What follows belongs to an exercise in optimizing a design on an open flow for small area, a short achievable clock period and few clock cycles; a production flow would make more cautious choices. RTL that was checked went through simulation tests only; none was proved equivalent to the original. The series may have gaps, and a smaller design here may also do less where the tests do not look. The RTL of runs 2, 3 and 5 was laid out without a check of its function.

--- flow/design.v ---
module cpu(clk, reset, imem_addr, imem_data, dmem_addr, dmem_we, dmem_wdata, dmem_rdata, done);
  input clk, reset;
  output [11:0] imem_addr;
  input [31:0] imem_data;
  output [15:0] dmem_addr;
  output dmem_we;
  output [31:0] dmem_wdata;
  input [31:0] dmem_rdata;
  output done;
  wire over;
  wire [31:0] ins;
  wire [4:0] EXDest, MADest, WBDest;
  wire [34:0] IFControl;
  wire [105:0] IDResult;
  wire [73:0] EXResult;
  wire [73:0] MAResult;
  wire [37:0] WBResult;
  IF fetch(.clk(clk), .reset(reset), .IFControl(IFControl), .ins(ins), .over(over),
                      .imem_addr(imem_addr), .imem_data(imem_data));
  ID decode(.clk(clk), .reset(reset), .ins(ins), .EXDest(EXDest), .MADest(MADest),
                      .WBDest(WBDest), .WBResult(WBResult),
                      .IFControl(IFControl), .IDResult(IDResult));
  EX alu(.clk(clk), .reset(reset), .IDResult(IDResult), .EXResult(EXResult),
                      .EXDest(EXDest));
  MA mem(.clk(clk), .reset(reset), .EXResult(EXResult), .MAResult(MAResult),
                      .MADest(MADest), .dmem_addr(dmem_addr), .dmem_we(dmem_we),
                      .dmem_wdata(dmem_wdata), .dmem_rdata(dmem_rdata));
  WB write_back(.clk(clk), .reset(reset), .MAResult(MAResult),
                      .WBResult(WBResult), .WBDest(WBDest));
  reg [1:0] drain;
  always @(posedge clk) begin
    if (reset)
      drain <= 2'd0;
    else if (over && IFControl[34] && drain != 2'd3)
      drain <= drain + 2'd1;
  end
  assign done = (drain == 2'd3);
endmodule
module IF(clk, reset, IFControl, ins, over, imem_addr, imem_data);
  input clk, reset;
  input [34:0] IFControl;
  output [31:0] ins;
  reg [31:0] ins;
  output over;
  output [11:0] imem_addr;
  input [31:0] imem_data;
  reg [31:0] PC;
  wire IFControlValid;
  wire IFControlBranch;
  wire IFControlStop;
  wire [31:0] IFControlBranchAddress;
  assign IFControlValid = IFControl[34]; 
  assign IFControlBranch = IFControl[33]; 
  assign IFControlStop = IFControl[32]; 
  assign IFControlBranchAddress = IFControl[31:0]; 
  wire [31:0] ins_out;
  assign imem_addr = PC[13:2];
  assign ins_out = imem_data;
  reg over_q;
  assign over = !reset && (over_q || (ins_out[31:28] == 4'b1111));
  always @(posedge clk) begin
    if (reset)
      over_q <= 1'b0;
    else
      over_q <= over;
  end
  reg ins_flag; 
  always @(posedge clk) begin
    if (reset)
      ins_flag <= 0;
    else
      ins_flag <= 1;
  end
  always @(posedge clk) begin
    if (reset) begin
      ins <= 0;
    end else if (IFControlStop) begin
      ins <= 0;
    end else if (!over && ins_flag && !(ins_out[31:28] == 4'b1111)) begin
      ins <= ins_out;
    end else begin
      ins <= 32'h00000000;
    end
  end
  always @(posedge clk) begin
    if (reset) begin
      PC <= 0;
    end else if (IFControlBranch) begin
      PC <= IFControlBranchAddress;
    end else if (IFControlValid) begin
      PC <= PC + 4;
    end else begin
      PC <= PC;
    end
  end
endmodule
module ID(clk, reset, ins, EXDest, MADest, WBDest, WBResult, IFControl, IDResult);
  input clk, reset;
  input [31:0] ins;
  input [4:0] EXDest, MADest, WBDest;
  input [37:0] WBResult;
  output [105:0] IDResult;
  reg [105:0] IDResult;
  output [34:0] IFControl;
  wire WBResultValid;
  wire [4:0] WBResultDest;
  wire [31:0] WBResultSrc;
  assign WBResultValid = WBResult[37];
  assign WBResultDest = WBResult[36:32];
  assign WBResultSrc = WBResult[31:0];
  wire [3:0] IDResultOpcode;
  reg [4:0] IDResultDest;
  wire [31:0] IDResultRec1;
  wire [31:0] IDResultRec2;
  reg [31:0] IDResultImm;
  reg IFControlValid;
  reg IFControlBranch;
  reg IFControlStop;
  reg [31:0] IFControlAddress;
  reg [31:0] innerIns;
  reg inner;
  always @(posedge clk) begin
    if (reset) begin
      inner <= 1'b0;
      innerIns <= 0;
    end else begin
      if (IFControlValid) begin
        inner <= 1'b0;
        innerIns <= 0;
      end else if (!inner) begin
        inner <= 1'b1;
        innerIns <= ins;
      end
    end
  end
  reg [31:0] curIns;
  always @(*) begin
    if (!inner)
      curIns = ins;
    else
      curIns = innerIns;
  end
  reg [4:0] regAddress1, regAddress2;
  always @(*) begin
    if (curIns[31:28]==4'b1011 || curIns[31:28]==4'b1100 ||
        curIns[31:28]==4'b1101 || curIns[31:28]==4'b1110 || curIns[31:28]==4'b1111) begin
      regAddress1 = curIns[27:23];
      regAddress2 = 0;
      IDResultDest = 0;
      IDResultImm = {9'b000000000, curIns[22:0]};
    end else if (curIns[31:28]==4'b1001) begin
      regAddress1 = curIns[27:23];
      regAddress2 = curIns[22:18];
      IDResultDest = 0;
      IDResultImm = {{15{curIns[17]}}, curIns[16:0]};
    end else if (curIns[31:28]==4'b0100 || curIns[31:28]==4'b0101 ||
        curIns[31:28]==4'b0110 || curIns[31:28]==4'b0111 || curIns[31:28]==4'b1000) begin
      regAddress1 = curIns[22:18];
      regAddress2 = 0;
      IDResultDest = curIns[27:23];
      IDResultImm = {{15{curIns[17]}}, curIns[16:0]};
    end else if (curIns[31:28]==4'b0001 || curIns[31:28]==4'b0010 ||
        curIns[31:28]==4'b0011) begin
      regAddress1 = curIns[22:18];
      regAddress2 = curIns[17:13];
      IDResultDest = curIns[27:23];
      IDResultImm = 0;
    end else if (curIns[31:28]==4'b1010) begin
      regAddress1 = 0;
      regAddress2 = 0;
      IDResultDest = 0;
      IDResultImm = {4'b0000, curIns[27:0]};
    end else begin
      regAddress1 = 0;
      regAddress2 = 0;
      IDResultDest = 0;
      IDResultImm = 0;
    end
  end
  Register registers(.clk(clk), .reset(reset), .rin1(regAddress1), .rout1(IDResultRec1),
  .rin2(regAddress2), .rout2(IDResultRec2), .we(WBResultValid),
  .waddr(WBResultDest), .win(WBResultSrc));
  assign IDResultOpcode = curIns[31:28];
  reg reset_over;
  always @(posedge clk) begin
    if (reset)
      reset_over <= 0;
    else
      reset_over <= 1;
  end
  always @(*) begin
    if (reset_over) begin
      IFControlValid = 1'b1;
    end else begin
      IFControlValid = 1'b0;
    end
    if (curIns[31:28] == 4'b1011 || curIns[31:28] == 4'b1100 ||
        curIns[31:28] == 4'b1101 || curIns[31:28] == 4'b1110 || curIns[31:28] == 4'b1111) begin
       if ((curIns[27:23] != 0) &&
          ((curIns[27:23] == EXDest) || (curIns[27:23] == MADest) || (curIns[27:23] == WBDest)))
         IFControlValid = 1'b0;
    end else if (curIns[31:28] == 4'b1001) begin
      if (((curIns[27:23] != 0) &&
          ((curIns[27:23] == EXDest) || (curIns[27:23]==MADest) || (curIns[27:23]==WBDest))) ||
          ((curIns[22:18] != 0) &&
          ((curIns[22:18] == EXDest) || (curIns[22:18]==MADest) || (curIns[22:18]==WBDest))) )
         IFControlValid = 1'b0;
    end else if (curIns[31:28] == 4'b0100 || curIns[31:28] == 4'b0101 ||
        curIns[31:28] == 4'b0110 || curIns[31:28] == 4'b0111 || curIns[31:28] == 4'b1000) begin
      if ((curIns[22:18] != 0) &&
        ((curIns[22:18] == EXDest) || (curIns[22:18] == MADest) || (curIns[22:18] == WBDest)))
         IFControlValid = 1'b0;
    end else if (curIns[31:28] == 4'b0001 || curIns[31:28] == 4'b0010 || curIns[31:28] == 4'b0011) begin
      if (((curIns[22:18] != 0) &&
          ((curIns[22:18] == EXDest) || (curIns[22:18] == MADest) || (curIns[22:18] == WBDest))) ||
          ((curIns[17:13] != 0) &&
          ((curIns[17:13] == EXDest) || (curIns[17:13] == MADest) || (curIns[17:13] == WBDest))))
         IFControlValid = 1'b0;
    end
  end
  always @(*) begin
    IFControlBranch = 1'b0;
    IFControlAddress = 32'h00000000;
    IFControlStop = 1'b0;
    if (curIns[31:28]==4'b1010) begin
      IFControlBranch = 1'b1;
      IFControlAddress = {4'b0000, curIns[27:0]};
      IFControlStop = 1'b1;
    end else if (curIns[31:28]==4'b1011 || curIns[31:28]==4'b1100 ||
        curIns[31:28]==4'b1101 || curIns[31:28]==4'b1110 || curIns[31:28]==4'b1111) begin
          if ((curIns[27:23] != EXDest) &&
              (curIns[27:23] != MADest) && (curIns[27:23] != WBDest)) begin
            case(curIns[31:28])
              4'b1011 : begin
                  if (IDResultRec1 == 0) begin
                    IFControlBranch = 1'b1;
                    IFControlAddress = {9'b000000000, curIns[22:0]};
                    IFControlStop = 1'b1;
                  end
                end
              4'b1100 : begin
                  if (IDResultRec1[31] == 0 && IDResultRec1[30:0] != 0) begin
                    IFControlBranch = 1'b1;
                    IFControlAddress = {9'b000000000, curIns[22:0]};
                    IFControlStop = 1'b1;
                  end
                end
              4'b1101 : begin
                  if (IDResultRec1[31] == 1) begin
                    IFControlBranch = 1'b1;
                    IFControlAddress = {9'b000000000, curIns[22:0]};
                    IFControlStop = 1'b1;
                  end
                end
              4'b1110 : begin
                  if (IDResultRec1[31] == 0) begin
                    IFControlBranch = 1'b1;
                    IFControlAddress = {9'b000000000, curIns[22:0]};
                    IFControlStop = 1'b1;
                  end
                end
              default : ;
            endcase
          end
    end
  end
  assign IFControl[34] = IFControlValid;
  assign IFControl[33] = IFControlBranch;
  assign IFControl[32] = IFControlStop;
  assign IFControl[31:0] = IFControlAddress;
  always @(posedge clk) begin
    if (reset) begin
      IDResult <= 0;
    end else if (!IFControlStop) begin
      IDResult[105] <= IFControlValid;
      IDResult[104:101] <= IDResultOpcode;
      IDResult[100:96] <= IDResultDest;
      IDResult[95:64] <= IDResultRec1;
      IDResult[63:32] <= IDResultRec2;
      IDResult[31:0] <= IDResultImm;
    end
  end
endmodule
module EX(clk, reset, IDResult, EXResult, EXDest);
  input clk, reset;
  input [105:0] IDResult;
  output [73:0] EXResult;
  reg [73:0] EXResult;
  output [4:0] EXDest;
  reg[4:0] EXDest;
  wire IDResultValid;
  wire [3:0] IDResultOpcode;
  wire [4:0] IDResultDest;
  wire [31:0] IDResultRec1;
  wire [31:0] IDResultRec2;
  wire [31:0] IDResultImm;
  assign IDResultValid = IDResult[105];
  assign IDResultOpcode = IDResult[104:101];
  assign IDResultDest = IDResult[100:96];
  assign IDResultRec1 = IDResult[95:64];
  assign IDResultRec2 = IDResult[63:32];
  assign IDResultImm = IDResult[31:0];
  reg EXResultValid;
  reg [3:0] EXResultOpcode;
  reg [4:0] EXResultDest;
  reg [31:0] EXResultAnswer;
  reg [31:0] EXResultValue;
  always @(*) begin
    if (IDResultValid)
      EXDest = IDResultDest;
    else
      EXDest = 0;
  end
  always @(*) begin
    EXResultValid = 0;
    EXResultOpcode = 0;
    EXResultDest = 0;
    EXResultAnswer = 32'h00000000;
    EXResultValue = 32'h00000000;
    if (IDResultValid) begin
      EXResultValid = 1'b1;
      EXResultOpcode = IDResultOpcode;
      EXResultDest = IDResultDest;
      case(IDResultOpcode)
        4'b0001:begin
          EXResultAnswer = IDResultRec1 + IDResultRec2;
        end
        4'b0010:begin
          EXResultAnswer = IDResultRec1 - IDResultRec2;
        end
        4'b0011:begin
          EXResultAnswer = IDResultRec1 * IDResultRec2;
        end
        4'b0100:begin
          EXResultAnswer = IDResultRec1 + IDResultImm;
        end
        4'b0101:begin
          EXResultAnswer = IDResultRec1 - IDResultImm;
        end
        4'b0110:begin
          EXResultAnswer = IDResultRec1 * IDResultImm;
        end
        4'b0111:begin
          EXResultAnswer = IDResultRec1 << IDResultImm[3:0];
        end
        4'b1000:begin
          EXResultAnswer = IDResultRec1 + IDResultImm;
        end
        4'b1001:begin
          EXResultAnswer = IDResultRec2 + IDResultImm;
          EXResultValue = IDResultRec1;
        end
        default : ;
      endcase
    end
  end
  always @(posedge clk) begin
    if (reset)
      EXResult <= 0;
    else begin
      EXResult[73] <= EXResultValid;
      EXResult[72:69] <= EXResultOpcode;
      EXResult[68:64] <= EXResultDest;
      EXResult[63:32] <= EXResultAnswer;
      EXResult[31:0] <= EXResultValue;
    end
  end
endmodule
module MA(clk, reset, EXResult, MAResult, MADest, dmem_addr, dmem_we, dmem_wdata, dmem_rdata);
  input clk, reset;
  input [73:0] EXResult;
  output [73:0] MAResult;
  output [4:0] MADest;
  output [15:0] dmem_addr;
  output dmem_we;
  output [31:0] dmem_wdata;
  input [31:0] dmem_rdata;
  reg [73:0] MAResult;
  reg [4:0] MADest;
  wire EXResultValid;
  wire [3:0] EXResultOpcode;
  wire [4:0] EXResultDest;
  wire [31:0] EXResultAnswer;
  wire [31:0] EXResultValue;
  assign EXResultValid = EXResult[73];
  assign EXResultOpcode = EXResult[72:69];
  assign EXResultDest = EXResult[68:64];
  assign EXResultAnswer = EXResult[63:32];
  assign EXResultValue = EXResult[31:0];
  wire MAResultValid;
  wire [3:0] MAResultOpcode;
  wire [4:0] MAResultDest;
  wire [31:0] MAResultAnswer;
  wire [31:0] MAResultMemoryAnswer;
  always @(*) begin
    if (EXResultValid)
      MADest = EXResultDest;
    else
      MADest = 0;
  end
  reg rd_we; 
  always @(*) begin
    rd_we = 0;
    if (EXResultOpcode == 4'b1001)
      rd_we = 1;
  end
  assign MAResultValid = EXResultValid;
  assign MAResultOpcode = EXResultOpcode;
  assign MAResultDest = EXResultDest;
  assign MAResultAnswer = EXResultAnswer;
  assign dmem_addr = EXResultAnswer[17:2];
  assign dmem_we = rd_we;
  assign dmem_wdata = EXResultValue;
  assign MAResultMemoryAnswer = dmem_rdata;
  always @(posedge clk) begin
    if (reset)
      MAResult <= 0;
    else begin
      MAResult[73] <= MAResultValid;
      MAResult[72:69] <= MAResultOpcode;
      MAResult[68:64] <= MAResultDest;
      MAResult[63:32] <= MAResultAnswer;
      MAResult[31:0] <= MAResultMemoryAnswer;
    end
  end
endmodule
module WB(clk, reset, MAResult, WBResult, WBDest);
  input clk, reset;
  input [73:0] MAResult;
  output [37:0] WBResult;
  reg[37:0] WBResult;
  output [4:0] WBDest;
  reg [4:0] WBDest;
  wire MAResultValid;
  wire [3:0] MAResultOpcode;
  wire [4:0] MAResultDest;
  wire [31:0] MAResultAnswer;
  wire [31:0] MAResultMemoryAnswer;
  assign MAResultValid = MAResult[73];
  assign MAResultOpcode = MAResult[72:69];
  assign MAResultDest = MAResult[68:64];
  assign MAResultAnswer = MAResult[63:32];
  assign MAResultMemoryAnswer = MAResult[31:0];
  reg WBResultValid;
  reg [4:0] WBResultDest;
  reg [31:0] WBResultSrc;
  always @(*) begin
    if (MAResultValid)
      WBDest = MAResultDest;
    else
      WBDest = 0;
  end
  always @(*) begin
    WBResultValid = 0;
    WBResultDest = 0;
    WBResultSrc = 0;
    if (MAResultValid) begin
      if ((MAResultOpcode[3]==1'b0) || (MAResultOpcode==4'b1000)) begin
        WBResultValid = 1'b1;
        WBResultDest = MAResultDest;
        if (MAResultOpcode == 4'b1000)
          WBResultSrc = MAResultMemoryAnswer;
        else
          WBResultSrc = MAResultAnswer;
      end
    end
  end
  always @(*) begin
    WBResult[37] = WBResultValid;
    WBResult[36:32] = WBResultDest;
    WBResult[31:0] = WBResultSrc;
  end
endmodule
module Register(clk, reset, rin1, rout1, rin2, rout2, we, waddr, win);
  input clk, reset, we;
  input [4:0] rin1, rin2, waddr;
  input [31:0] win;
  output [31:0] rout1, rout2;
  reg [31:0] R[31:1];
  assign rout1 = (rin1 == 5'd0) ? 32'b0 : R[rin1];
  assign rout2 = (rin2 == 5'd0) ? 32'b0 : R[rin2];
  integer i;
  always @(posedge clk) begin
    if (reset) begin
      for (i = 1; i <= 31; i = i + 1)
        R[i] <= 32'b0;
    end else if (we && waddr != 0) begin
      R[waddr] <= win;
    end
  end
endmodule
--- flow/run.sh ---
#!/bin/bash
# synth_recipe.tcl (not shown) runs the flow's synth.tcl, then flattens the netlist and writes it again
# the make line also repeats each setting of config.mk as NAME=value (left out here)
make -C /OpenROAD-flow-scripts/flow DESIGN_CONFIG=/design/flow/config.mk WORK_HOME=/design/flow/orfs CLKGATE_MAP_FILE= SYNTH_SCRIPT=/design/flow/synth_recipe.tcl finish
--- flow/config.mk ---
export PLATFORM = sky130hd
export DESIGN_NAME = cpu
export DESIGN_NICKNAME = cpu
export VERILOG_FILES = /design/flow/design.v
export SDC_FILE = /design/flow/constraint.sdc
export NUM_CORES = 4
export LEC_CHECK = 0
export CAP_MARGIN = 20
export CORE_MARGIN = 2
export CORE_UTILIZATION = 40
export SLEW_MARGIN = 20
--- flow/constraint.sdc ---
create_clock -name core_clock -period 10.0 [get_ports {clk}]
set_input_delay 2.0000 -clock core_clock [delete_from_list [all_inputs] [get_ports {clk}]]
set_output_delay 2.0000 -clock core_clock [all_outputs]
set_load 0.01 [all_outputs]
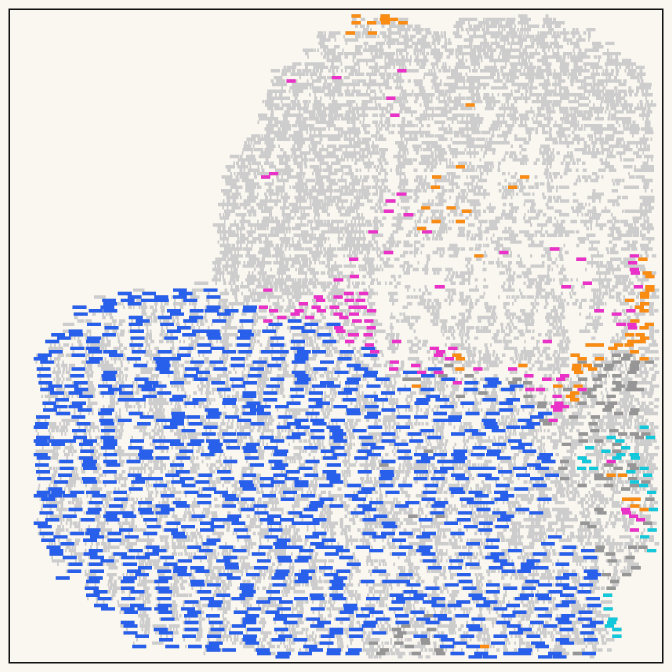
(run_1/registers.png)
Other sequential cells in the stronger grey, the rest of the logic in the fainter grey.
- cyan: fetch.ins (flops 32)
- blue: decode.registers.R (flops 1024)
- magenta: decode.IDResult (flops 103)
- orange: alu.EXResult (flops 74)
- not coloured: 123

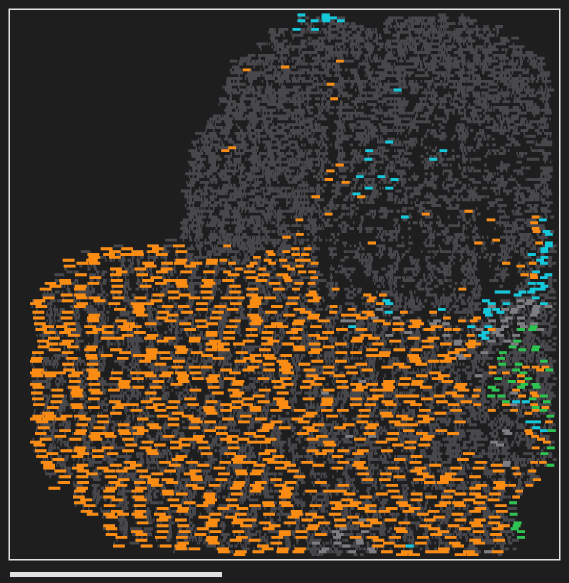
(run_1/hierarchy.png)
The bar under the picture is 200 um long. Other sequential cells in the stronger grey, the rest of the logic in the fainter grey.
- orange: decode (flops 1161)
- cyan: alu (flops 74)
- green: fetch (flops 45)

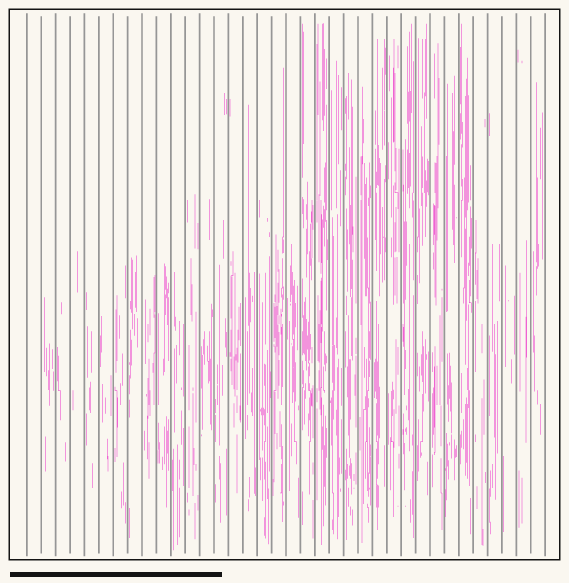
(run_1/met4.png)
The bar under the picture is 200 um long. Supply wires on this layer in grey.
- share of all routed wire: 7.1%
- main direction: vertical
- wire length on this layer: 31.8 mm

==> key figures, run 1 <==
Global route
  • Final global-route overflow total: 0
  • Largest net degree at the start of global routing: 137
  • Vias in the first global route: 90.12k
  • Global routing's busiest layer: met2
  • First-pass GRT wire length: 641.5 mm
  • M2 GR Usage: 48.14%
  • Met3 Use GR: 9.675%
  • Initial antenna violation count: 40
  • Total GRT Usage: 32.99%
  • Met1 Usage GRT: 43.11%

Clocking
  • CTS max path bufs: 4
  • Worst-path clk slew: 0.07 ns
  • Hold-fix buffers, CTS: 0
  • Clock Tree Root: clkbuf_16
  • Setup bufs post-CTS: 0
  • CTS Buf Count: 165
  • Clock sinks: 1356
  • CTS resizes: 0
  • Clk Latency, worst-skew pair: 0.87 ns
  • # H-tree levels: 4
  • CTS tree: yes

Timing
  • Final-report hold violation count: 0
  • Slew @ Worst Pin: 1.230 ns
  • Max-slew violation count: 0
  • # setup viols final: 0
  • Crit path time final: 9.229 ns
  • Setup TNS: 0 ns
  • Slew headroom: 17.42%
  • Fmax: 108.4 MHz
  • Worst Skew: 0.09780 ns
  • RSZ-0062 raised after global routing: no
  • Period Utilization, post-route: 92.29%

Synth
  • Yosys top cell by area: edfxtp_1
  • Synth top area share: 29.16%
  • Cell count after synthesis: 11.83k
  • Post-synth ARST share: 0%
  • Synth area leaders: edfxtp_1 29%, fa_1 16%, nand2_1 8.7%, dfxtp_1 6.3%, nor2_1 4.3%
  • Number of synthesized flops with an enable pin: 1024
  • FF+latch count, synth: 1356
  • Post-synth cell types: 105
  • Seq/Total Area, Yosys: 35.47%
  • Most used DFF post-synth: edfxtp_1
  • YS warnings: 7
  • Synthesized area: 105400 um2
  • Synth Area per Inst: 8.910 um2

Detailed routing
  • DRC violations left: 0
  • Routed wire length: 449.3 mm
  • Via count: 92.64k
  • 1st-pass router iterations: 7
  • ANT nets after route: 0
  • Vias/cell: 6.125
  • Iteration-0 DRC Markers: 13.52k
  • Wirelength per Cell: 29.71 um

Cells and area
  • Final Core Density: 44.06%
  • Final-layout fill cell count: 25.16k
  • FF+latch area: 37430 um2
  • Share of cells above drive strength 1: 7.238%
  • Fin nets: 12.66k
  • Design area: 115600 um2
  • Multi-input gate area: 60660 um2
  • Syn-to-layout area delta: 9.585%

Floorplan
  • Starting Density: 40.20%
  • Die X: 517.4 um
  • CORE AREA: 262300 um2
  • Row cnt: 188
  • Die span in y: 517.4 um
  • # IOs: 128
  • Full die area: 267700 um2

Worst hold path
  • Worst hold path class: flop to flop

Placed design
  • Post-DP Area: 110000 um2
  • DP HPWL: 298.3 mm
  • Routability cong.: 1.014
  • # port buffers: 127

Worst setup path
  • Critical path fanouts, max: 27
  • CP Class: flop to flop
  • Startpoint Class: flop
  • Required @ worst endpoint: 10.62 ns
  • WP data arrival: 9.85 ns
  • CP endpoint kind: flop

Outcome
  • Outcome: timing/DRC/antenna clean

Run
  • Max Cap Viol: 0
Testbench counts for the RTL of run 1, summed over its fixed seeds: cycles 81,643.
## run 1: Yosys cell counts (208+ instances only)
| cell | n |
|---|---|
| and3_1 | 208 |
| nand3_1 | 592 |
| ha_1 | 311 |
| and2_1 | 587 |
| clkbuf_1 | 691 |
| mux2i_1 | 246 |
| inv_1 | 946 |
| edfxtp_1 | 1024 |
| nor2_1 | 1199 |
| dfxtp_1 | 332 |
| a21oi_1 | 251 |
| fa_1 | 818 |
| nand2_1 | 2441 |
## run 1: worst paths after layout
kind | start | endpoint | slack, ns | cells after the start
hold reg to reg | alu.EXResult[52] | mem.MAResult[52] | 0.41 | 1
hold / removal | alu.EXResult[52] | mem.MAResult[52] | 0.41 | 1
setup / recovery | decode.inner | decode.IDResult[74] | 0.77 | 20
setup reg to reg | decode.inner | decode.IDResult[74] | 0.77 | 20
## run 1: cells in the final DEF (no fill, tap or decap), types with 136 or more instances in the layout
master     synthesis  layout
ha_1             311     311
xnor2_1          176     176
nand3_1          592     592
fa_1             818     818
buf_4             90     315
edfxtp_1        1024    1024
dfxtp_1          332     307
mux2i_1          246     245
nor2_1          1199    1195
and2_1           587     584
nand2_1         2441    2364
clkbuf_16          0     173
o21ai_0          161     160
inv_1            946     945
a31oi_1          137     136
and3_1           208     208
a311oi_1         202     202
a21oi_1          251     249
## run 1: cells by family (layout without fill, tap and decap cells)
logic type      count (synthesis)  after routing  synth area share, %
flops                        1356           1356                35.47
xor+xnor                      237            237                1.969
fa+ha+maj                    1129           1129                19.22
compound gates               1410           1410                9.604
mux                           314            314                3.235
other cells                     1             49             0.003556
buf+inv                      1979           1706                7.676
simple gates                 5408           5408                22.83
## run 1: worst max-delay path: stages, from the launching register on
cell       delay, ns
dfxtp_2         0.82
or4b_1          0.72
a211oi_4        0.84
a211oi_4        0.22
buf_8           0.26
buf_4           0.21
nor3_4          0.86
buf_4           0.37
nand3_1         0.11
o2111ai_1       0.37
o32ai_1         0.22
buf_4           0.25
nor3_1          0.43
nand3_1         0.31
nor4_2          0.66
a211oi_1        0.26
o21ai_4         0.23
buf_4           0.45
buf_4           0.37
a21oi_1         0.10
a211oi_1        0.85
## run 1: sequential cells by signal, summed over array words and instances (netlist names), 2 cells and up
name / cells
fetch.ins: 32
mem.MAResult: 74
alu.EXResult: 74
decode.innerIns: 32
decode.IDResult: 103
drain: 2
fetch.PC: 12
decode.registers.R: 1024
## run 1: metrics by stage
| step | hold WS, ns | setup slack (ns) | instances |
|---|---|---|---|
| final | 0.4082 | 0.7708 | 15124 |
| after global routing | 0.4305 | 0.8252 | 15110 |
| after CTS | 0.4237 | 1.310 | 15105 |
| after detailed placement | 0.4421 | 1.344 | 14810 |
| after global placement | 0.4305 | 1.321 | 14808 |
| after floorplan | 0.4138 | 1.867 | 11865 |
## run 1: routing by layer
metal,up-vias,routed length [um]
met2,6675,188700
met3,1391,60470
met1,45931,168100
met5,-,201
met4,30,31840
li1,38609,-
## run 1: area by class of cell
class | count | share of cell area (%)
flip-flops and latches | 1356 | 32.39
well taps | 3515 | 3.806
multi-input cells | 8530 | 52.50
inverters | 947 | 3.076
repair buffers | 464 | 3.502
clock buffers | 210 | 3.979
clock inverters | 85 | 0.7103
diodes | 17 | 0.03682
==> run_1/met2.png <==
The bar under the picture is 200 um long.
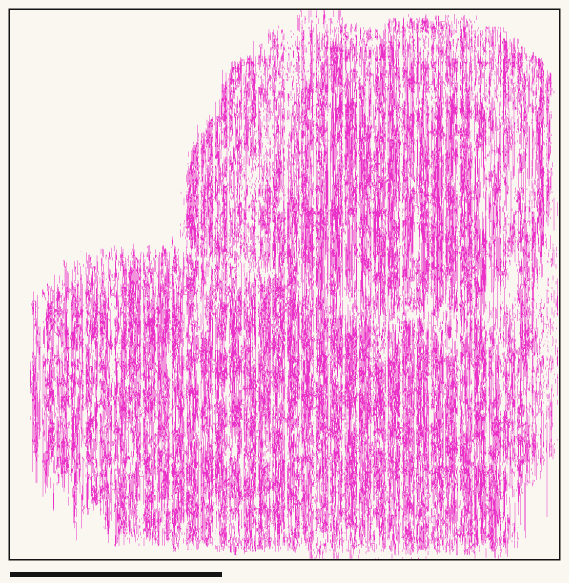

==> run 2: too many edits to list; what changed since run 1 <==
flow/design.v: 491 -> 1536 lines; modules unchanged: 0
  cpu: edited, 38 -> 206 lines
  Mul: new, 1278 lines
  BoothEnc: new, 13 lines
  FA: new, 6 lines
  HA: new, 6 lines
  BoothPP: new, 7 lines
  AO22: new, 5 lines
  XOR2: new, 5 lines
  AO222: new, 5 lines
  NAND11: new, 5 lines
  removed: IF, ID, EX, MA, WB, Register
==> module HA as of run 2 <==
module HA(x, y, s, c);
  input x, y;
  output s, c;
  assign s = x ^ y;
  assign c = x & y;
endmodule
==> module AO222 as of run 2 <==
module AO222(a, b, c, d, e, f, y);
  input a, b, c, d, e, f;
  output y;
  assign y = ~((a & b) | (c & d) | (e & f));
endmodule
==> module BoothPP as of run 2 <==
module BoothPP(s1, s2, ng, a0, a1, p);
  input s1, s2, ng, a0, a1;
  output p;
  wire t;
  AO22 u0(.a(s1), .b(a0), .c(s2), .d(a1), .y(t));
  XOR2 u1(.a(t), .b(ng), .y(p));
endmodule
==> module NAND11 as of run 2 <==
module NAND11(t, y);
  input [10:0] t;
  output y;
  assign y = ~&t;
endmodule
==> module BoothEnc as of run 2 <==
module BoothEnc(b, bs1, bs2, bng);
  input [31:0] b;
  output [15:0] bs1, bs2, bng;
  wire [32:0] bb = {b, 1'b0};
  genvar j;
  generate
    for (j = 0; j < 16; j = j + 1) begin : d
      assign bs1[j] = bb[2*j+1] ^ bb[2*j];
      assign bs2[j] = (bb[2*j+2] & ~bb[2*j+1] & ~bb[2*j]) | (~bb[2*j+2] & bb[2*j+1] & bb[2*j]);
      assign bng[j] = bb[2*j+2];
    end
  endgenerate
endmodule
==> module cpu as of run 2 <==
module cpu(clk, reset, imem_addr, imem_data, dmem_addr, dmem_we, dmem_wdata, dmem_rdata, done);
  input clk, reset;
  output [11:0] imem_addr;
  input [31:0] imem_data;
  output [15:0] dmem_addr;
  output dmem_we;
  output [31:0] dmem_wdata;
  input [31:0] dmem_rdata;
  output done;
  localparam OP_NOP = 4'b0000, OP_ADD = 4'b0001, OP_SUB = 4'b0010, OP_MUL = 4'b0011,
             OP_ADDI = 4'b0100, OP_SUBI = 4'b0101, OP_MULI = 4'b0110, OP_SHLI = 4'b0111,
             OP_LW = 4'b1000, OP_SW = 4'b1001, OP_J = 4'b1010, OP_BZ = 4'b1011,
             OP_BGTZ = 4'b1100, OP_BLTZ = 4'b1101, OP_BGEZ = 4'b1110, OP_HALT = 4'b1111;
  integer m;
  reg [11:0] pc;
  reg [31:0] ir;
  reg ir_valid;
  reg ir_pred;           
  reg [11:0] ir_alt;     
  reg [4:0] ir_r2;       
  reg [31:1] s1, s2;     
  reg halted;
  wire [3:0] f_op = imem_data[31:28];
  wire f_jump = (f_op == OP_J);
  wire f_br = (f_op == OP_BZ) | (f_op == OP_BGTZ) | (f_op == OP_BLTZ) | (f_op == OP_BGEZ);
  wire f_back = f_br && (imem_data[13:2] <= pc);
  wire [11:0] pc_inc = pc + 12'd1;
  wire f_ra2 = (f_op == OP_SW) | f_br;
  wire [4:0] f_r2 = f_ra2 ? imem_data[27:23] : imem_data[17:13];
  wire [3:0] d_op = ir[31:28];
  wire [4:0] d_ra = ir[27:23], d_rb = ir[22:18];
  wire d_rtype = (d_op == OP_ADD) | (d_op == OP_SUB) | (d_op == OP_MUL);
  wire d_itype = (d_op == OP_ADDI) | (d_op == OP_SUBI) | (d_op == OP_MULI) | (d_op == OP_SHLI) | (d_op == OP_LW);
  wire d_sw = (d_op == OP_SW);
  wire d_br = (d_op == OP_BZ) | (d_op == OP_BGTZ) | (d_op == OP_BLTZ) | (d_op == OP_BGEZ);
  wire d_halt = (d_op == OP_HALT);
  wire d_use1 = d_rtype | d_itype | d_sw;
  wire d_use2 = d_rtype | d_sw | d_br;
  wire d_wr = (d_rtype | d_itype) & (d_ra != 5'd0);
  wire d_sub = (d_op == OP_SUB) | (d_op == OP_SUBI);
  wire d_mul = (d_op == OP_MUL) | (d_op == OP_MULI);
  reg e_valid;           
  reg [4:0] e_dest;
  reg e_mul, e_shl, e_lw, e_sw, e_cin;
  reg [31:0] e_a, e_b;   
  reg [31:0] e_ma;       
  reg [3:0] e_sh;        
  reg [15:0] e_bs1, e_bs2, e_bng;   
  reg [15:0] e_addr;     
  reg w_valid, w_mul;
  reg [4:0] w_dest;
  reg [31:0] w_x, w_y, w_z;   
  reg x_valid;
  reg [4:0] x_dest;
  reg [31:0] x_res;
  reg [31:0] R[31:1];
  reg [31:1] zf;
  wire [31:0] rf_wd = reset ? 32'b0 : x_res;
  wire rf_wz = reset | (x_res == 32'b0);
  always @(posedge clk) begin
    for (m = 1; m <= 31; m = m + 1)
      if (reset || (x_valid && x_dest == m)) begin
        R[m] <= rf_wd;
        zf[m] <= rf_wz;
      end
  end
  wire rf2_zero = |(s2 & zf) | (ir_r2 == 5'd0);
  wire [31:0] rf1, rf2;
  genvar i, j;
  generate
    for (i = 0; i < 32; i = i + 1) begin : rd
      wire [10:0] t1, t2;
      for (j = 0; j < 10; j = j + 1) begin : grp
        AO222 a1(.a(R[3*j+1][i]), .b(s1[3*j+1]), .c(R[3*j+2][i]), .d(s1[3*j+2]),
                 .e(R[3*j+3][i]), .f(s1[3*j+3]), .y(t1[j]));
        AO222 a2(.a(R[3*j+1][i]), .b(s2[3*j+1]), .c(R[3*j+2][i]), .d(s2[3*j+2]),
                 .e(R[3*j+3][i]), .f(s2[3*j+3]), .y(t2[j]));
      end
      assign t1[10] = ~(R[31][i] & s1[31]);
      assign t2[10] = ~(R[31][i] & s2[31]);
      NAND11 n1(.t(t1), .y(rf1[i]));
      NAND11 n2(.t(t2), .y(rf2[i]));
    end
  endgenerate
  wire [32:0] e_sum33 = {e_a, 1'b1} + {e_b, e_cin};
  wire [31:0] e_sum = e_sum33[32:1];
  wire e_sum_zero = (((e_a ^ e_b) ^ {e_a[30:0] | e_b[30:0], e_cin}) == 32'b0);
  wire [31:0] e_shv = e_a << e_sh;
  wire [31:0] e_px, e_py, e_pz;
  Mul mul(.a(e_ma), .bs1(e_bs1), .bs2(e_bs2), .bng(e_bng), .x(e_px), .y(e_py), .z(e_pz));
  wire [31:0] e_alu = e_shl ? e_shv : e_sum;
  wire [31:0] e_fwd = e_lw ? dmem_rdata : e_alu;
  wire [31:0] w_s, w_c;
  genvar q;
  generate
    for (q = 0; q < 32; q = q + 1) begin : csa
      FA f(.x(w_x[q]), .y(w_y[q]), .z(w_z[q]), .s(w_s[q]), .c(w_c[q]));
    end
  endgenerate
  wire [31:0] w_sum = w_s + {w_c[30:0], 1'b0};
  wire m1e = e_valid & (e_dest == d_rb);
  wire m1w = w_valid & (w_dest == d_rb);
  wire m1x = x_valid & (x_dest == d_rb);
  wire m2e = e_valid & (e_dest == ir_r2);
  wire m2w = w_valid & (w_dest == ir_r2);
  wire m2x = x_valid & (x_dest == ir_r2);
  wire [31:0] v1r = m1w ? w_x : m1x ? x_res : rf1;
  wire [31:0] v1 = m1e ? e_fwd : v1r;
  wire [31:0] v2 = m2e ? e_fwd : m2w ? w_x : m2x ? x_res : rf2;
  wire d_stall = ir_valid & (((e_mul & m1e) | (w_mul & ~m1e & m1w)) & d_use1 |
                             ((e_mul & m2e) | (w_mul & ~m2e & m2w)) & d_use2 |
                             (e_lw & m2e & d_br) | (m1e & (d_op == OP_LW | d_sw)));
  wire d_go = ir_valid & ~d_stall & ~halted;
  wire e_zero = e_shl ? (e_shv == 32'b0) : e_sum_zero;
  wire v2_zero = m2e ? e_zero : m2w ? (w_x == 32'b0) : m2x ? (x_res == 32'b0) : rf2_zero;
  wire v2_neg = m2e ? e_alu[31] : m2w ? w_x[31] : m2x ? x_res[31] : rf2[31];
  reg cond;
  always @(*) begin
    case (d_op)
      OP_BZ:   cond = v2_zero;
      OP_BGTZ: cond = ~v2_neg & ~v2_zero;
      OP_BLTZ: cond = v2_neg;
      default: cond = ~v2_neg;
    endcase
  end
  wire d_redirect = d_go & d_br & (cond != ir_pred);
  wire [4:0] s1_addr = d_stall ? d_rb : imem_data[22:18];
  wire [4:0] s2_addr = d_stall ? ir_r2 : f_r2;
  always @(posedge clk) begin
    if (reset) begin
      pc <= 12'd0;
      ir_valid <= 1'b0;
      ir_pred <= 1'b0;
      halted <= 1'b0;
    end else begin
      if (d_redirect) begin
        pc <= ir_alt;
        ir_valid <= 1'b0;
      end else if (!d_stall) begin
        pc <= (f_jump | f_back) ? imem_data[13:2] : pc_inc;
        ir_valid <= 1'b1;
        ir_pred <= f_back;
      end
      if (d_go & d_halt) halted <= 1'b1;
    end
    for (m = 1; m <= 31; m = m + 1) begin
      s1[m] <= (s1_addr == m);
      s2[m] <= (s2_addr == m);
    end
    if (!d_stall) begin
      ir <= imem_data;
      ir_r2 <= f_r2;
      ir_alt <= f_back ? pc_inc : imem_data[13:2];
    end
  end
  wire [31:0] d_sext = {{14{ir[17]}}, ir[17:0]};
  wire [31:0] d_b = d_itype ? d_sext : v2;
  wire [17:0] d_addr = v1r[17:0] + ir[17:0];
  wire [15:0] d_bs1, d_bs2, d_bng;
  BoothEnc benc(.b(d_b), .bs1(d_bs1), .bs2(d_bs2), .bng(d_bng));
  always @(posedge clk) begin
    if (reset) begin
      e_valid <= 1'b0;
      e_mul <= 1'b0;
      e_sw <= 1'b0;
    end else begin
      e_valid <= d_go & d_wr;
      e_mul <= d_go & d_mul;
      e_sw <= d_go & d_sw;
    end
    e_shl <= (d_op == OP_SHLI);
    e_lw <= (d_op == OP_LW);
    e_cin <= d_sub;
    e_dest <= d_ra;
    e_a <= v1;
    e_ma <= v1;
    e_sh <= d_b[3:0];
    e_b <= d_b ^ {32{d_sub}};
    e_bs1 <= d_bs1;
    e_bs2 <= d_bs2;
    e_bng <= d_bng;
    e_addr <= d_addr[17:2];
  end
  assign dmem_addr = e_addr;
  assign dmem_we = e_sw;
  assign dmem_wdata = e_b;
  always @(posedge clk) begin
    if (reset) begin
      w_valid <= 1'b0;
      w_mul <= 1'b0;
      x_valid <= 1'b0;
    end else begin
      w_valid <= e_valid;
      w_mul <= e_mul;
      x_valid <= w_valid;
    end
    w_dest <= e_dest;
    w_x <= e_mul ? e_px : e_fwd;
    w_y <= e_mul ? e_py : 32'b0;
    w_z <= e_mul ? e_pz : 32'b0;
    x_dest <= w_dest;
    x_res <= w_sum;
  end
  assign imem_addr = pc;
  assign done = halted;
endmodule
==> module AO22 as of run 2 <==
module AO22(a, b, c, d, y);
  input a, b, c, d;
  output y;
  assign y = (a & b) | (c & d);
endmodule
==> module XOR2 as of run 2 <==
module XOR2(a, b, y);
  input a, b;
  output y;
  assign y = a ^ b;
endmodule
==> module FA as of run 2 <==
module FA(x, y, z, s, c);
  input x, y, z;
  output s, c;
  assign s = x ^ y ^ z;
  assign c = (x & y) | (x & z) | (y & z);
endmodule
==> flow/flow/run.sh (new file) <==
#!/bin/bash
# Standard layout, with timing repair aiming below the clock period by
# SETUP_SLACK_MARGIN ns. The SDC (clock period, I/O delays) is unchanged.
set -euo pipefail
bash standard.sh SETUP_SLACK_MARGIN=6 finish > standard.log 2>&1
==> flow/standard.sh (new file) <==
#!/bin/bash
# synth_recipe.tcl (not shown) runs the flow's synth.tcl, then flattens the netlist and writes it again
# the make line also repeats each setting of config.mk as NAME=value (left out here)
make -C /OpenROAD-flow-scripts/flow DESIGN_CONFIG=/design/flow/config.mk WORK_HOME=/design/flow/orfs CLKGATE_MAP_FILE= SYNTH_SCRIPT=/design/flow/synth_recipe.tcl "${@:-finish}"
--- a/flow/config.mk
+++ b/flow/config.mk
@@ -8,4 +8,7 @@
 export CAP_MARGIN = 20
 export CORE_MARGIN = 2
-export CORE_UTILIZATION = 40
+export CORE_UTILIZATION = 65
+export CTS_BUF_LIST = sky130_fd_sc_hd__clkbuf_8
 export SLEW_MARGIN = 20
+export SYNTH_HIERARCHICAL = 1
+export SYNTH_MINIMUM_KEEP_SIZE = 0
removed: flow/run.sh
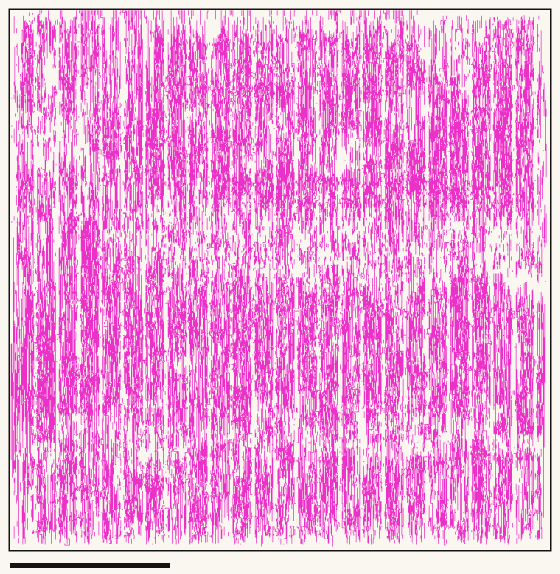
(run_2/met2.png)
The bar under the picture is 100 um long.
- wire length on this layer: 112 mm
- share of all routed wire: 42%
- longest straight run: 93.7 um
- nets with wire on the layer: 5519
- main direction: vertical

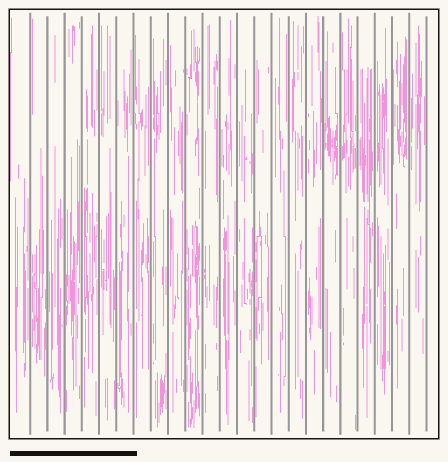
(run_2/met4.png)
The bar under the picture is 100 um long. Supply wires on this layer in grey.
- main direction: vertical
- share of all routed wire: 7.8%

==> run 2 against run 1 <==
  * Synthesized area down 32%
  * Clock skew down 0.027 ns
  * Flip-flop and latch count grew 77
  * Register-to-register slack improved by 4.7 ns
  * Non-clock buffer count fell by 24
  * Hold slack worse by 0.043 ns
  * Final cell count is 50% lower
==> key figures, run 2 <==
Worst setup path
  • Crit path buffers/inverters: 3
  • Reg2Reg Setup Slack: 5.50 ns
  • Delay-heaviest family, CP: compound AO/OA/AOI/OAI gates
  • Worst path depth: 18
  • Startpoint Class: flop
  • Slowest-stage cell, CP: or3_4
  • WP data arrival: 5.28 ns
  • Worst Setup EP: e_addr[12]
  • R2R depth: 18
  • Critical path's most frequent cell: a21o_1
  • CP endpoint kind: flop
  • Required @ worst endpoint: 10.77 ns
  • Delay of the slowest critical-path stage: 0.55 ns
  • Worst R2R End: e_addr[12]
  • R2r startpoint: s1[4]
  • Worst Setup SP: s1[4]
  • Critical path fanouts, max: 8
  • CP Class: flop to flop
  • Worst-path cell chain: buf_12 > a222oi_1 > nand4_1 > or3_4 > mux2i_1 > a21oi_2 > ha_1 > a21o_1 > a21o_1 > a221oi_4 > nor2_2 > o31a_1 > buf_4 > buf_6 > a21oi_4 > nor2b_1 > nor3_2 > a211oi_1

Cells and area
  • FF+latch area: 39470 um2
  • Biggest register: R
  • Max FFs per register: 992
  • Multi-input gate area: 32090 um2
  • Commonest non-fill, non-tap cell in the layout: edfxtp_1
  • Share of cells above drive strength 1: 15.68%
  • Final Core Density: 75.08%
  • Fin nets: 6294
  • Syn-to-layout area delta: 14.95%
  • Commonest non-fill, non-tap cells in the layout: 1067 x edfxtp_1, 641 x a222oi_1, 366 x xor2_1
  • Final-layout fill cell count: 7217

Clocking
  • CTS tree: yes
  • CTS max path bufs: 3
  • # H-tree levels: 4
  • Clock sinks: 1433
  • Hold-fix buffers, CTS: 0
  • Clk Latency, worst-skew pair: 0.94 ns
  • CTS Buf Count: 221
  • Clock Tree Root: clkbuf_8
  • Worst-path clk slew: 0.06 ns

Synth
  • Synth cell count leaders: 1067 x edfxtp_1, 641 x a222oi_1, 369 x xor2_1
  • Complex-gate fraction of the synthesized area: 17.35%
  • Synth area leaders: edfxtp_1 44%, dfxtp_1 10%, a222oi_1 8.9%, fa_1 6.0%, xor2_1 4.5%
  • Synthesized area: 72080 um2
  • Synth Area per Inst: 13.24 um2
  • Post-synth cell types: 85
  • Adder-cell share of the synthesized area: 8.586%
  • Synth top area share: 44.45%
  • Yosys top cell by area: edfxtp_1
  • Number of synthesized flops with an enable pin: 1067
  • FF+latch count, synth: 1433
  • Seq/Total Area, Yosys: 54.62%
  • Cell count after synthesis: 5444
  • YS warnings: 9
  • Most frequent cell after synthesis: edfxtp_1
  • Simple-gate share of the synthesized area: 8.004%
  • Post-synth ARST share: 0%
  • Most used DFF post-synth: edfxtp_1
  • Mux cell area share after synthesis: 3.140%
  • Largest family of logic cells by synthesized area: compound AO/OA/AOI/OAI gates
  • Post-synthesis xor/xnor area fraction: 5.590%

Detailed routing
  • Iteration-0 DRC Markers: 12.53k
  • Via count: 57.42k
  • Vias/cell: 7.602
  • 1st-pass router iterations: 15
  • ANT nets after route: 0
  • Wirelength per Cell: 35.23 um
  • Routed wire length: 266.1 mm
  • DRC violations left: 0

Timing
  • Slew @ Worst Pin: 1.093 ns
  • Worst Skew: 0.07035 ns
  • Slew headroom: 27.15%
  • Max-slew violation count: 0
  • # setup viols final: 0
  • Fmax: 222.0 MHz
  • Min Hold Slack: 0.3653 ns
  • Crit path time final: 4.504 ns
  • Period Utilization, post-route: 45.04%
  • Setup TNS: 0 ns
  • RSZ-0062 raised after global routing: yes
  • Final-report hold violation count: 0

Floorplan
  • Full die area: 113600 um2
  • Die span in y: 337 um
  • # IOs: 128
  • Row cnt: 122
  • Die X: 337 um
  • Starting Density: 65.31%
  • CORE AREA: 110400 um2

Global route
  • Initial antenna violation count: 12
  • Total GRT Usage: 45.26%
  • Final global-route overflow total: 0
  • Largest net degree at the start of global routing: 96
  • First-pass GRT wire length: 370.4 mm
  • Vias in the first global route: 55.71k

Run
  • Max Cap Viol: 0

Worst hold path
  • Worst hold path class: flop to flop

Placed design
  • DP HPWL: 161.3 mm
  • Routability cong.: 0.9951
  • # port buffers: 127

Outcome
  • Outcome: timing/DRC/antenna clean
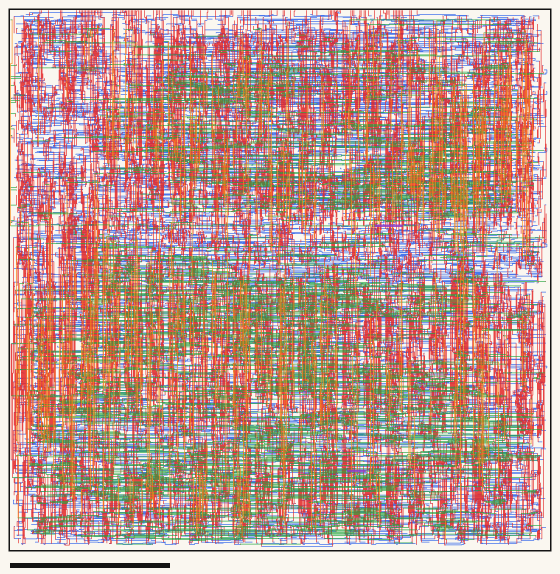
(run_2/metal_stack.png)
The bar under the picture is 100 um long.
- purple: met5 (wire length 25.8 um)
- green: met3 (wire length 44.3 mm)
- orange: met4 (wire length 20.7 mm)
- blue: met1 (wire length 88.9 mm)
- red: met2 (wire length 112 mm)

==> run 2: cell count changes after synthesis, moves of 162 or more <==
cell	delta
nand3_1	-474
xor2_1	+308
a222oi_1	+637
nand2_1	-2158
ha_1	-162
clkbuf_1	-571
a22o_1	+254
and3_1	-184
and2_1	-505
inv_1	-821
fa_1	-602
nor2_1	-994
a311oi_1	-199
==> run 2: worst min-delay path by stage <==
| stage | cells after the start | slack [ns] | from | endpoint |
|---|---|---|---|---|
| 2_1_floorplan | 0 | 0.35 | ir[25] | e_dest[2] |
| 3_3_place_gp | 0 | 0.35 | ir[26] | e_dest[3] |
| 3_5_place_dp | 0 | 0.36 | ir[26] | e_dest[3] |
| 4_1_cts | 0 | 0.37 | ir[25] | e_dest[2] |
| 5_1_grt | 0 | 0.38 | ir[27] | e_dest[4] |
| 6_report | 0 | 0.37 | ir[25] | e_dest[2] |
==> run 2: cells by family after synthesis <==
logic type	Yosys count
AO/OA/AOI/OAI	1476
XOR/XNOR	460
adder cells (fa/ha/maj)	365
buffers and inverters	392
flip-flops	1433
multiplexers	181
other	1
AND/OR/NAND/NOR	1136
==> run 2: final cells by class <==
cell class,instances,share of cell area [%]
flip-flops and latches,1433,47.63
repair inverters,1,0.006040
clock buffers,239,3.970
multi-input cells,3640,38.72
repair buffers,440,5.492
inverters,126,0.5995
diodes,7,0.02114
clock inverters,179,1.306
well taps,1488,2.247
==> run 2: routing by layer <==
layer	GRT usage [%]	part of all wire, %
met4	30.21	7.8
met2	65.38	42
met3	15.34	17
met5	0.1702	0.0094
met1	58.12	33
==> run 2: per-module statistics from Yosys (local to each module, per instance), excerpt <==
module	flip-flops and latches	cells inside	cell area [um2]	times used
FA	0	1	20.02	214
BoothEnc	0	78	544.3	1
NAND11	0	4	23.77	64
HA	0	1	12.51	28
cpu	1433	3587	53480	1
XOR2	0	1	8.758	272
AO22	0	1	8.758	272
==> run 2: metrics by stage <==
step	cell area (um2)	instances	worst slack [ns]
after global routing	82850	7548	5.397
after CTS	81280	7474	5.837
after global placement	75700	7009	4.730
final	82860	7553	5.496
after detailed placement	75710	7010	4.697
after floorplan	72280	5463	5.821
==> run 2: repair_timing <==
item                       4_1_cts  5_1_grt
setup buffers                   38       55
resized for setup              165      177
pin swaps                       49       54
gates cloned                     8       14
setup endpoints to repair      224      136
==> run_2/final_clocks.png <==
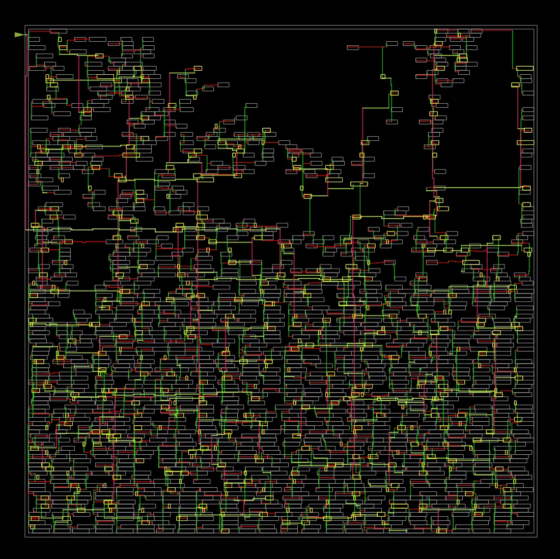

--- run 3 (diff from run 2) ---
--- a/flow/config.mk
+++ b/flow/config.mk
@@ -9,5 +9,7 @@
 export CORE_MARGIN = 2
 export CORE_UTILIZATION = 65
-export CTS_BUF_LIST = sky130_fd_sc_hd__clkbuf_8
+export CTS_BUF_LIST = sky130_fd_sc_hd__clkbuf_16
+export CTS_CLUSTER_DIAMETER = 80
+export CTS_CLUSTER_SIZE = 24
 export SLEW_MARGIN = 20
 export SYNTH_HIERARCHICAL = 1
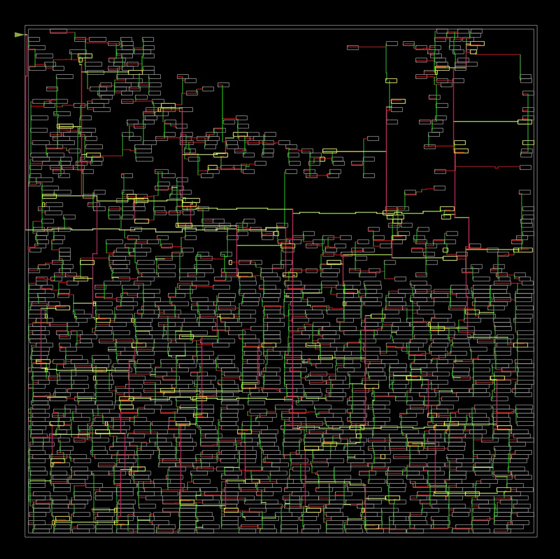
(run_3/final_clocks.png)
clock sinks: 1433
Clk Latency, worst-skew pair: 0.71 ns
CTS Buf Count: 75

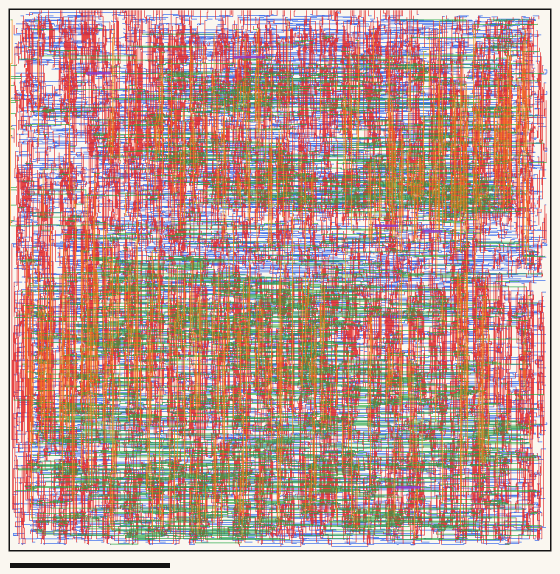
(run_3/metal_stack.png)
The bar under the picture is 100 um long.
- green: met3 (wire length 42.7 mm)
- orange: met4 (wire length 20.0 mm)
- red: met2 (wire length 112 mm)
- blue: met1 (wire length 88.2 mm)
- purple: met5 (wire length 69.9 um)

==> run 3 against run 2 <==
  * Global-route usage fell by 0.36 points
  * Design area decreased by 2.6%
  * Synthesized cell count unchanged
  * Critical path depth unchanged
  * Clock skew decreased by 0.031 ns
  * Die area unchanged
  * Count of clock-buffer cells in the layout down 162
  * Routed wire length decreased by 1.1%
  * Final cell count down 4.0%
  * First-iteration DRC count rose by 0.79%
  * Highest routed layer unchanged
==> key figures, run 3 <==
Outcome
  • Outcome: timing/DRC/antenna clean

Clocking
  • CTS tree: yes
  • # H-tree levels: 3
  • Hold-fix buffers, CTS: 0
  • Clock Tree Root: clkbuf_16
  • CTS max path bufs: 3

Global route
  • Vias in the first global route: 54.48k
  • Final global-route overflow total: 0
  • First-pass GRT wire length: 367.4 mm
  • Initial antenna violation count: 12
  • Total GRT Usage: 44.90%

Cells and area
  • Biggest register: R
  • Final Core Density: 73.12%
  • Share of cells above drive strength 1: 12.99%
  • Fin nets: 6146
  • Commonest non-fill, non-tap cells in the layout: 1067 x edfxtp_1, 641 x a222oi_1, 368 x xor2_1
  • Max FFs per register: 992
  • Final-layout fill cell count: 7378
  • Commonest non-fill, non-tap cell in the layout: edfxtp_1

Synth
  • Synth cell count leaders: 1067 x edfxtp_1, 641 x a222oi_1, 369 x xor2_1
  • Synth top area share: 44.45%
  • Synth Area per Inst: 13.24 um2
  • Number of synthesized flops with an enable pin: 1067
  • Post-synth ARST share: 0%
  • FF+latch count, synth: 1433
  • Seq/Total Area, Yosys: 54.62%
  • YS warnings: 9
  • Yosys top cell by area: edfxtp_1
  • Synth area leaders: edfxtp_1 44%, dfxtp_1 10%, a222oi_1 8.9%, fa_1 6.0%, xor2_1 4.5%
  • Most used DFF post-synth: edfxtp_1
  • Most frequent cell after synthesis: edfxtp_1

Floorplan
  • Full die area: 113600 um2
  • Die X: 337 um
  • CORE AREA: 110400 um2
  • Die span in y: 337 um
  • # IOs: 128

Worst setup path
  • Startpoint Class: flop
  • CP Class: flop to flop
  • WP data arrival: 5.12 ns

Detailed routing
  • 1st-pass router iterations: 14
  • ANT nets after route: 0
  • Via count: 56.51k
  • Wirelength per Cell: 36.30 um
  • Routed wire length: 263.2 mm
  • Vias/cell: 7.795

Run
  • Max Cap Viol: 0

Timing
  • Fmax: 220.0 MHz
  • RSZ-0062 raised after global routing: yes
  • Period Utilization, post-route: 45.46%
  • Slew headroom: 22.58%
  • Worst Skew: 0.03927 ns
  • Max-slew violation count: 0
  • Final-report hold violation count: 0
  • Crit path time final: 4.546 ns

Placed design
  • Routability cong.: 0.9951
  • DP HPWL: 161.3 mm
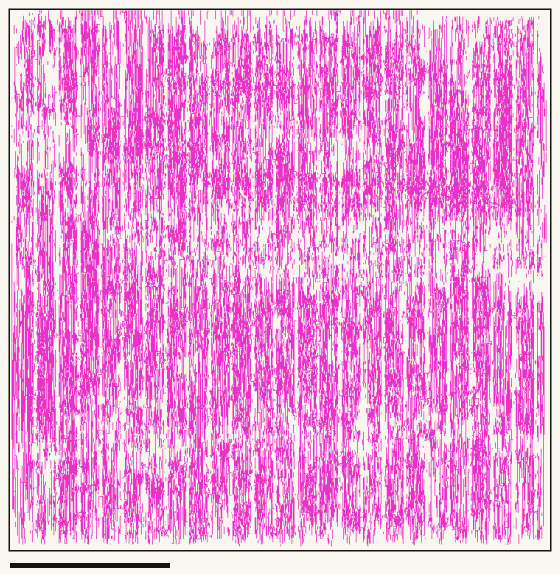
(run_3/met2.png)
The bar under the picture is 100 um long.
- main direction: vertical
- wire length on this layer: 112 mm
- nets with wire on the layer: 5336
- share of all routed wire: 43%
- longest straight run: 122 um

## run 3: layer usage
| metal | global-route usage [%] | up-vias | wire (um) |
|---|---|---|---|
| li1 | - | 22668 | - |
| met1 | 58.48 | 27207 | 88230 |
| met2 | 65.70 | 5461 | 112100 |
| met3 | 14.59 | 1160 | 42720 |
| met4 | 27.24 | 10 | 20030 |
| met5 | 0 | - | 69 |
## run 3: logic make-up after synthesis
family                   count (synthesis)  share of synthesized area, %
buffers and inverters                  392                         2.711
AND/OR/NAND/NOR                       1136                         8.004
XOR/XNOR                               460                         5.589
AO/OA/AOI/OAI                         1476                         17.35
flip-flops                            1433                         54.62
multiplexers                           181                         3.140
other                                    1                      0.005203
adder cells (fa/ha/maj)                365                         8.586
## run 3: critical path: stages (launching register included)
cell and delay, ns:
dfxtp_4 0.36, buf_12 0.13, a222oi_1 0.42, nand4_1 0.40
or3_4 0.54, mux2i_1 0.18, a21oi_2 0.09, ha_1 0.33
a21o_1 0.20, a21o_1 0.23, a221oi_4 0.36, nor2_2 0.08
o31a_1 0.35, buf_4 0.16, buf_6 0.11, a21oi_4 0.13
nor2b_2 0.06, nor3_2 0.17, a211oi_1 0.09
## run 3: modules after synthesis, one instance, submodules excluded, excerpt
module / flip-flops and latches / copies in the design / cells / area [um2]
NAND11: 0 / 64 / 4 / 23.77
XOR2: 0 / 272 / 1 / 8.758
cpu: 1433 / 1 / 3587 / 53480
BoothEnc: 0 / 1 / 78 / 544.3
Mul: 0 / 1 / 97 / 724.4
FA: 0 / 214 / 1 / 20.02
AO22: 0 / 272 / 1 / 8.758
AO222: 0 / 640 / 1 / 10.01
HA: 0 / 28 / 1 / 12.51
## run 3: final timing paths
kind / startpoint / end / slack [ns] / cells after the start
worst min register to register: ir[26] / e_dest[3] / 0.37 / 0
worst max register to register: s1[22] / e_addr[12] / 5.45 / 18
worst max-delay path: s1[22] / e_addr[12] / 5.45 / 18
worst min-delay path: ir[26] / e_dest[3] / 0.37 / 0
## run 3: timing repair
action / CTS / global route
setup endpoints to repair: 220 / 150
pin swaps: 51 / 72
buffers inserted: 44 / 52
resized for setup: 168 / 172
cloned: 10 / 9
## run 3: stage by stage
stage	cell area [um2]	instances	setup slack [ns]
after floorplan	72280	5463	5.821
after global placement	75700	7009	4.730
after detailed placement	75710	7010	4.697
after CTS	79320	7178	5.865
after global routing	80670	7240	5.438
final	80690	7249	5.454
## run 3: final cells by class
| cell class | count | area, um2 | area share, % |
|---|---|---|---|
| repair buffers | 438 | 4469 | 5.539 |
| repair inverters | 1 | 5.005 | 0.006202 |
| clock buffers | 77 | 1927 | 2.388 |
| flip-flops and latches | 1433 | 39460 | 48.90 |
| diodes | 9 | 22.52 | 0.02791 |
| multi-input cells | 3640 | 32110 | 39.79 |
| clock inverters | 37 | 342.8 | 0.4249 |
| well taps | 1488 | 1862 | 2.307 |
| inverters | 126 | 499.2 | 0.6187 |
==> run_3/met4.png <==
The bar under the picture is 100 um long. Supply wires on this layer in grey.
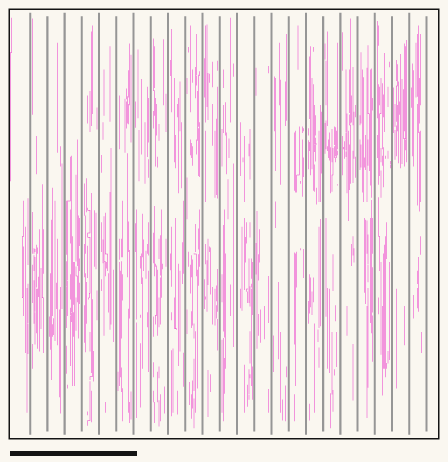

--- run 4 (diff from run 3) ---
--- a/flow/design.v
+++ b/flow/design.v
@@ -44,6 +44,4 @@
   reg e_mul, e_shl, e_lw, e_sw, e_cin;
   reg [31:0] e_a, e_b;   
-  reg [31:0] e_ma;       
-  reg [3:0] e_sh;        
   reg [15:0] e_bs1, e_bs2, e_bng;   
   reg [15:0] e_addr;     
@@ -55,15 +53,10 @@
   reg [31:0] x_res;
   reg [31:0] R[31:1];
-  reg [31:1] zf;
   wire [31:0] rf_wd = reset ? 32'b0 : x_res;
-  wire rf_wz = reset | (x_res == 32'b0);
   always @(posedge clk) begin
     for (m = 1; m <= 31; m = m + 1)
-      if (reset || (x_valid && x_dest == m)) begin
+      if (reset || (x_valid && x_dest == m))
         R[m] <= rf_wd;
-        zf[m] <= rf_wz;
-      end
   end
-  wire rf2_zero = |(s2 & zf) | (ir_r2 == 5'd0);
   wire [31:0] rf1, rf2;
   genvar i, j;
@@ -86,7 +79,7 @@
   wire [31:0] e_sum = e_sum33[32:1];
   wire e_sum_zero = (((e_a ^ e_b) ^ {e_a[30:0] | e_b[30:0], e_cin}) == 32'b0);
-  wire [31:0] e_shv = e_a << e_sh;
+  wire [31:0] e_shv = e_a << e_b[3:0];
   wire [31:0] e_px, e_py, e_pz;
-  Mul mul(.a(e_ma), .bs1(e_bs1), .bs2(e_bs2), .bng(e_bng), .x(e_px), .y(e_py), .z(e_pz));
+  Mul mul(.a(e_a), .bs1(e_bs1), .bs2(e_bs2), .bng(e_bng), .x(e_px), .y(e_py), .z(e_pz));
   wire [31:0] e_alu = e_shl ? e_shv : e_sum;
   wire [31:0] e_fwd = e_lw ? dmem_rdata : e_alu;
@@ -105,13 +98,12 @@
   wire m2w = w_valid & (w_dest == ir_r2);
   wire m2x = x_valid & (x_dest == ir_r2);
-  wire [31:0] v1r = m1w ? w_x : m1x ? x_res : rf1;
-  wire [31:0] v1 = m1e ? e_fwd : v1r;
+  wire [31:0] v1 = m1e ? e_fwd : m1w ? w_x : m1x ? x_res : rf1;
   wire [31:0] v2 = m2e ? e_fwd : m2w ? w_x : m2x ? x_res : rf2;
   wire d_stall = ir_valid & (((e_mul & m1e) | (w_mul & ~m1e & m1w)) & d_use1 |
                              ((e_mul & m2e) | (w_mul & ~m2e & m2w)) & d_use2 |
-                             (e_lw & m2e & d_br) | (m1e & (d_op == OP_LW | d_sw)));
+                             (e_lw & m2e & d_br));
   wire d_go = ir_valid & ~d_stall & ~halted;
   wire e_zero = e_shl ? (e_shv == 32'b0) : e_sum_zero;
-  wire v2_zero = m2e ? e_zero : m2w ? (w_x == 32'b0) : m2x ? (x_res == 32'b0) : rf2_zero;
+  wire v2_zero = m2e ? e_zero : m2w ? (w_x == 32'b0) : m2x ? (x_res == 32'b0) : (rf2 == 32'b0);
   wire v2_neg = m2e ? e_alu[31] : m2w ? w_x[31] : m2x ? x_res[31] : rf2[31];
   reg cond;
@@ -156,5 +148,5 @@
   wire [31:0] d_sext = {{14{ir[17]}}, ir[17:0]};
   wire [31:0] d_b = d_itype ? d_sext : v2;
-  wire [17:0] d_addr = v1r[17:0] + ir[17:0];
+  wire [17:0] d_addr = v1[17:0] + ir[17:0];
   wire [15:0] d_bs1, d_bs2, d_bng;
   BoothEnc benc(.b(d_b), .bs1(d_bs1), .bs2(d_bs2), .bng(d_bng));
@@ -174,6 +166,4 @@
     e_dest <= d_ra;
     e_a <= v1;
-    e_ma <= v1;
-    e_sh <= d_b[3:0];
     e_b <= d_b ^ {32{d_sub}};
     e_bs1 <= d_bs1;
==> flow/run.sh (new file) <==
#!/bin/bash
# synth_recipe.tcl (not shown) runs the flow's synth.tcl, then flattens the netlist and writes it again
# the make line also repeats each setting of config.mk as NAME=value (left out here)
make -C /OpenROAD-flow-scripts/flow DESIGN_CONFIG=/design/flow/config.mk WORK_HOME=/design/flow/orfs CLKGATE_MAP_FILE= SYNTH_SCRIPT=/design/flow/synth_recipe.tcl finish
--- a/flow/config.mk
+++ b/flow/config.mk
@@ -9,7 +9,6 @@
 export CORE_MARGIN = 2
 export CORE_UTILIZATION = 65
-export CTS_BUF_LIST = sky130_fd_sc_hd__clkbuf_16
-export CTS_CLUSTER_DIAMETER = 80
-export CTS_CLUSTER_SIZE = 24
+export CTS_BUF_LIST = sky130_fd_sc_hd__clkbuf_8
+export SETUP_SLACK_MARGIN = 5
 export SLEW_MARGIN = 20
 export SYNTH_HIERARCHICAL = 1
removed: flow/flow/run.sh
removed: flow/standard.sh
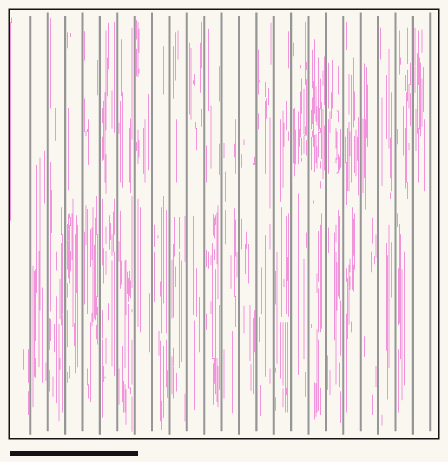
(run_4/met4.png)
The bar under the picture is 100 um long. Supply wires on this layer in grey.
- main direction: vertical
- share of all routed wire: 6.4%
- nets with wire on the layer: 307
- wire length on this layer: 16100 um
- longest straight run: 155 um

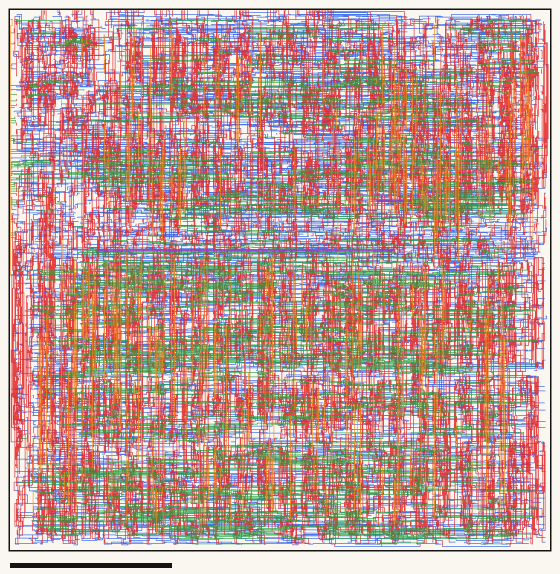
(run_4/metal_stack.png)
The bar under the picture is 100 um long.
- orange: met4 (wire length 16100 um)
- purple: met5 (wire length 197 um)
- green: met3 (wire length 41.0 mm)
- blue: met1 (wire length 86.6 mm)
- red: met2 (wire length 106 mm)

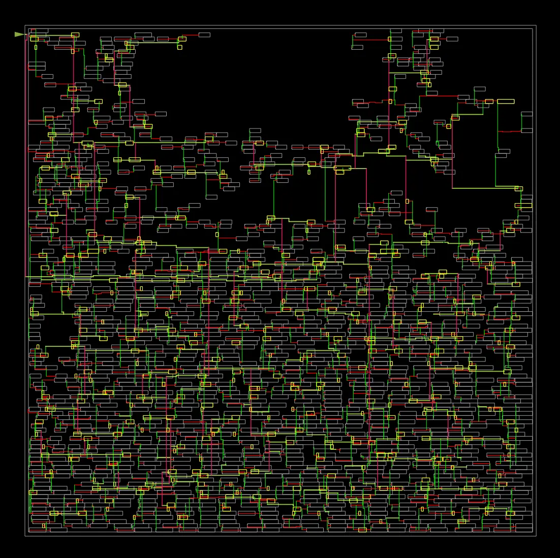
(run_4/final_clocks.png)
Clk Latency, worst-skew pair: 0.96 ns
clock sinks: 1398
CLK BUF: 228
CTS Buf Count: 215

==> run 4 against run 3 <==
  * Critical path type unchanged
  * Hold slack got worse by 0.0016 ns
  * Fmax shrank 8.8%
  * Still clean
  * Clock skew rose by 0.045 ns
  * Global-route usage fell by 1.0 points
  * First-iteration DRC count is 5.1% lower
  * Final cell count grew 0.32%
  * Synthesized cell count fell by 1.2%
==> key figures, run 4 <==
Synth
  • FF+latch count, synth: 1398
  • Synth top area share: 43.94%
  • Synth cell count leaders: 1036 x edfxtp_1, 644 x a222oi_1, 388 x xor2_1
  • Post-synth cell types: 85
  • Cell count after synthesis: 5377
  • Number of synthesized flops with an enable pin: 1036

Outcome
  • Outcome: timing/DRC/antenna clean

Timing
  • Final-report hold violation count: 0
  • Fmax: 200.6 MHz
  • Slew headroom: 21.33%
  • RSZ-0062 raised after global routing: yes
  • Period Utilization, post-route: 49.84%
  • Worst Skew: 0.08422 ns
  • Setup TNS: 0 ns

Clocking
  • Hold-fix buffers, CTS: 0
  • CTS tree: yes
  • Clock Tree Root: clkbuf_8

Run
  • Max Cap Viol: 0

Worst setup path
  • Slowest-stage cell, CP: or3_1
  • CP endpoint kind: flop
  • Required @ worst endpoint: 10.77 ns
  • WP data arrival: 5.76 ns

Global route
  • Largest net degree at the start of global routing: 71
  • Final global-route overflow total: 0
  • Vias in the first global route: 54.48k

Cells and area
  • Commonest non-fill, non-tap cell in the layout: edfxtp_1
  • Fin nets: 6101

Detailed routing
  • Wirelength per Cell: 34.40 um
  • Via count: 55.47k

Worst hold path
  • Worst hold path class: flop to flop

Floorplan
  • Full die area: 111600 um2
  • Starting Density: 65.31%
  • CORE AREA: 108400 um2
  • Die span in y: 334.0 um

Placed design
  • # port buffers: 127
Testbench counts for the RTL of run 4, summed over its fixed seeds: cycles 51,708.
## run 4: changes by cell type after synthesis, sizes merged, moves of 13 or more
cell / before / now
mux2: 57 / 40
nand2: 283 / 268
o21ai: 136 / 159
nand3: 125 / 112
edfxtp: 1067 / 1036
nand4: 149 / 168
xnor2: 91 / 69
inv: 126 / 112
xor2: 369 / 388
o211ai: 28 / 51
a211oi: 51 / 38
## run 4: Yosys stat by module, one instance, submodules excluded, excerpt
module / cells / cell area (um2) / times used
cpu: 3520 / 52210 / 1
Mul: 97 / 724.4 / 1
BoothEnc: 78 / 544.3 / 1
NAND11: 4 / 23.77 / 64
FA: 1 / 20.02 / 214
HA: 1 / 12.51 / 28
AO222: 1 / 10.01 / 640
AO22: 1 / 8.758 / 272
XOR2: 1 / 8.758 / 272
## run 4: final timing paths
| check | from | cells after the start | slack (ns) | to |
|---|---|---|---|---|
| setup / recovery | s2[4] | 15 | 5.02 | pc[1] |
| setup reg to reg | s2[4] | 15 | 5.02 | pc[1] |
| hold reg to reg | ir[26] | 0 | 0.37 | e_dest[3] |
| hold / removal | ir[26] | 0 | 0.37 | e_dest[3] |
## run 4: cell type report
type | count | area (um2)
sequential | 1398 | 38370
tap | 1414 | 1769
clock buffer | 228 | 3138
fill | 7488 | 29860
antenna | 4 | 10.01
timing repair buffer | 316 | 2708
clock inverter | 174 | 994.7
inverter | 115 | 440.4
multi-input combinational | 3623 | 31110
## run 4: kinds of logic (layout without fill, tap and decap cells)
family	count (synthesis)	count (layout)	share of synthesized area, %
buffers and inverters	376	833	2.656
XOR/XNOR	457	457	5.653
AND/OR/NAND/NOR	1122	1123	8.142
flip-flops	1398	1398	54.18
multiplexers	170	170	2.951
AO/OA/AOI/OAI	1487	1487	17.66
other	1	24	0.005297
adder cells (fa/ha/maj)	366	366	8.758
## run 4: worst max-delay path, delay by kind of cell, from the launching register on
kind | cells | cell delay, ns
DFF | 1 | 0.29
AOI/OAI and AO/OA | 6 | 1.28
muxes | 1 | 0.18
and+or+nand+nor | 7 | 2.72
buffers and inverters | 1 | 0.28
## run 4: layer usage
metal / global-route usage (%) / vias to the layer above / share of wire [%] / routed length [um]
met5: 0 / - / 0.078 / 196
met4: 25.07 / 4 / 6.4 / 16110
met3: 14.05 / 932 / 16 / 41010
li1: - / 22635 / - / -
met2: 62.46 / 5223 / 42 / 106200
met1: 59.46 / 26679 / 35 / 86600
## run 4: timing repair
| action | CTS | global route |
|---|---|---|
| pin swaps | 0 | 7 |
| setup buffers | 0 | 5 |
| resized for setup | 7 | 23 |
| gates cloned | 0 | 1 |
| setup endpoints to repair | 57 | 37 |
## run 4: through the flow
stage	setup slack, ns	cells	hold slack, ns
final	5.016	7272	0.3692
after global routing	4.966	7269	0.3811
after global placement	4.258	6860	0.3468
after detailed placement	4.192	6860	0.3536
after floorplan	5.341	5396	0.3389
after CTS	4.964	7262	0.3708
==> run_4/met2.png <==
The bar under the picture is 100 um long.
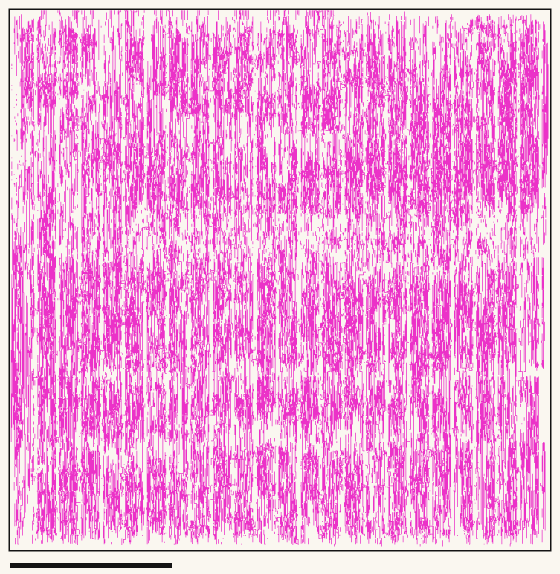

--- run 5 (diff from run 4) ---
--- a/flow/design.v
+++ b/flow/design.v
@@ -44,4 +44,6 @@
   reg e_mul, e_shl, e_lw, e_sw, e_cin;
   reg [31:0] e_a, e_b;   
+  reg [31:0] e_ma;       
+  reg [3:0] e_sh;        
   reg [15:0] e_bs1, e_bs2, e_bng;   
   reg [15:0] e_addr;     
@@ -53,10 +55,15 @@
   reg [31:0] x_res;
   reg [31:0] R[31:1];
+  reg [31:1] zf;
   wire [31:0] rf_wd = reset ? 32'b0 : x_res;
+  wire rf_wz = reset | (x_res == 32'b0);
   always @(posedge clk) begin
     for (m = 1; m <= 31; m = m + 1)
-      if (reset || (x_valid && x_dest == m))
+      if (reset || (x_valid && x_dest == m)) begin
         R[m] <= rf_wd;
+        zf[m] <= rf_wz;
+      end
   end
+  wire rf2_zero = |(s2 & zf) | (ir_r2 == 5'd0);
   wire [31:0] rf1, rf2;
   genvar i, j;
@@ -79,7 +86,7 @@
   wire [31:0] e_sum = e_sum33[32:1];
   wire e_sum_zero = (((e_a ^ e_b) ^ {e_a[30:0] | e_b[30:0], e_cin}) == 32'b0);
-  wire [31:0] e_shv = e_a << e_b[3:0];
+  wire [31:0] e_shv = e_a << e_sh;
   wire [31:0] e_px, e_py, e_pz;
-  Mul mul(.a(e_a), .bs1(e_bs1), .bs2(e_bs2), .bng(e_bng), .x(e_px), .y(e_py), .z(e_pz));
+  Mul mul(.a(e_ma), .bs1(e_bs1), .bs2(e_bs2), .bng(e_bng), .x(e_px), .y(e_py), .z(e_pz));
   wire [31:0] e_alu = e_shl ? e_shv : e_sum;
   wire [31:0] e_fwd = e_lw ? dmem_rdata : e_alu;
@@ -98,12 +105,13 @@
   wire m2w = w_valid & (w_dest == ir_r2);
   wire m2x = x_valid & (x_dest == ir_r2);
-  wire [31:0] v1 = m1e ? e_fwd : m1w ? w_x : m1x ? x_res : rf1;
+  wire [31:0] v1r = m1w ? w_x : m1x ? x_res : rf1;
+  wire [31:0] v1 = m1e ? e_fwd : v1r;
   wire [31:0] v2 = m2e ? e_fwd : m2w ? w_x : m2x ? x_res : rf2;
   wire d_stall = ir_valid & (((e_mul & m1e) | (w_mul & ~m1e & m1w)) & d_use1 |
                              ((e_mul & m2e) | (w_mul & ~m2e & m2w)) & d_use2 |
-                             (e_lw & m2e & d_br));
+                             (e_lw & m2e & d_br) | (m1e & (d_op == OP_LW | d_sw)));
   wire d_go = ir_valid & ~d_stall & ~halted;
   wire e_zero = e_shl ? (e_shv == 32'b0) : e_sum_zero;
-  wire v2_zero = m2e ? e_zero : m2w ? (w_x == 32'b0) : m2x ? (x_res == 32'b0) : (rf2 == 32'b0);
+  wire v2_zero = m2e ? e_zero : m2w ? (w_x == 32'b0) : m2x ? (x_res == 32'b0) : rf2_zero;
   wire v2_neg = m2e ? e_alu[31] : m2w ? w_x[31] : m2x ? x_res[31] : rf2[31];
   reg cond;
@@ -148,5 +156,6 @@
   wire [31:0] d_sext = {{14{ir[17]}}, ir[17:0]};
   wire [31:0] d_b = d_itype ? d_sext : v2;
-  wire [17:0] d_addr = v1[17:0] + ir[17:0];
+  wire [17:0] d_addr;
+  KSAdd #(.N(18)) aadd(.a(v1r[17:0]), .b(ir[17:0]), .s(d_addr));
   wire [15:0] d_bs1, d_bs2, d_bng;
   BoothEnc benc(.b(d_b), .bs1(d_bs1), .bs2(d_bs2), .bng(d_bng));
@@ -166,4 +175,6 @@
     e_dest <= d_ra;
     e_a <= v1;
+    e_ma <= v1;
+    e_sh <= d_b[3:0];
     e_b <= d_b ^ {32{d_sub}};
     e_bs1 <= d_bs1;
@@ -1525,2 +1536,41 @@
   assign y = ~&t;
 endmodule
+module KSAdd(a, b, s);
+  parameter N = 18;
+  localparam L = $clog2(N);
+  input [N-1:0] a, b;
+  output [N-1:0] s;
+  wire [N*(L+1)-1:0] g, p;
+  genvar i, k;
+  generate
+    for (i = 0; i < N; i = i + 1) begin : pg
+      AND2 ga(.a(a[i]), .b(b[i]), .y(g[i]));
+      XOR2 px(.a(a[i]), .b(b[i]), .y(p[i]));
+    end
+    for (k = 0; k < L; k = k + 1) begin : lvl
+      for (i = 0; i < N; i = i + 1) begin : c
+        if (i >= (1 << k)) begin : m
+          AO21 go(.a(p[k*N+i]), .b(g[k*N+i-(1<<k)]), .c(g[k*N+i]), .y(g[(k+1)*N+i]));
+          AND2 pa(.a(p[k*N+i]), .b(p[k*N+i-(1<<k)]), .y(p[(k+1)*N+i]));
+        end else begin : t
+          assign g[(k+1)*N+i] = g[k*N+i];
+          assign p[(k+1)*N+i] = p[k*N+i];
+        end
+      end
+    end
+    assign s[0] = p[0];
+    for (i = 1; i < N; i = i + 1) begin : sm
+      XOR2 sx(.a(p[i]), .b(g[L*N+i-1]), .y(s[i]));
+    end
+  endgenerate
+endmodule
+module AND2(a, b, y);
+  input a, b;
+  output y;
+  assign y = a & b;
+endmodule
+module AO21(a, b, c, y);
+  input a, b, c;
+  output y;
+  assign y = (a & b) | c;
+endmodule
==> flow/flow/run.sh (new file) <==
#!/bin/bash
# The standard layout, with two changes after the standard synthesis:
#  - timing repair aims MARGIN ns below the clock period (the SDC is unchanged);
#  - the clkdlybuf4s* delay cells are not used, so the port buffers that
#    buffer_ports inserts are plain buffers instead of delay cells.
set -euo pipefail
MARGIN=${MARGIN:-6.2}
DONT_USE="sky130_fd_sc_hd__probe_p_8 sky130_fd_sc_hd__probec_p_8 sky130_fd_sc_hd__lpflow_bleeder_1 sky130_fd_sc_hd__lpflow_clkbufkapwr_1 sky130_fd_sc_hd__lpflow_clkbufkapwr_16 sky130_fd_sc_hd__lpflow_clkbufkapwr_2 sky130_fd_sc_hd__lpflow_clkbufkapwr_4 sky130_fd_sc_hd__lpflow_clkbufkapwr_8 sky130_fd_sc_hd__lpflow_clkinvkapwr_1 sky130_fd_sc_hd__lpflow_clkinvkapwr_16 sky130_fd_sc_hd__lpflow_clkinvkapwr_2 sky130_fd_sc_hd__lpflow_clkinvkapwr_4 sky130_fd_sc_hd__lpflow_clkinvkapwr_8 sky130_fd_sc_hd__lpflow_decapkapwr_12 sky130_fd_sc_hd__lpflow_decapkapwr_3 sky130_fd_sc_hd__lpflow_decapkapwr_4 sky130_fd_sc_hd__lpflow_decapkapwr_6 sky130_fd_sc_hd__lpflow_decapkapwr_8 sky130_fd_sc_hd__lpflow_inputiso0n_1 sky130_fd_sc_hd__lpflow_inputiso0p_1 sky130_fd_sc_hd__lpflow_inputiso1n_1 sky130_fd_sc_hd__lpflow_inputiso1p_1 sky130_fd_sc_hd__lpflow_inputisolatch_1 sky130_fd_sc_hd__lpflow_isobufsrc_1 sky130_fd_sc_hd__lpflow_isobufsrc_16 sky130_fd_sc_hd__lpflow_isobufsrc_2 sky130_fd_sc_hd__lpflow_isobufsrc_4 sky130_fd_sc_hd__lpflow_isobufsrc_8 sky130_fd_sc_hd__lpflow_isobufsrckapwr_16 sky130_fd_sc_hd__lpflow_lsbuf_lh_hl_isowell_tap_1 sky130_fd_sc_hd__lpflow_lsbuf_lh_hl_isowell_tap_2 sky130_fd_sc_hd__lpflow_lsbuf_lh_hl_isowell_tap_4 sky130_fd_sc_hd__lpflow_lsbuf_lh_isowell_4 sky130_fd_sc_hd__lpflow_lsbuf_lh_isowell_tap_1 sky130_fd_sc_hd__lpflow_lsbuf_lh_isowell_tap_2 sky130_fd_sc_hd__lpflow_lsbuf_lh_isowell_tap_4"
DONT_USE="$DONT_USE sky130_fd_sc_hd__clkdlybuf4s15_1 sky130_fd_sc_hd__clkdlybuf4s15_2 sky130_fd_sc_hd__clkdlybuf4s18_1 sky130_fd_sc_hd__clkdlybuf4s18_2 sky130_fd_sc_hd__clkdlybuf4s25_1 sky130_fd_sc_hd__clkdlybuf4s25_2 sky130_fd_sc_hd__clkdlybuf4s50_1 sky130_fd_sc_hd__clkdlybuf4s50_2"
# standard synthesis, unchanged
bash standard.sh synth > synth.log 2>&1
# floorplan to final layout
bash standard.sh "SETUP_SLACK_MARGIN=$MARGIN" "DONT_USE_CELLS=$DONT_USE" finish > layout.log 2>&1
==> flow/standard.sh (new file) <==
#!/bin/bash
# synth_recipe.tcl (not shown) runs the flow's synth.tcl, then flattens the netlist and writes it again
# the make line also repeats each setting of config.mk as NAME=value (left out here)
make -C /OpenROAD-flow-scripts/flow DESIGN_CONFIG=/design/flow/config.mk WORK_HOME=/design/flow/orfs CLKGATE_MAP_FILE= SYNTH_SCRIPT=/design/flow/synth_recipe.tcl "${@:-finish}"
--- a/flow/config.mk
+++ b/flow/config.mk
@@ -10,5 +10,4 @@
 export CORE_UTILIZATION = 65
 export CTS_BUF_LIST = sky130_fd_sc_hd__clkbuf_8
-export SETUP_SLACK_MARGIN = 5
 export SLEW_MARGIN = 20
 export SYNTH_HIERARCHICAL = 1
removed: flow/run.sh
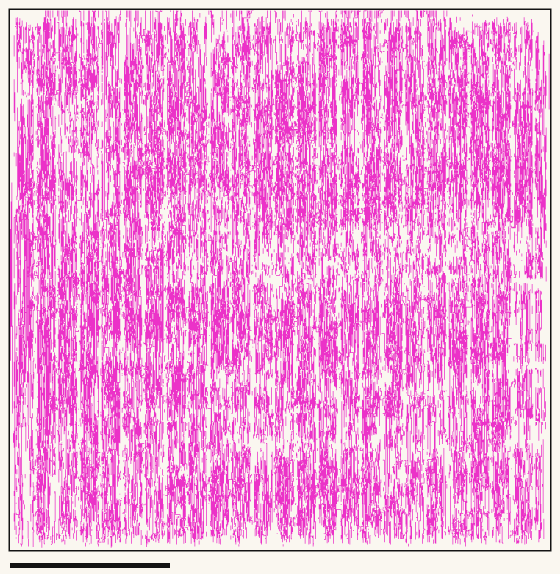
(run_5/met2.png)
The bar under the picture is 100 um long.
- nets with wire on the layer: 5797
- main direction: vertical
- wire length on this layer: 112 mm

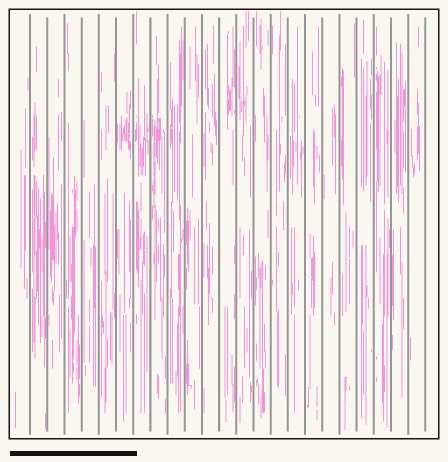
(run_5/met4.png)
The bar under the picture is 100 um long. Supply wires on this layer in grey.
- longest straight run: 141 um
- wire length on this layer: 17400 um

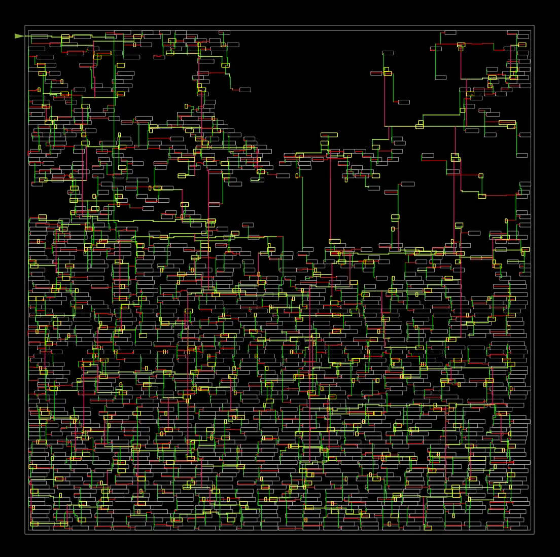
(run_5/final_clocks.png)
CLK BUF: 248
CTS Buf Count: 221
Clk Latency, worst-skew pair: 0.98 ns
seq_cells: 1433

==> run 5 against run 4 <==
  * First-iteration DRC count grew 3.6%
  * Highest routed layer unchanged
  * Critical path depth decreased by 2
  * Synthesized cell count rose by 2.8%
  * Worst setup slack better by 0.93 ns
  * Die area rose by 2.4%
==> key figures, run 5 <==
Outcome
  • Outcome: timing/DRC/antenna clean

Cells and area
  • Fin nets: 6443
  • Max FFs per register: 992
  • Commonest non-fill, non-tap cells in the layout: 1067 x edfxtp_1, 645 x a222oi_1, 390 x xor2_1
  • Syn-to-layout area delta: 13.26%

Clocking
  • # H-tree levels: 4
  • CTS max path bufs: 3
  • Hold-fix buffers, CTS: 0
  • Clock sinks: 1433

Synth
  • Cell count after synthesis: 5528

Timing
  • # setup viols final: 0
  • Fmax: 246.9 MHz
  • Slew headroom: 17.99%
  • Max-slew violation count: 0
  • Setup TNS: 0 ns
  • Slew @ Worst Pin: 1.226 ns
  • Worst Skew: 0.06877 ns

Detailed routing
  • Via count: 58.81k
  • ANT nets after route: 0
  • DRC violations left: 0
  • Vias/cell: 7.620
  • Wirelength per Cell: 34.67 um
  • Routed wire length: 267.6 mm

Worst setup path
  • Worst-path cell chain: buf_12 > a222oi_1 > nand4_1 > or3_4 > mux2i_4 > nand2_1 > o211ai_1 > nand4_1 > o21a_4 > nor3_4 > nor4bb_4 > buf_6 > a221o_1
  • CP Class: flop to flop
  • Reg2Reg Setup Slack: 5.95 ns
  • WP data arrival: 4.89 ns
  • Startpoint Class: flop
  • Required @ worst endpoint: 10.84 ns
  • CP endpoint kind: flop
  • Slowest-stage cell, CP: a222oi_1

Global route
  • Final global-route overflow total: 0
  • Initial antenna violation count: 11
  • First-pass GRT wire length: 374.2 mm

Floorplan
  • Die X: 338.0 um
  • CORE AREA: 110700 um2
  • Starting Density: 65.52%

Worst hold path
  • Worst hold path class: flop to flop
  • Endpoint of the worst hold path: e_dest[4]
  • Hold Path Depth: 0

Placed design
  • DP HPWL: 181.5 mm

Run
  • Max Cap Viol: 0
==> run 5: cell count changes in the layout (fill, tap and decap cells not counted), sizes merged, moves of 17 or more <==
| cell | previous run | this run |
|---|---|---|
| clkdlybuf4s50 | 126 | 0 |
| ha | 150 | 133 |
| a21o | 45 | 84 |
| nor3 | 24 | 51 |
| clkbuf | 228 | 291 |
| xor2 | 388 | 405 |
| edfxtp | 1036 | 1067 |
| o211ai | 51 | 33 |
| buf | 190 | 474 |
| and2 | 79 | 123 |
| nand3 | 112 | 91 |
==> run 5: cell type report <==
type / count / area share (%)
diodes: 7 / 0.02133
clock inverters: 169 / 1.164
clock buffers: 248 / 4.156
well taps: 1488 / 2.267
multi-input cells: 3726 / 39.88
repair buffers: 518 / 3.711
flip-flops and latches: 1433 / 48.21
inverters: 128 / 0.5942
==> run 5: layer usage <==
layer	part of all wire, %	vias up	GRT usage, %	routed length (um)
met3	17	971	13.24	44390
met5	0.096	-	0	257
li1	-	23574	-	-
met4	6.5	12	24.65	17410
met2	42	5654	63.68	111900
met1	35	28596	63.71	93660
==> run 5: worst max path at each step <==
stage	slack, ns	cells past startpoint	end	startpoint
after global placement	4.68	4	R[5][20]	reset
after detailed placement	4.56	4	R[5][24]	reset
after floorplan	5.61	13	pc[0]	imem_data[7]
after CTS	5.92	13	pc[5]	e_sh[0]
after global routing	5.96	13	pc[1]	e_sh[1]
final	5.95	13	pc[5]	s2[16]
==> run 5: critical path: cells and delay by family (launching register included) <==
kind                   cells  cell delay (ns)
AO/OA/AOI/OAI              4             1.58
AND/OR/NAND/NOR            6             1.45
buffers and inverters      2             0.36
flip-flops                 1             0.32
multiplexers               1             0.19
==> run 5: what timing repair did <==
item / CTS / global route
setup endpoints to repair: 480 / 316
buffers inserted: 72 / 140
gates cloned: 3 / 7
pin swaps: 46 / 68
gates resized for setup: 254 / 183
==> run 5: stage by stage <==
step	hold slack [ns]	instance area, um2
floorplan	0.3389	72690
global placement	0.3512	74660
detailed placement	0.3635	74850
CTS	0.3675	80430
global route	0.3755	82110
finish	0.3689	82120
==> run_5/metal_stack.png <==
The bar under the picture is 100 um long.
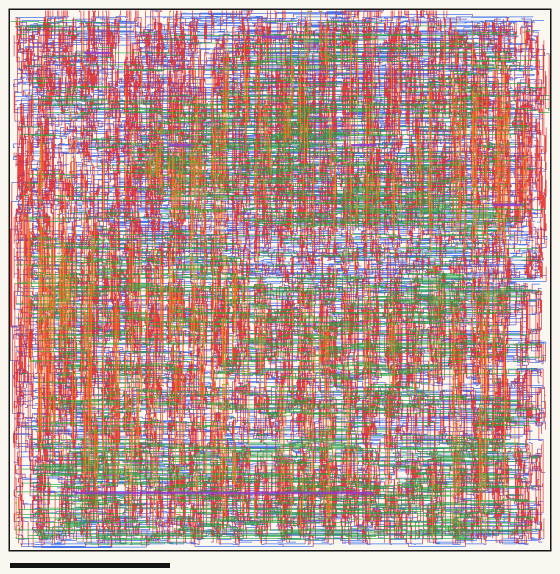

--- run 6 (diff from run 5) ---
--- a/flow/design.v
+++ b/flow/design.v
@@ -90,4 +90,7 @@
   Mul mul(.a(e_ma), .bs1(e_bs1), .bs2(e_bs2), .bng(e_bng), .x(e_px), .y(e_py), .z(e_pz));
   wire [31:0] e_alu = e_shl ? e_shv : e_sum;
+  wire e_c31;
+  CarryTree #(.N(31)) csign(.a(e_a[30:0]), .b(e_b[30:0]), .cin(e_cin), .co(e_c31));
+  wire e_sign = e_shl ? e_shv[31] : (e_a[31] ^ e_b[31] ^ e_c31);
   wire [31:0] e_fwd = e_lw ? dmem_rdata : e_alu;
   wire [31:0] w_s, w_c;
@@ -114,5 +117,5 @@
   wire e_zero = e_shl ? (e_shv == 32'b0) : e_sum_zero;
   wire v2_zero = m2e ? e_zero : m2w ? (w_x == 32'b0) : m2x ? (x_res == 32'b0) : rf2_zero;
-  wire v2_neg = m2e ? e_alu[31] : m2w ? w_x[31] : m2x ? x_res[31] : rf2[31];
+  wire v2_neg = m2e ? e_sign : m2w ? w_x[31] : m2x ? x_res[31] : rf2[31];
   reg cond;
   always @(*) begin
@@ -1538,5 +1541,5 @@
 module KSAdd(a, b, s);
   parameter N = 18;
-  localparam L = $clog2(N);
+  parameter L = 5;    
   input [N-1:0] a, b;
   output [N-1:0] s;
@@ -1575,2 +1578,34 @@
   assign y = (a & b) | c;
 endmodule
+module CarryTree(a, b, cin, co);
+  parameter N = 31;   
+  parameter L = 5;    
+  input [N-1:0] a, b;
+  input cin;
+  output co;
+  wire [2*(N+1)-1:0] g, t;
+  assign g[0] = cin;
+  assign t[0] = 1'b0;
+  genvar i, k;
+  generate
+    for (i = 0; i < N; i = i + 1) begin : l0
+      AND2 ga(.a(a[i]), .b(b[i]), .y(g[i+1]));
+      OR2 to(.a(a[i]), .b(b[i]), .y(t[i+1]));
+    end
+    for (k = 0; k < L; k = k + 1) begin : lvl
+      for (i = 0; i < ((N + 1) >> (k + 1)); i = i + 1) begin : n
+        localparam LO = (2 * (N + 1) - (2 * (N + 1) >> k)) + 2 * i;
+        localparam HI = LO + 1;
+        localparam O = (2 * (N + 1) - (2 * (N + 1) >> (k + 1))) + i;
+        AO21 go(.a(t[HI]), .b(g[LO]), .c(g[HI]), .y(g[O]));
+        AND2 ta(.a(t[HI]), .b(t[LO]), .y(t[O]));
+      end
+    end
+  endgenerate
+  assign co = g[2*(N+1)-2];
+endmodule
+module OR2(a, b, y);
+  input a, b;
+  output y;
+  assign y = a | b;
+endmodule
--- a/flow/config.mk
+++ b/flow/config.mk
@@ -9,5 +9,7 @@
 export CORE_MARGIN = 2
 export CORE_UTILIZATION = 65
-export CTS_BUF_LIST = sky130_fd_sc_hd__clkbuf_8
+export CTS_BUF_LIST = sky130_fd_sc_hd__clkbuf_16
+export CTS_CLUSTER_DIAMETER = 80
+export CTS_CLUSTER_SIZE = 24
 export SLEW_MARGIN = 20
 export SYNTH_HIERARCHICAL = 1
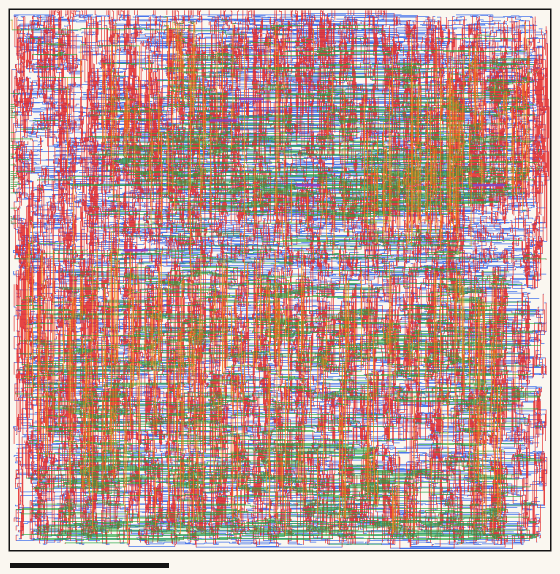
(run_6/metal_stack.png)
The bar under the picture is 100 um long.
- red: met2 (wire length 111 mm)
- orange: met4 (wire length 17500 um)
- blue: met1 (wire length 92.2 mm)
- purple: met5 (wire length 75.4 um)
- green: met3 (wire length 40.4 mm)

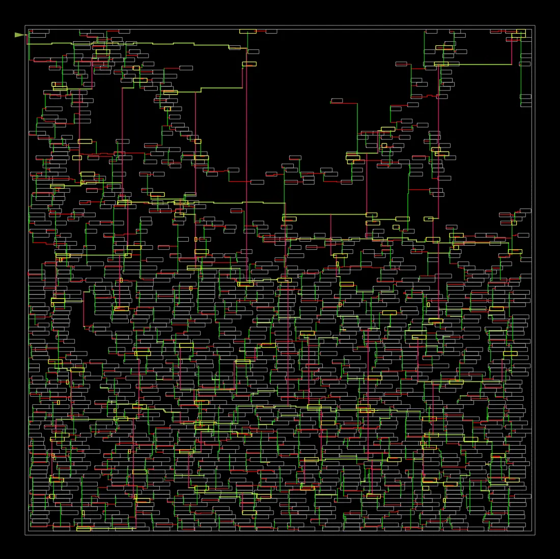
(run_6/final_clocks.png)
Worst Skew: 0.04449 ns
CLK BUF: 79
clock sinks: 1433

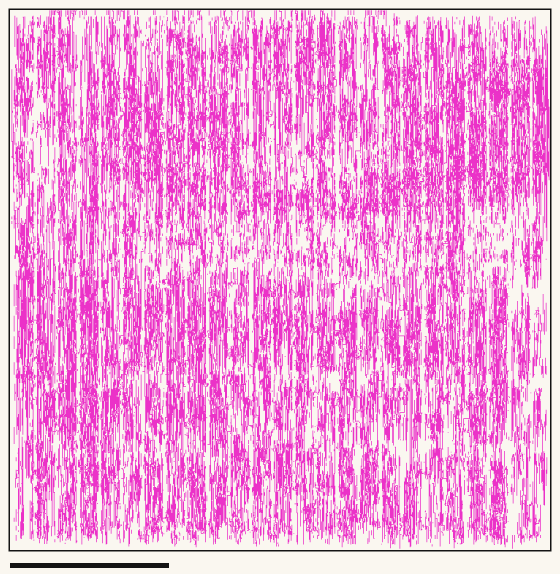
(run_6/met2.png)
The bar under the picture is 100 um long.
- wire length on this layer: 111 mm
- main direction: vertical
- share of all routed wire: 42%
- nets with wire on the layer: 5735
- longest straight run: 133 um

==> run 6 against run 5 <==
  * Flip-flop and latch count is the same
  * Synthesized cell count increased by 1.7%
  * Clock skew fell by 0.024 ns
  * Synthesized area rose by 1.1%
  * Sequential share of layout area rose by 0.74 points
  * Final cell count shrank 2.4%
  * Fmax up 4.0%
  * Utilization is 2.1 points lower
  * Critical endpoint is now pc[8]
==> key figures, run 6 <==
Cells and area
  • Share of cells above drive strength 1: 12.79%
  • Commonest non-fill, non-tap cell in the layout: edfxtp_1
  • Commonest non-fill, non-tap cells in the layout: 1067 x edfxtp_1, 642 x a222oi_1, 387 x xor2_1
  • Syn-to-layout area delta: 10.26%
  • Max FFs per register: 992
  • Biggest register: R
  • Final Core Density: 72.06%
  • Fin nets: 6395

Worst hold path
  • Worst hold path class: flop to flop
  • Hold Path Depth: 0

Timing
  • Period Utilization, post-route: 38.96%
  • # setup viols final: 0
  • Slew headroom: 12.37%
  • Min Hold Slack: 0.3726 ns
  • Fmax: 256.7 MHz
  • Final worst slack: 6.104 ns
  • Final-report hold violation count: 0
  • Slew @ Worst Pin: 1.310 ns
  • RSZ-0062 raised after global routing: yes
  • Crit path time final: 3.896 ns
  • Setup TNS: 0 ns
  • Max-slew violation count: 0

Global route
  • Largest net degree at the start of global routing: 58
  • M2 GR Usage: 62.84%
  • Final global-route overflow total: 0
  • Met1 Usage GRT: 60.00%
  • Total GRT Usage: 43.54%
  • Initial antenna violation count: 8
  • Global routing's busiest layer: met2
  • Vias in the first global route: 55.13k
  • Met3 Use GR: 12.33%
  • First-pass GRT wire length: 370.2 mm

Placed design
  • Routability cong.: 1.014
  • # port buffers: 127
  • DP HPWL: 176.4 mm
  • DP Worst Slack: 4.422 ns

Floorplan
  • # IOs: 128
  • Die span in y: 339.9 um
  • Full die area: 115500 um2
  • Die X: 339.9 um
  • CORE AREA: 112200 um2
  • Starting Density: 65.35%
  • Row cnt: 123

Clocking
  • Clock Tree Root: clkbuf_16
  • CTS max path bufs: 3
  • CTS Buf Count: 76
  • CTS tree: yes
  • # H-tree levels: 3
  • Worst-path clk slew: 0.10 ns
  • Clk Latency, worst-skew pair: 0.71 ns

Synth
  • Synth Area per Inst: 13.04 um2
  • YS warnings: 9
  • Cell count after synthesis: 5622
  • Synthesized area: 73320 um2

Worst setup path
  • R2R depth: 13
  • CP endpoint kind: flop
  • WP data arrival: 4.52 ns
  • Reg2Reg Setup Slack: 6.10 ns
  • Critical path fanouts, max: 11
  • Required @ worst endpoint: 10.63 ns
  • CP Class: flop to flop
  • Worst-path cell chain: buf_6 > mux4_2 > mux2_2 > o2bb2ai_2 > a2111oi_4 > nand4_1 > nor4_4 > mux2i_4 > buf_6 > mux2i_4 > buf_6 > o21ai_1 > a31oi_1
  • Startpoint Class: flop
  • Slowest-stage cell, CP: nor4_4
  • Critical path's most frequent cell: buf_6
  • Delay of the slowest critical-path stage: 0.55 ns

Run
  • Max Cap Viol: 0

Detailed routing
  • 1st-pass router iterations: 17
  • ANT nets after route: 0
  • Iteration-0 DRC Markers: 12.48k
  • Via count: 58.00k
  • Routed wire length: 260.8 mm
  • DRC violations left: 0
  • Wirelength per Cell: 34.64 um
  • Vias/cell: 7.703

Outcome
  • Outcome: timing/DRC/antenna clean
Testbench counts for the RTL of run 6, summed over its fixed seeds: cycles 51,781.
run 6: changes by cell type in the layout (fill, tap and decap cells not counted), moves of 17 or more:
cell	delta
buf_2	-34
and2_1	+64
clkbuf_8	-248
mux2_4	+22
or2_1	+31
a21o_1	+36
clkbuf_16	+76
nand2_1	-42
nor2b_1	+25
clkinv_2	-26
clkinv_1	-39
inv_1	-75
o21ai_0	-17
run 6: per-layer routing:
layer | up-vias | wire length [um]
met4 | 10 | 17490
met3 | 957 | 40410
li1 | 23565 | -
met2 | 5152 | 110700
met5 | - | 75
met1 | 28311 | 92170
run 6: critical path, delay by kind of cell, from the launching register on:
kind,cells,cell delay [ns]
flops,1,0.39
simple gates,2,0.79
compound gates,4,0.62
mux,4,1.51
buf+inv,3,0.48
run 6: final cells by class:
class                           count  area, um2
Clock inverter                     40      360.3
Timing Repair inverter              1      5.005
Timing Repair Buffer              512       2995
Tap cell                         1500       1877
Sequential cell                  1433      39570
Multi-Input combinational cell   3844      33600
Antenna cell                        8      20.02
Clock buffer                       79       1977
Fill cell                        7661      31350
Inverter                          112      430.4
run 6: stage by stage:
stage          area [um2]  std cells
2_1_floorplan       73620       5641
3_5_place_dp        75790       7207
3_3_place_gp        75730       7203
4_1_cts             79100       7383
5_1_grt             80820       7522
6_report            80840       7529
run 6: path summary, 6_finish.rpt:
| path | to | start |
|---|---|---|
| max | pc[8] | e_ma[1] |
| min | e_dest[3] | ir[26] |
| max reg2reg | pc[8] | e_ma[1] |
| min reg2reg | e_dest[3] | ir[26] |
run 6: timing repair:
item / CTS / global route
hold buffers: 0 / 0
resized for setup: 239 / 237
buffers inserted: 53 / 131
cloned: 4 / 4
endpoints found under the setup margin: 909 / 564
pin swaps: 14 / 51
==> run_6/met4.png <==
The bar under the picture is 100 um long. Supply wires on this layer in grey.
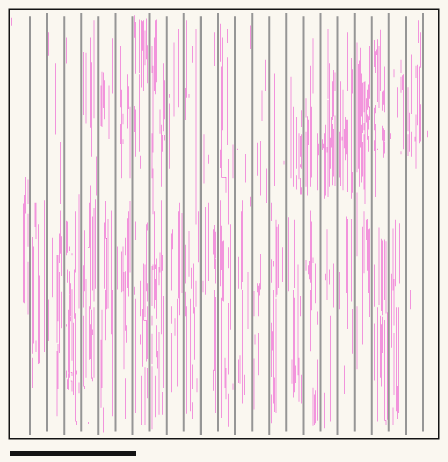

--- run 7 (diff from run 6) ---
--- a/flow/flow/run.sh
+++ b/flow/flow/run.sh
@@ -5,5 +5,5 @@
 #    buffer_ports inserts are plain buffers instead of delay cells.
 set -euo pipefail
-MARGIN=${MARGIN:-6.2}
+MARGIN=${MARGIN:-6.5}
 DONT_USE="sky130_fd_sc_hd__probe_p_8 sky130_fd_sc_hd__probec_p_8 sky130_fd_sc_hd__lpflow_bleeder_1 sky130_fd_sc_hd__lpflow_clkbufkapwr_1 sky130_fd_sc_hd__lpflow_clkbufkapwr_16 sky130_fd_sc_hd__lpflow_clkbufkapwr_2 sky130_fd_sc_hd__lpflow_clkbufkapwr_4 sky130_fd_sc_hd__lpflow_clkbufkapwr_8 sky130_fd_sc_hd__lpflow_clkinvkapwr_1 sky130_fd_sc_hd__lpflow_clkinvkapwr_16 sky130_fd_sc_hd__lpflow_clkinvkapwr_2 sky130_fd_sc_hd__lpflow_clkinvkapwr_4 sky130_fd_sc_hd__lpflow_clkinvkapwr_8 sky130_fd_sc_hd__lpflow_decapkapwr_12 sky130_fd_sc_hd__lpflow_decapkapwr_3 sky130_fd_sc_hd__lpflow_decapkapwr_4 sky130_fd_sc_hd__lpflow_decapkapwr_6 sky130_fd_sc_hd__lpflow_decapkapwr_8 sky130_fd_sc_hd__lpflow_inputiso0n_1 sky130_fd_sc_hd__lpflow_inputiso0p_1 sky130_fd_sc_hd__lpflow_inputiso1n_1 sky130_fd_sc_hd__lpflow_inputiso1p_1 sky130_fd_sc_hd__lpflow_inputisolatch_1 sky130_fd_sc_hd__lpflow_isobufsrc_1 sky130_fd_sc_hd__lpflow_isobufsrc_16 sky130_fd_sc_hd__lpflow_isobufsrc_2 sky130_fd_sc_hd__lpflow_isobufsrc_4 sky130_fd_sc_hd__lpflow_isobufsrc_8 sky130_fd_sc_hd__lpflow_isobufsrckapwr_16 sky130_fd_sc_hd__lpflow_lsbuf_lh_hl_isowell_tap_1 sky130_fd_sc_hd__lpflow_lsbuf_lh_hl_isowell_tap_2 sky130_fd_sc_hd__lpflow_lsbuf_lh_hl_isowell_tap_4 sky130_fd_sc_hd__lpflow_lsbuf_lh_isowell_4 sky130_fd_sc_hd__lpflow_lsbuf_lh_isowell_tap_1 sky130_fd_sc_hd__lpflow_lsbuf_lh_isowell_tap_2 sky130_fd_sc_hd__lpflow_lsbuf_lh_isowell_tap_4"
 DONT_USE="$DONT_USE sky130_fd_sc_hd__clkdlybuf4s15_1 sky130_fd_sc_hd__clkdlybuf4s15_2 sky130_fd_sc_hd__clkdlybuf4s18_1 sky130_fd_sc_hd__clkdlybuf4s18_2 sky130_fd_sc_hd__clkdlybuf4s25_1 sky130_fd_sc_hd__clkdlybuf4s25_2 sky130_fd_sc_hd__clkdlybuf4s50_1 sky130_fd_sc_hd__clkdlybuf4s50_2"
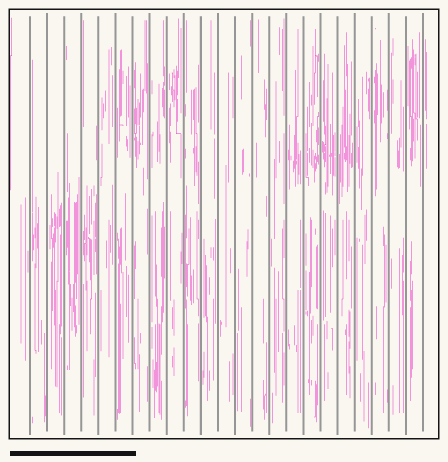
(run_7/met4.png)
The bar under the picture is 100 um long. Supply wires on this layer in grey.
- wire length on this layer: 17700 um
- longest straight run: 133 um
- share of all routed wire: 6.6%
- main direction: vertical

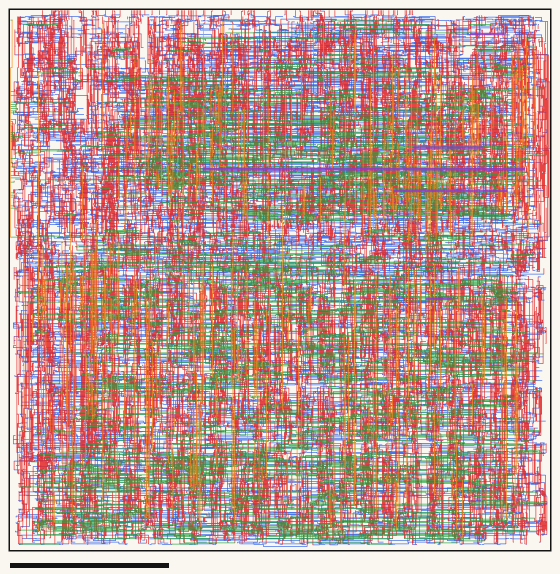
(run_7/metal_stack.png)
The bar under the picture is 100 um long.
- red: met2 (wire length 113 mm)
- blue: met1 (wire length 92.5 mm)
- orange: met4 (wire length 17700 um)
- green: met3 (wire length 45.8 mm)
- purple: met5 (wire length 349 um)

==> run 7 against run 6 <==
  * Design area grew 1.4%
  * Count of clock-buffer cells in the layout shrank 2
  * Worst setup slack lost 0.12 ns
  * Final cell count shrank 0.28%
  * Critical path depth shrank 1
  * Synthesized cell count is the same
  * Hold slack lost 0.0040 ns
  * Flip-flop and latch count is the same
  * Routed wire length grew 3.2%
  * Critical endpoint is now pc[1]
==> key figures, run 7 <==
Outcome
  • Outcome: timing/DRC/antenna clean

Cells and area
  • Biggest register: R
  • Cell Count, Final, Fillers Out: 7508
  • Max FFs per register: 992
  • Fin nets: 6381
  • Commonest non-fill, non-tap cell in the layout: edfxtp_1
  • Syn-to-layout area delta: 11.81%
  • Commonest non-fill, non-tap cells in the layout: 1067 x edfxtp_1, 642 x a222oi_1, 372 x xor2_1
  • Share of cells above drive strength 1: 15.23%

Placed design
  • # port buffers: 127
  • DP HPWL: 171.7 mm
  • Routability cong.: 1.003
  • DP Worst Slack: 4.342 ns
  • Inst Count DP: 7157

Worst setup path
  • CP endpoint kind: flop
  • Delay of the slowest critical-path stage: 0.58 ns
  • Slowest-stage cell, CP: nor4_4
  • Critical path fanouts, max: 5
  • Required @ worst endpoint: 10.60 ns
  • Reg2Reg Setup Slack: 5.99 ns
  • Worst-path cell chain: buf_12 > mux4_2 > mux2_4 > nand2b_4 > a2111oi_4 > nand4_1 > nor4_4 > mux2i_4 > mux2i_4 > buf_6 > nor4_4 > o2bb2ai_1

Detailed routing
  • Vias/cell: 7.783
  • Via count: 58.44k
  • ANT nets after route: 0
  • DRC violations left: 0
  • Iteration-0 DRC Markers: 12.23k

Timing
  • Fmax: 249.1 MHz
  • Period Utilization, post-route: 40.14%
  • Slew @ Worst Pin: 1.161 ns
  • Final worst slack: 5.986 ns
  • # setup viols final: 0
  • Min Hold Slack: 0.3686 ns
  • Crit path time final: 4.014 ns
  • Slew headroom: 22.23%

Floorplan
  • Starting Density: 65.35%
  • Row cnt: 123
  • CORE AREA: 112200 um2
  • # IOs: 128
  • Full die area: 115500 um2
  • Die span in y: 339.9 um

Clocking
  • Worst-path clk slew: 0.10 ns
  • CTS Buf Count: 77
  • Clock sinks: 1433
  • Clock Tree Root: clkbuf_16
  • Hold-fix buffers, CTS: 0
  • # H-tree levels: 3

Global route
  • Largest net degree at the start of global routing: 62
  • First-pass GRT wire length: 378.3 mm
  • Vias in the first global route: 56.23k
  • Final global-route overflow total: 0
  • Initial antenna violation count: 7

Run
  • Max Cap Viol: 0

Worst hold path
  • Worst hold path class: flop to flop

Synth
  • YS warnings: 9
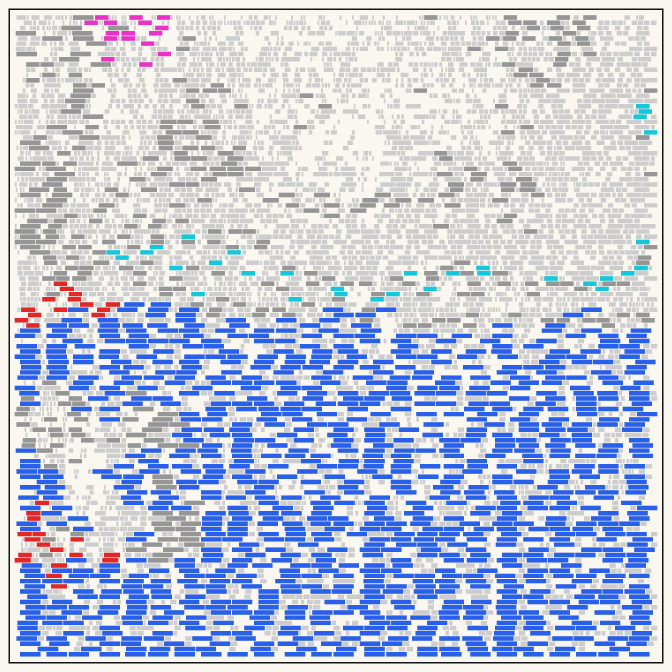
(run_7/registers.png)
Other sequential cells in the stronger grey, the rest of the logic in the fainter grey.
- blue: R (flops 992)
- red: s1 (flops 31)
- magenta: e_addr (flops 16; where top left)
- cyan: w_z (flops 32; where a horizontal strip, middle)

## run 7: changes by cell type in the layout (fill, tap and decap cells not counted), moves of 13 or more
| cell | before | now |
|---|---|---|
| buf_6 | 41 | 76 |
| nor2b_1 | 42 | 19 |
| xor2_1 | 387 | 372 |
| buf_4 | 58 | 76 |
| fa_2 | 4 | 35 |
| buf_2 | 136 | 87 |
| xor2_2 | 8 | 21 |
| dfxtp_1 | 291 | 271 |
| dfxtp_4 | 45 | 67 |
| fa_1 | 212 | 181 |
## run 7: final cells by class
type                            count  area (um2)
Tap cell                         1500        1877
Multi-Input combinational cell   3846       34400
Antenna cell                        1       2.502
Timing Repair Buffer              494        3237
Clock inverter                     43       446.7
Sequential cell                  1433       39650
Timing Repair inverter              2       10.01
Clock buffer                       77        1927
Fill cell                        7506       30210
Inverter                          112       427.9
## run 7: per-stage QoR
step                util (%)
detailed placement     67.65
CTS                    71.88
global placement       67.63
global route           73.07
finish                 73.07
floorplan                  -
## run 7: worst paths after layout
check | start | endpoint | depth (start not counted)
worst min-delay path | ir[25] | e_dest[2] | 0
worst min register to register | ir[25] | e_dest[2] | 0
worst max register to register | e_sh[0] | pc[1] | 12
worst max-delay path | e_sh[0] | pc[1] | 12
## run 7: per-layer routing
| layer | routed length [um] | vias up | part of all wire (%) | GRT usage (%) |
|---|---|---|---|---|
| li1 | - | 23512 | - | - |
| met5 | 348 | - | 0.13 | 0 |
| met1 | 92500 | 28349 | 34 | 60.88 |
| met4 | 17740 | 10 | 6.6 | 24.23 |
| met3 | 45780 | 986 | 17 | 15.20 |
| met2 | 112800 | 5579 | 42 | 63.88 |
## run 7: critical path: cells and delay by family, from the launching register on
kind	cells	cell delay (ns)
DFF	1	0.45
and+or+nand+nor	4	1.02
muxes	4	1.64
AOI/OAI and AO/OA	2	0.49
buffers and inverters	2	0.31
## run 7: what timing repair did
action	in CTS	in global routing
setup buffers	138	78
resized for setup	390	239
cloned	7	7
pin swaps	81	106
setup endpoints to repair	1431	765

## separate check: timing with driven ports
In the flow no input, the clock included, has a driving cell. The finished layouts below were timed again as built, in two steps.
Step 1 assumes that a clkbuf_16 drives the clock port and a buf_2 every other input.
Step 2 also shifts input and output timing later by t, the mid clock arrival at the registers, as if the neighbouring blocks saw the same clock.
Slacks: ideal ports / drivers / drivers and shift; pairs: ideal ports / drivers.
run	shift t [ns]	setup WS [ns]	hold WS [ns]
run 1	0.904	0.771 / 0.771 / 0.771	0.408 / 0.408 / 0.408
run 2	0.980	5.496 / 5.496 / 5.219	0.365 / 0.365 / 0.365
run 3	0.770	5.454 / 5.454 / 5.351	0.371 / 0.371 / 0.371
run 4	0.990	5.016 / 5.016 / 4.684	0.369 / 0.369 / 0.369
run 5	1.022	5.949 / 5.949 / 5.134	0.369 / 0.369 / 0.369
run 6	0.766	6.104 / 6.104 / 5.502	0.373 / 0.373 / 0.373
run 7	0.786	5.986 / 5.986 / 5.312	0.369 / 0.369 / 0.369
After both steps every run listed still meets setup and hold. The setup slack of run 5, which loses most, moves by 0.000 ns with the drivers and by -0.815 ns with both steps.
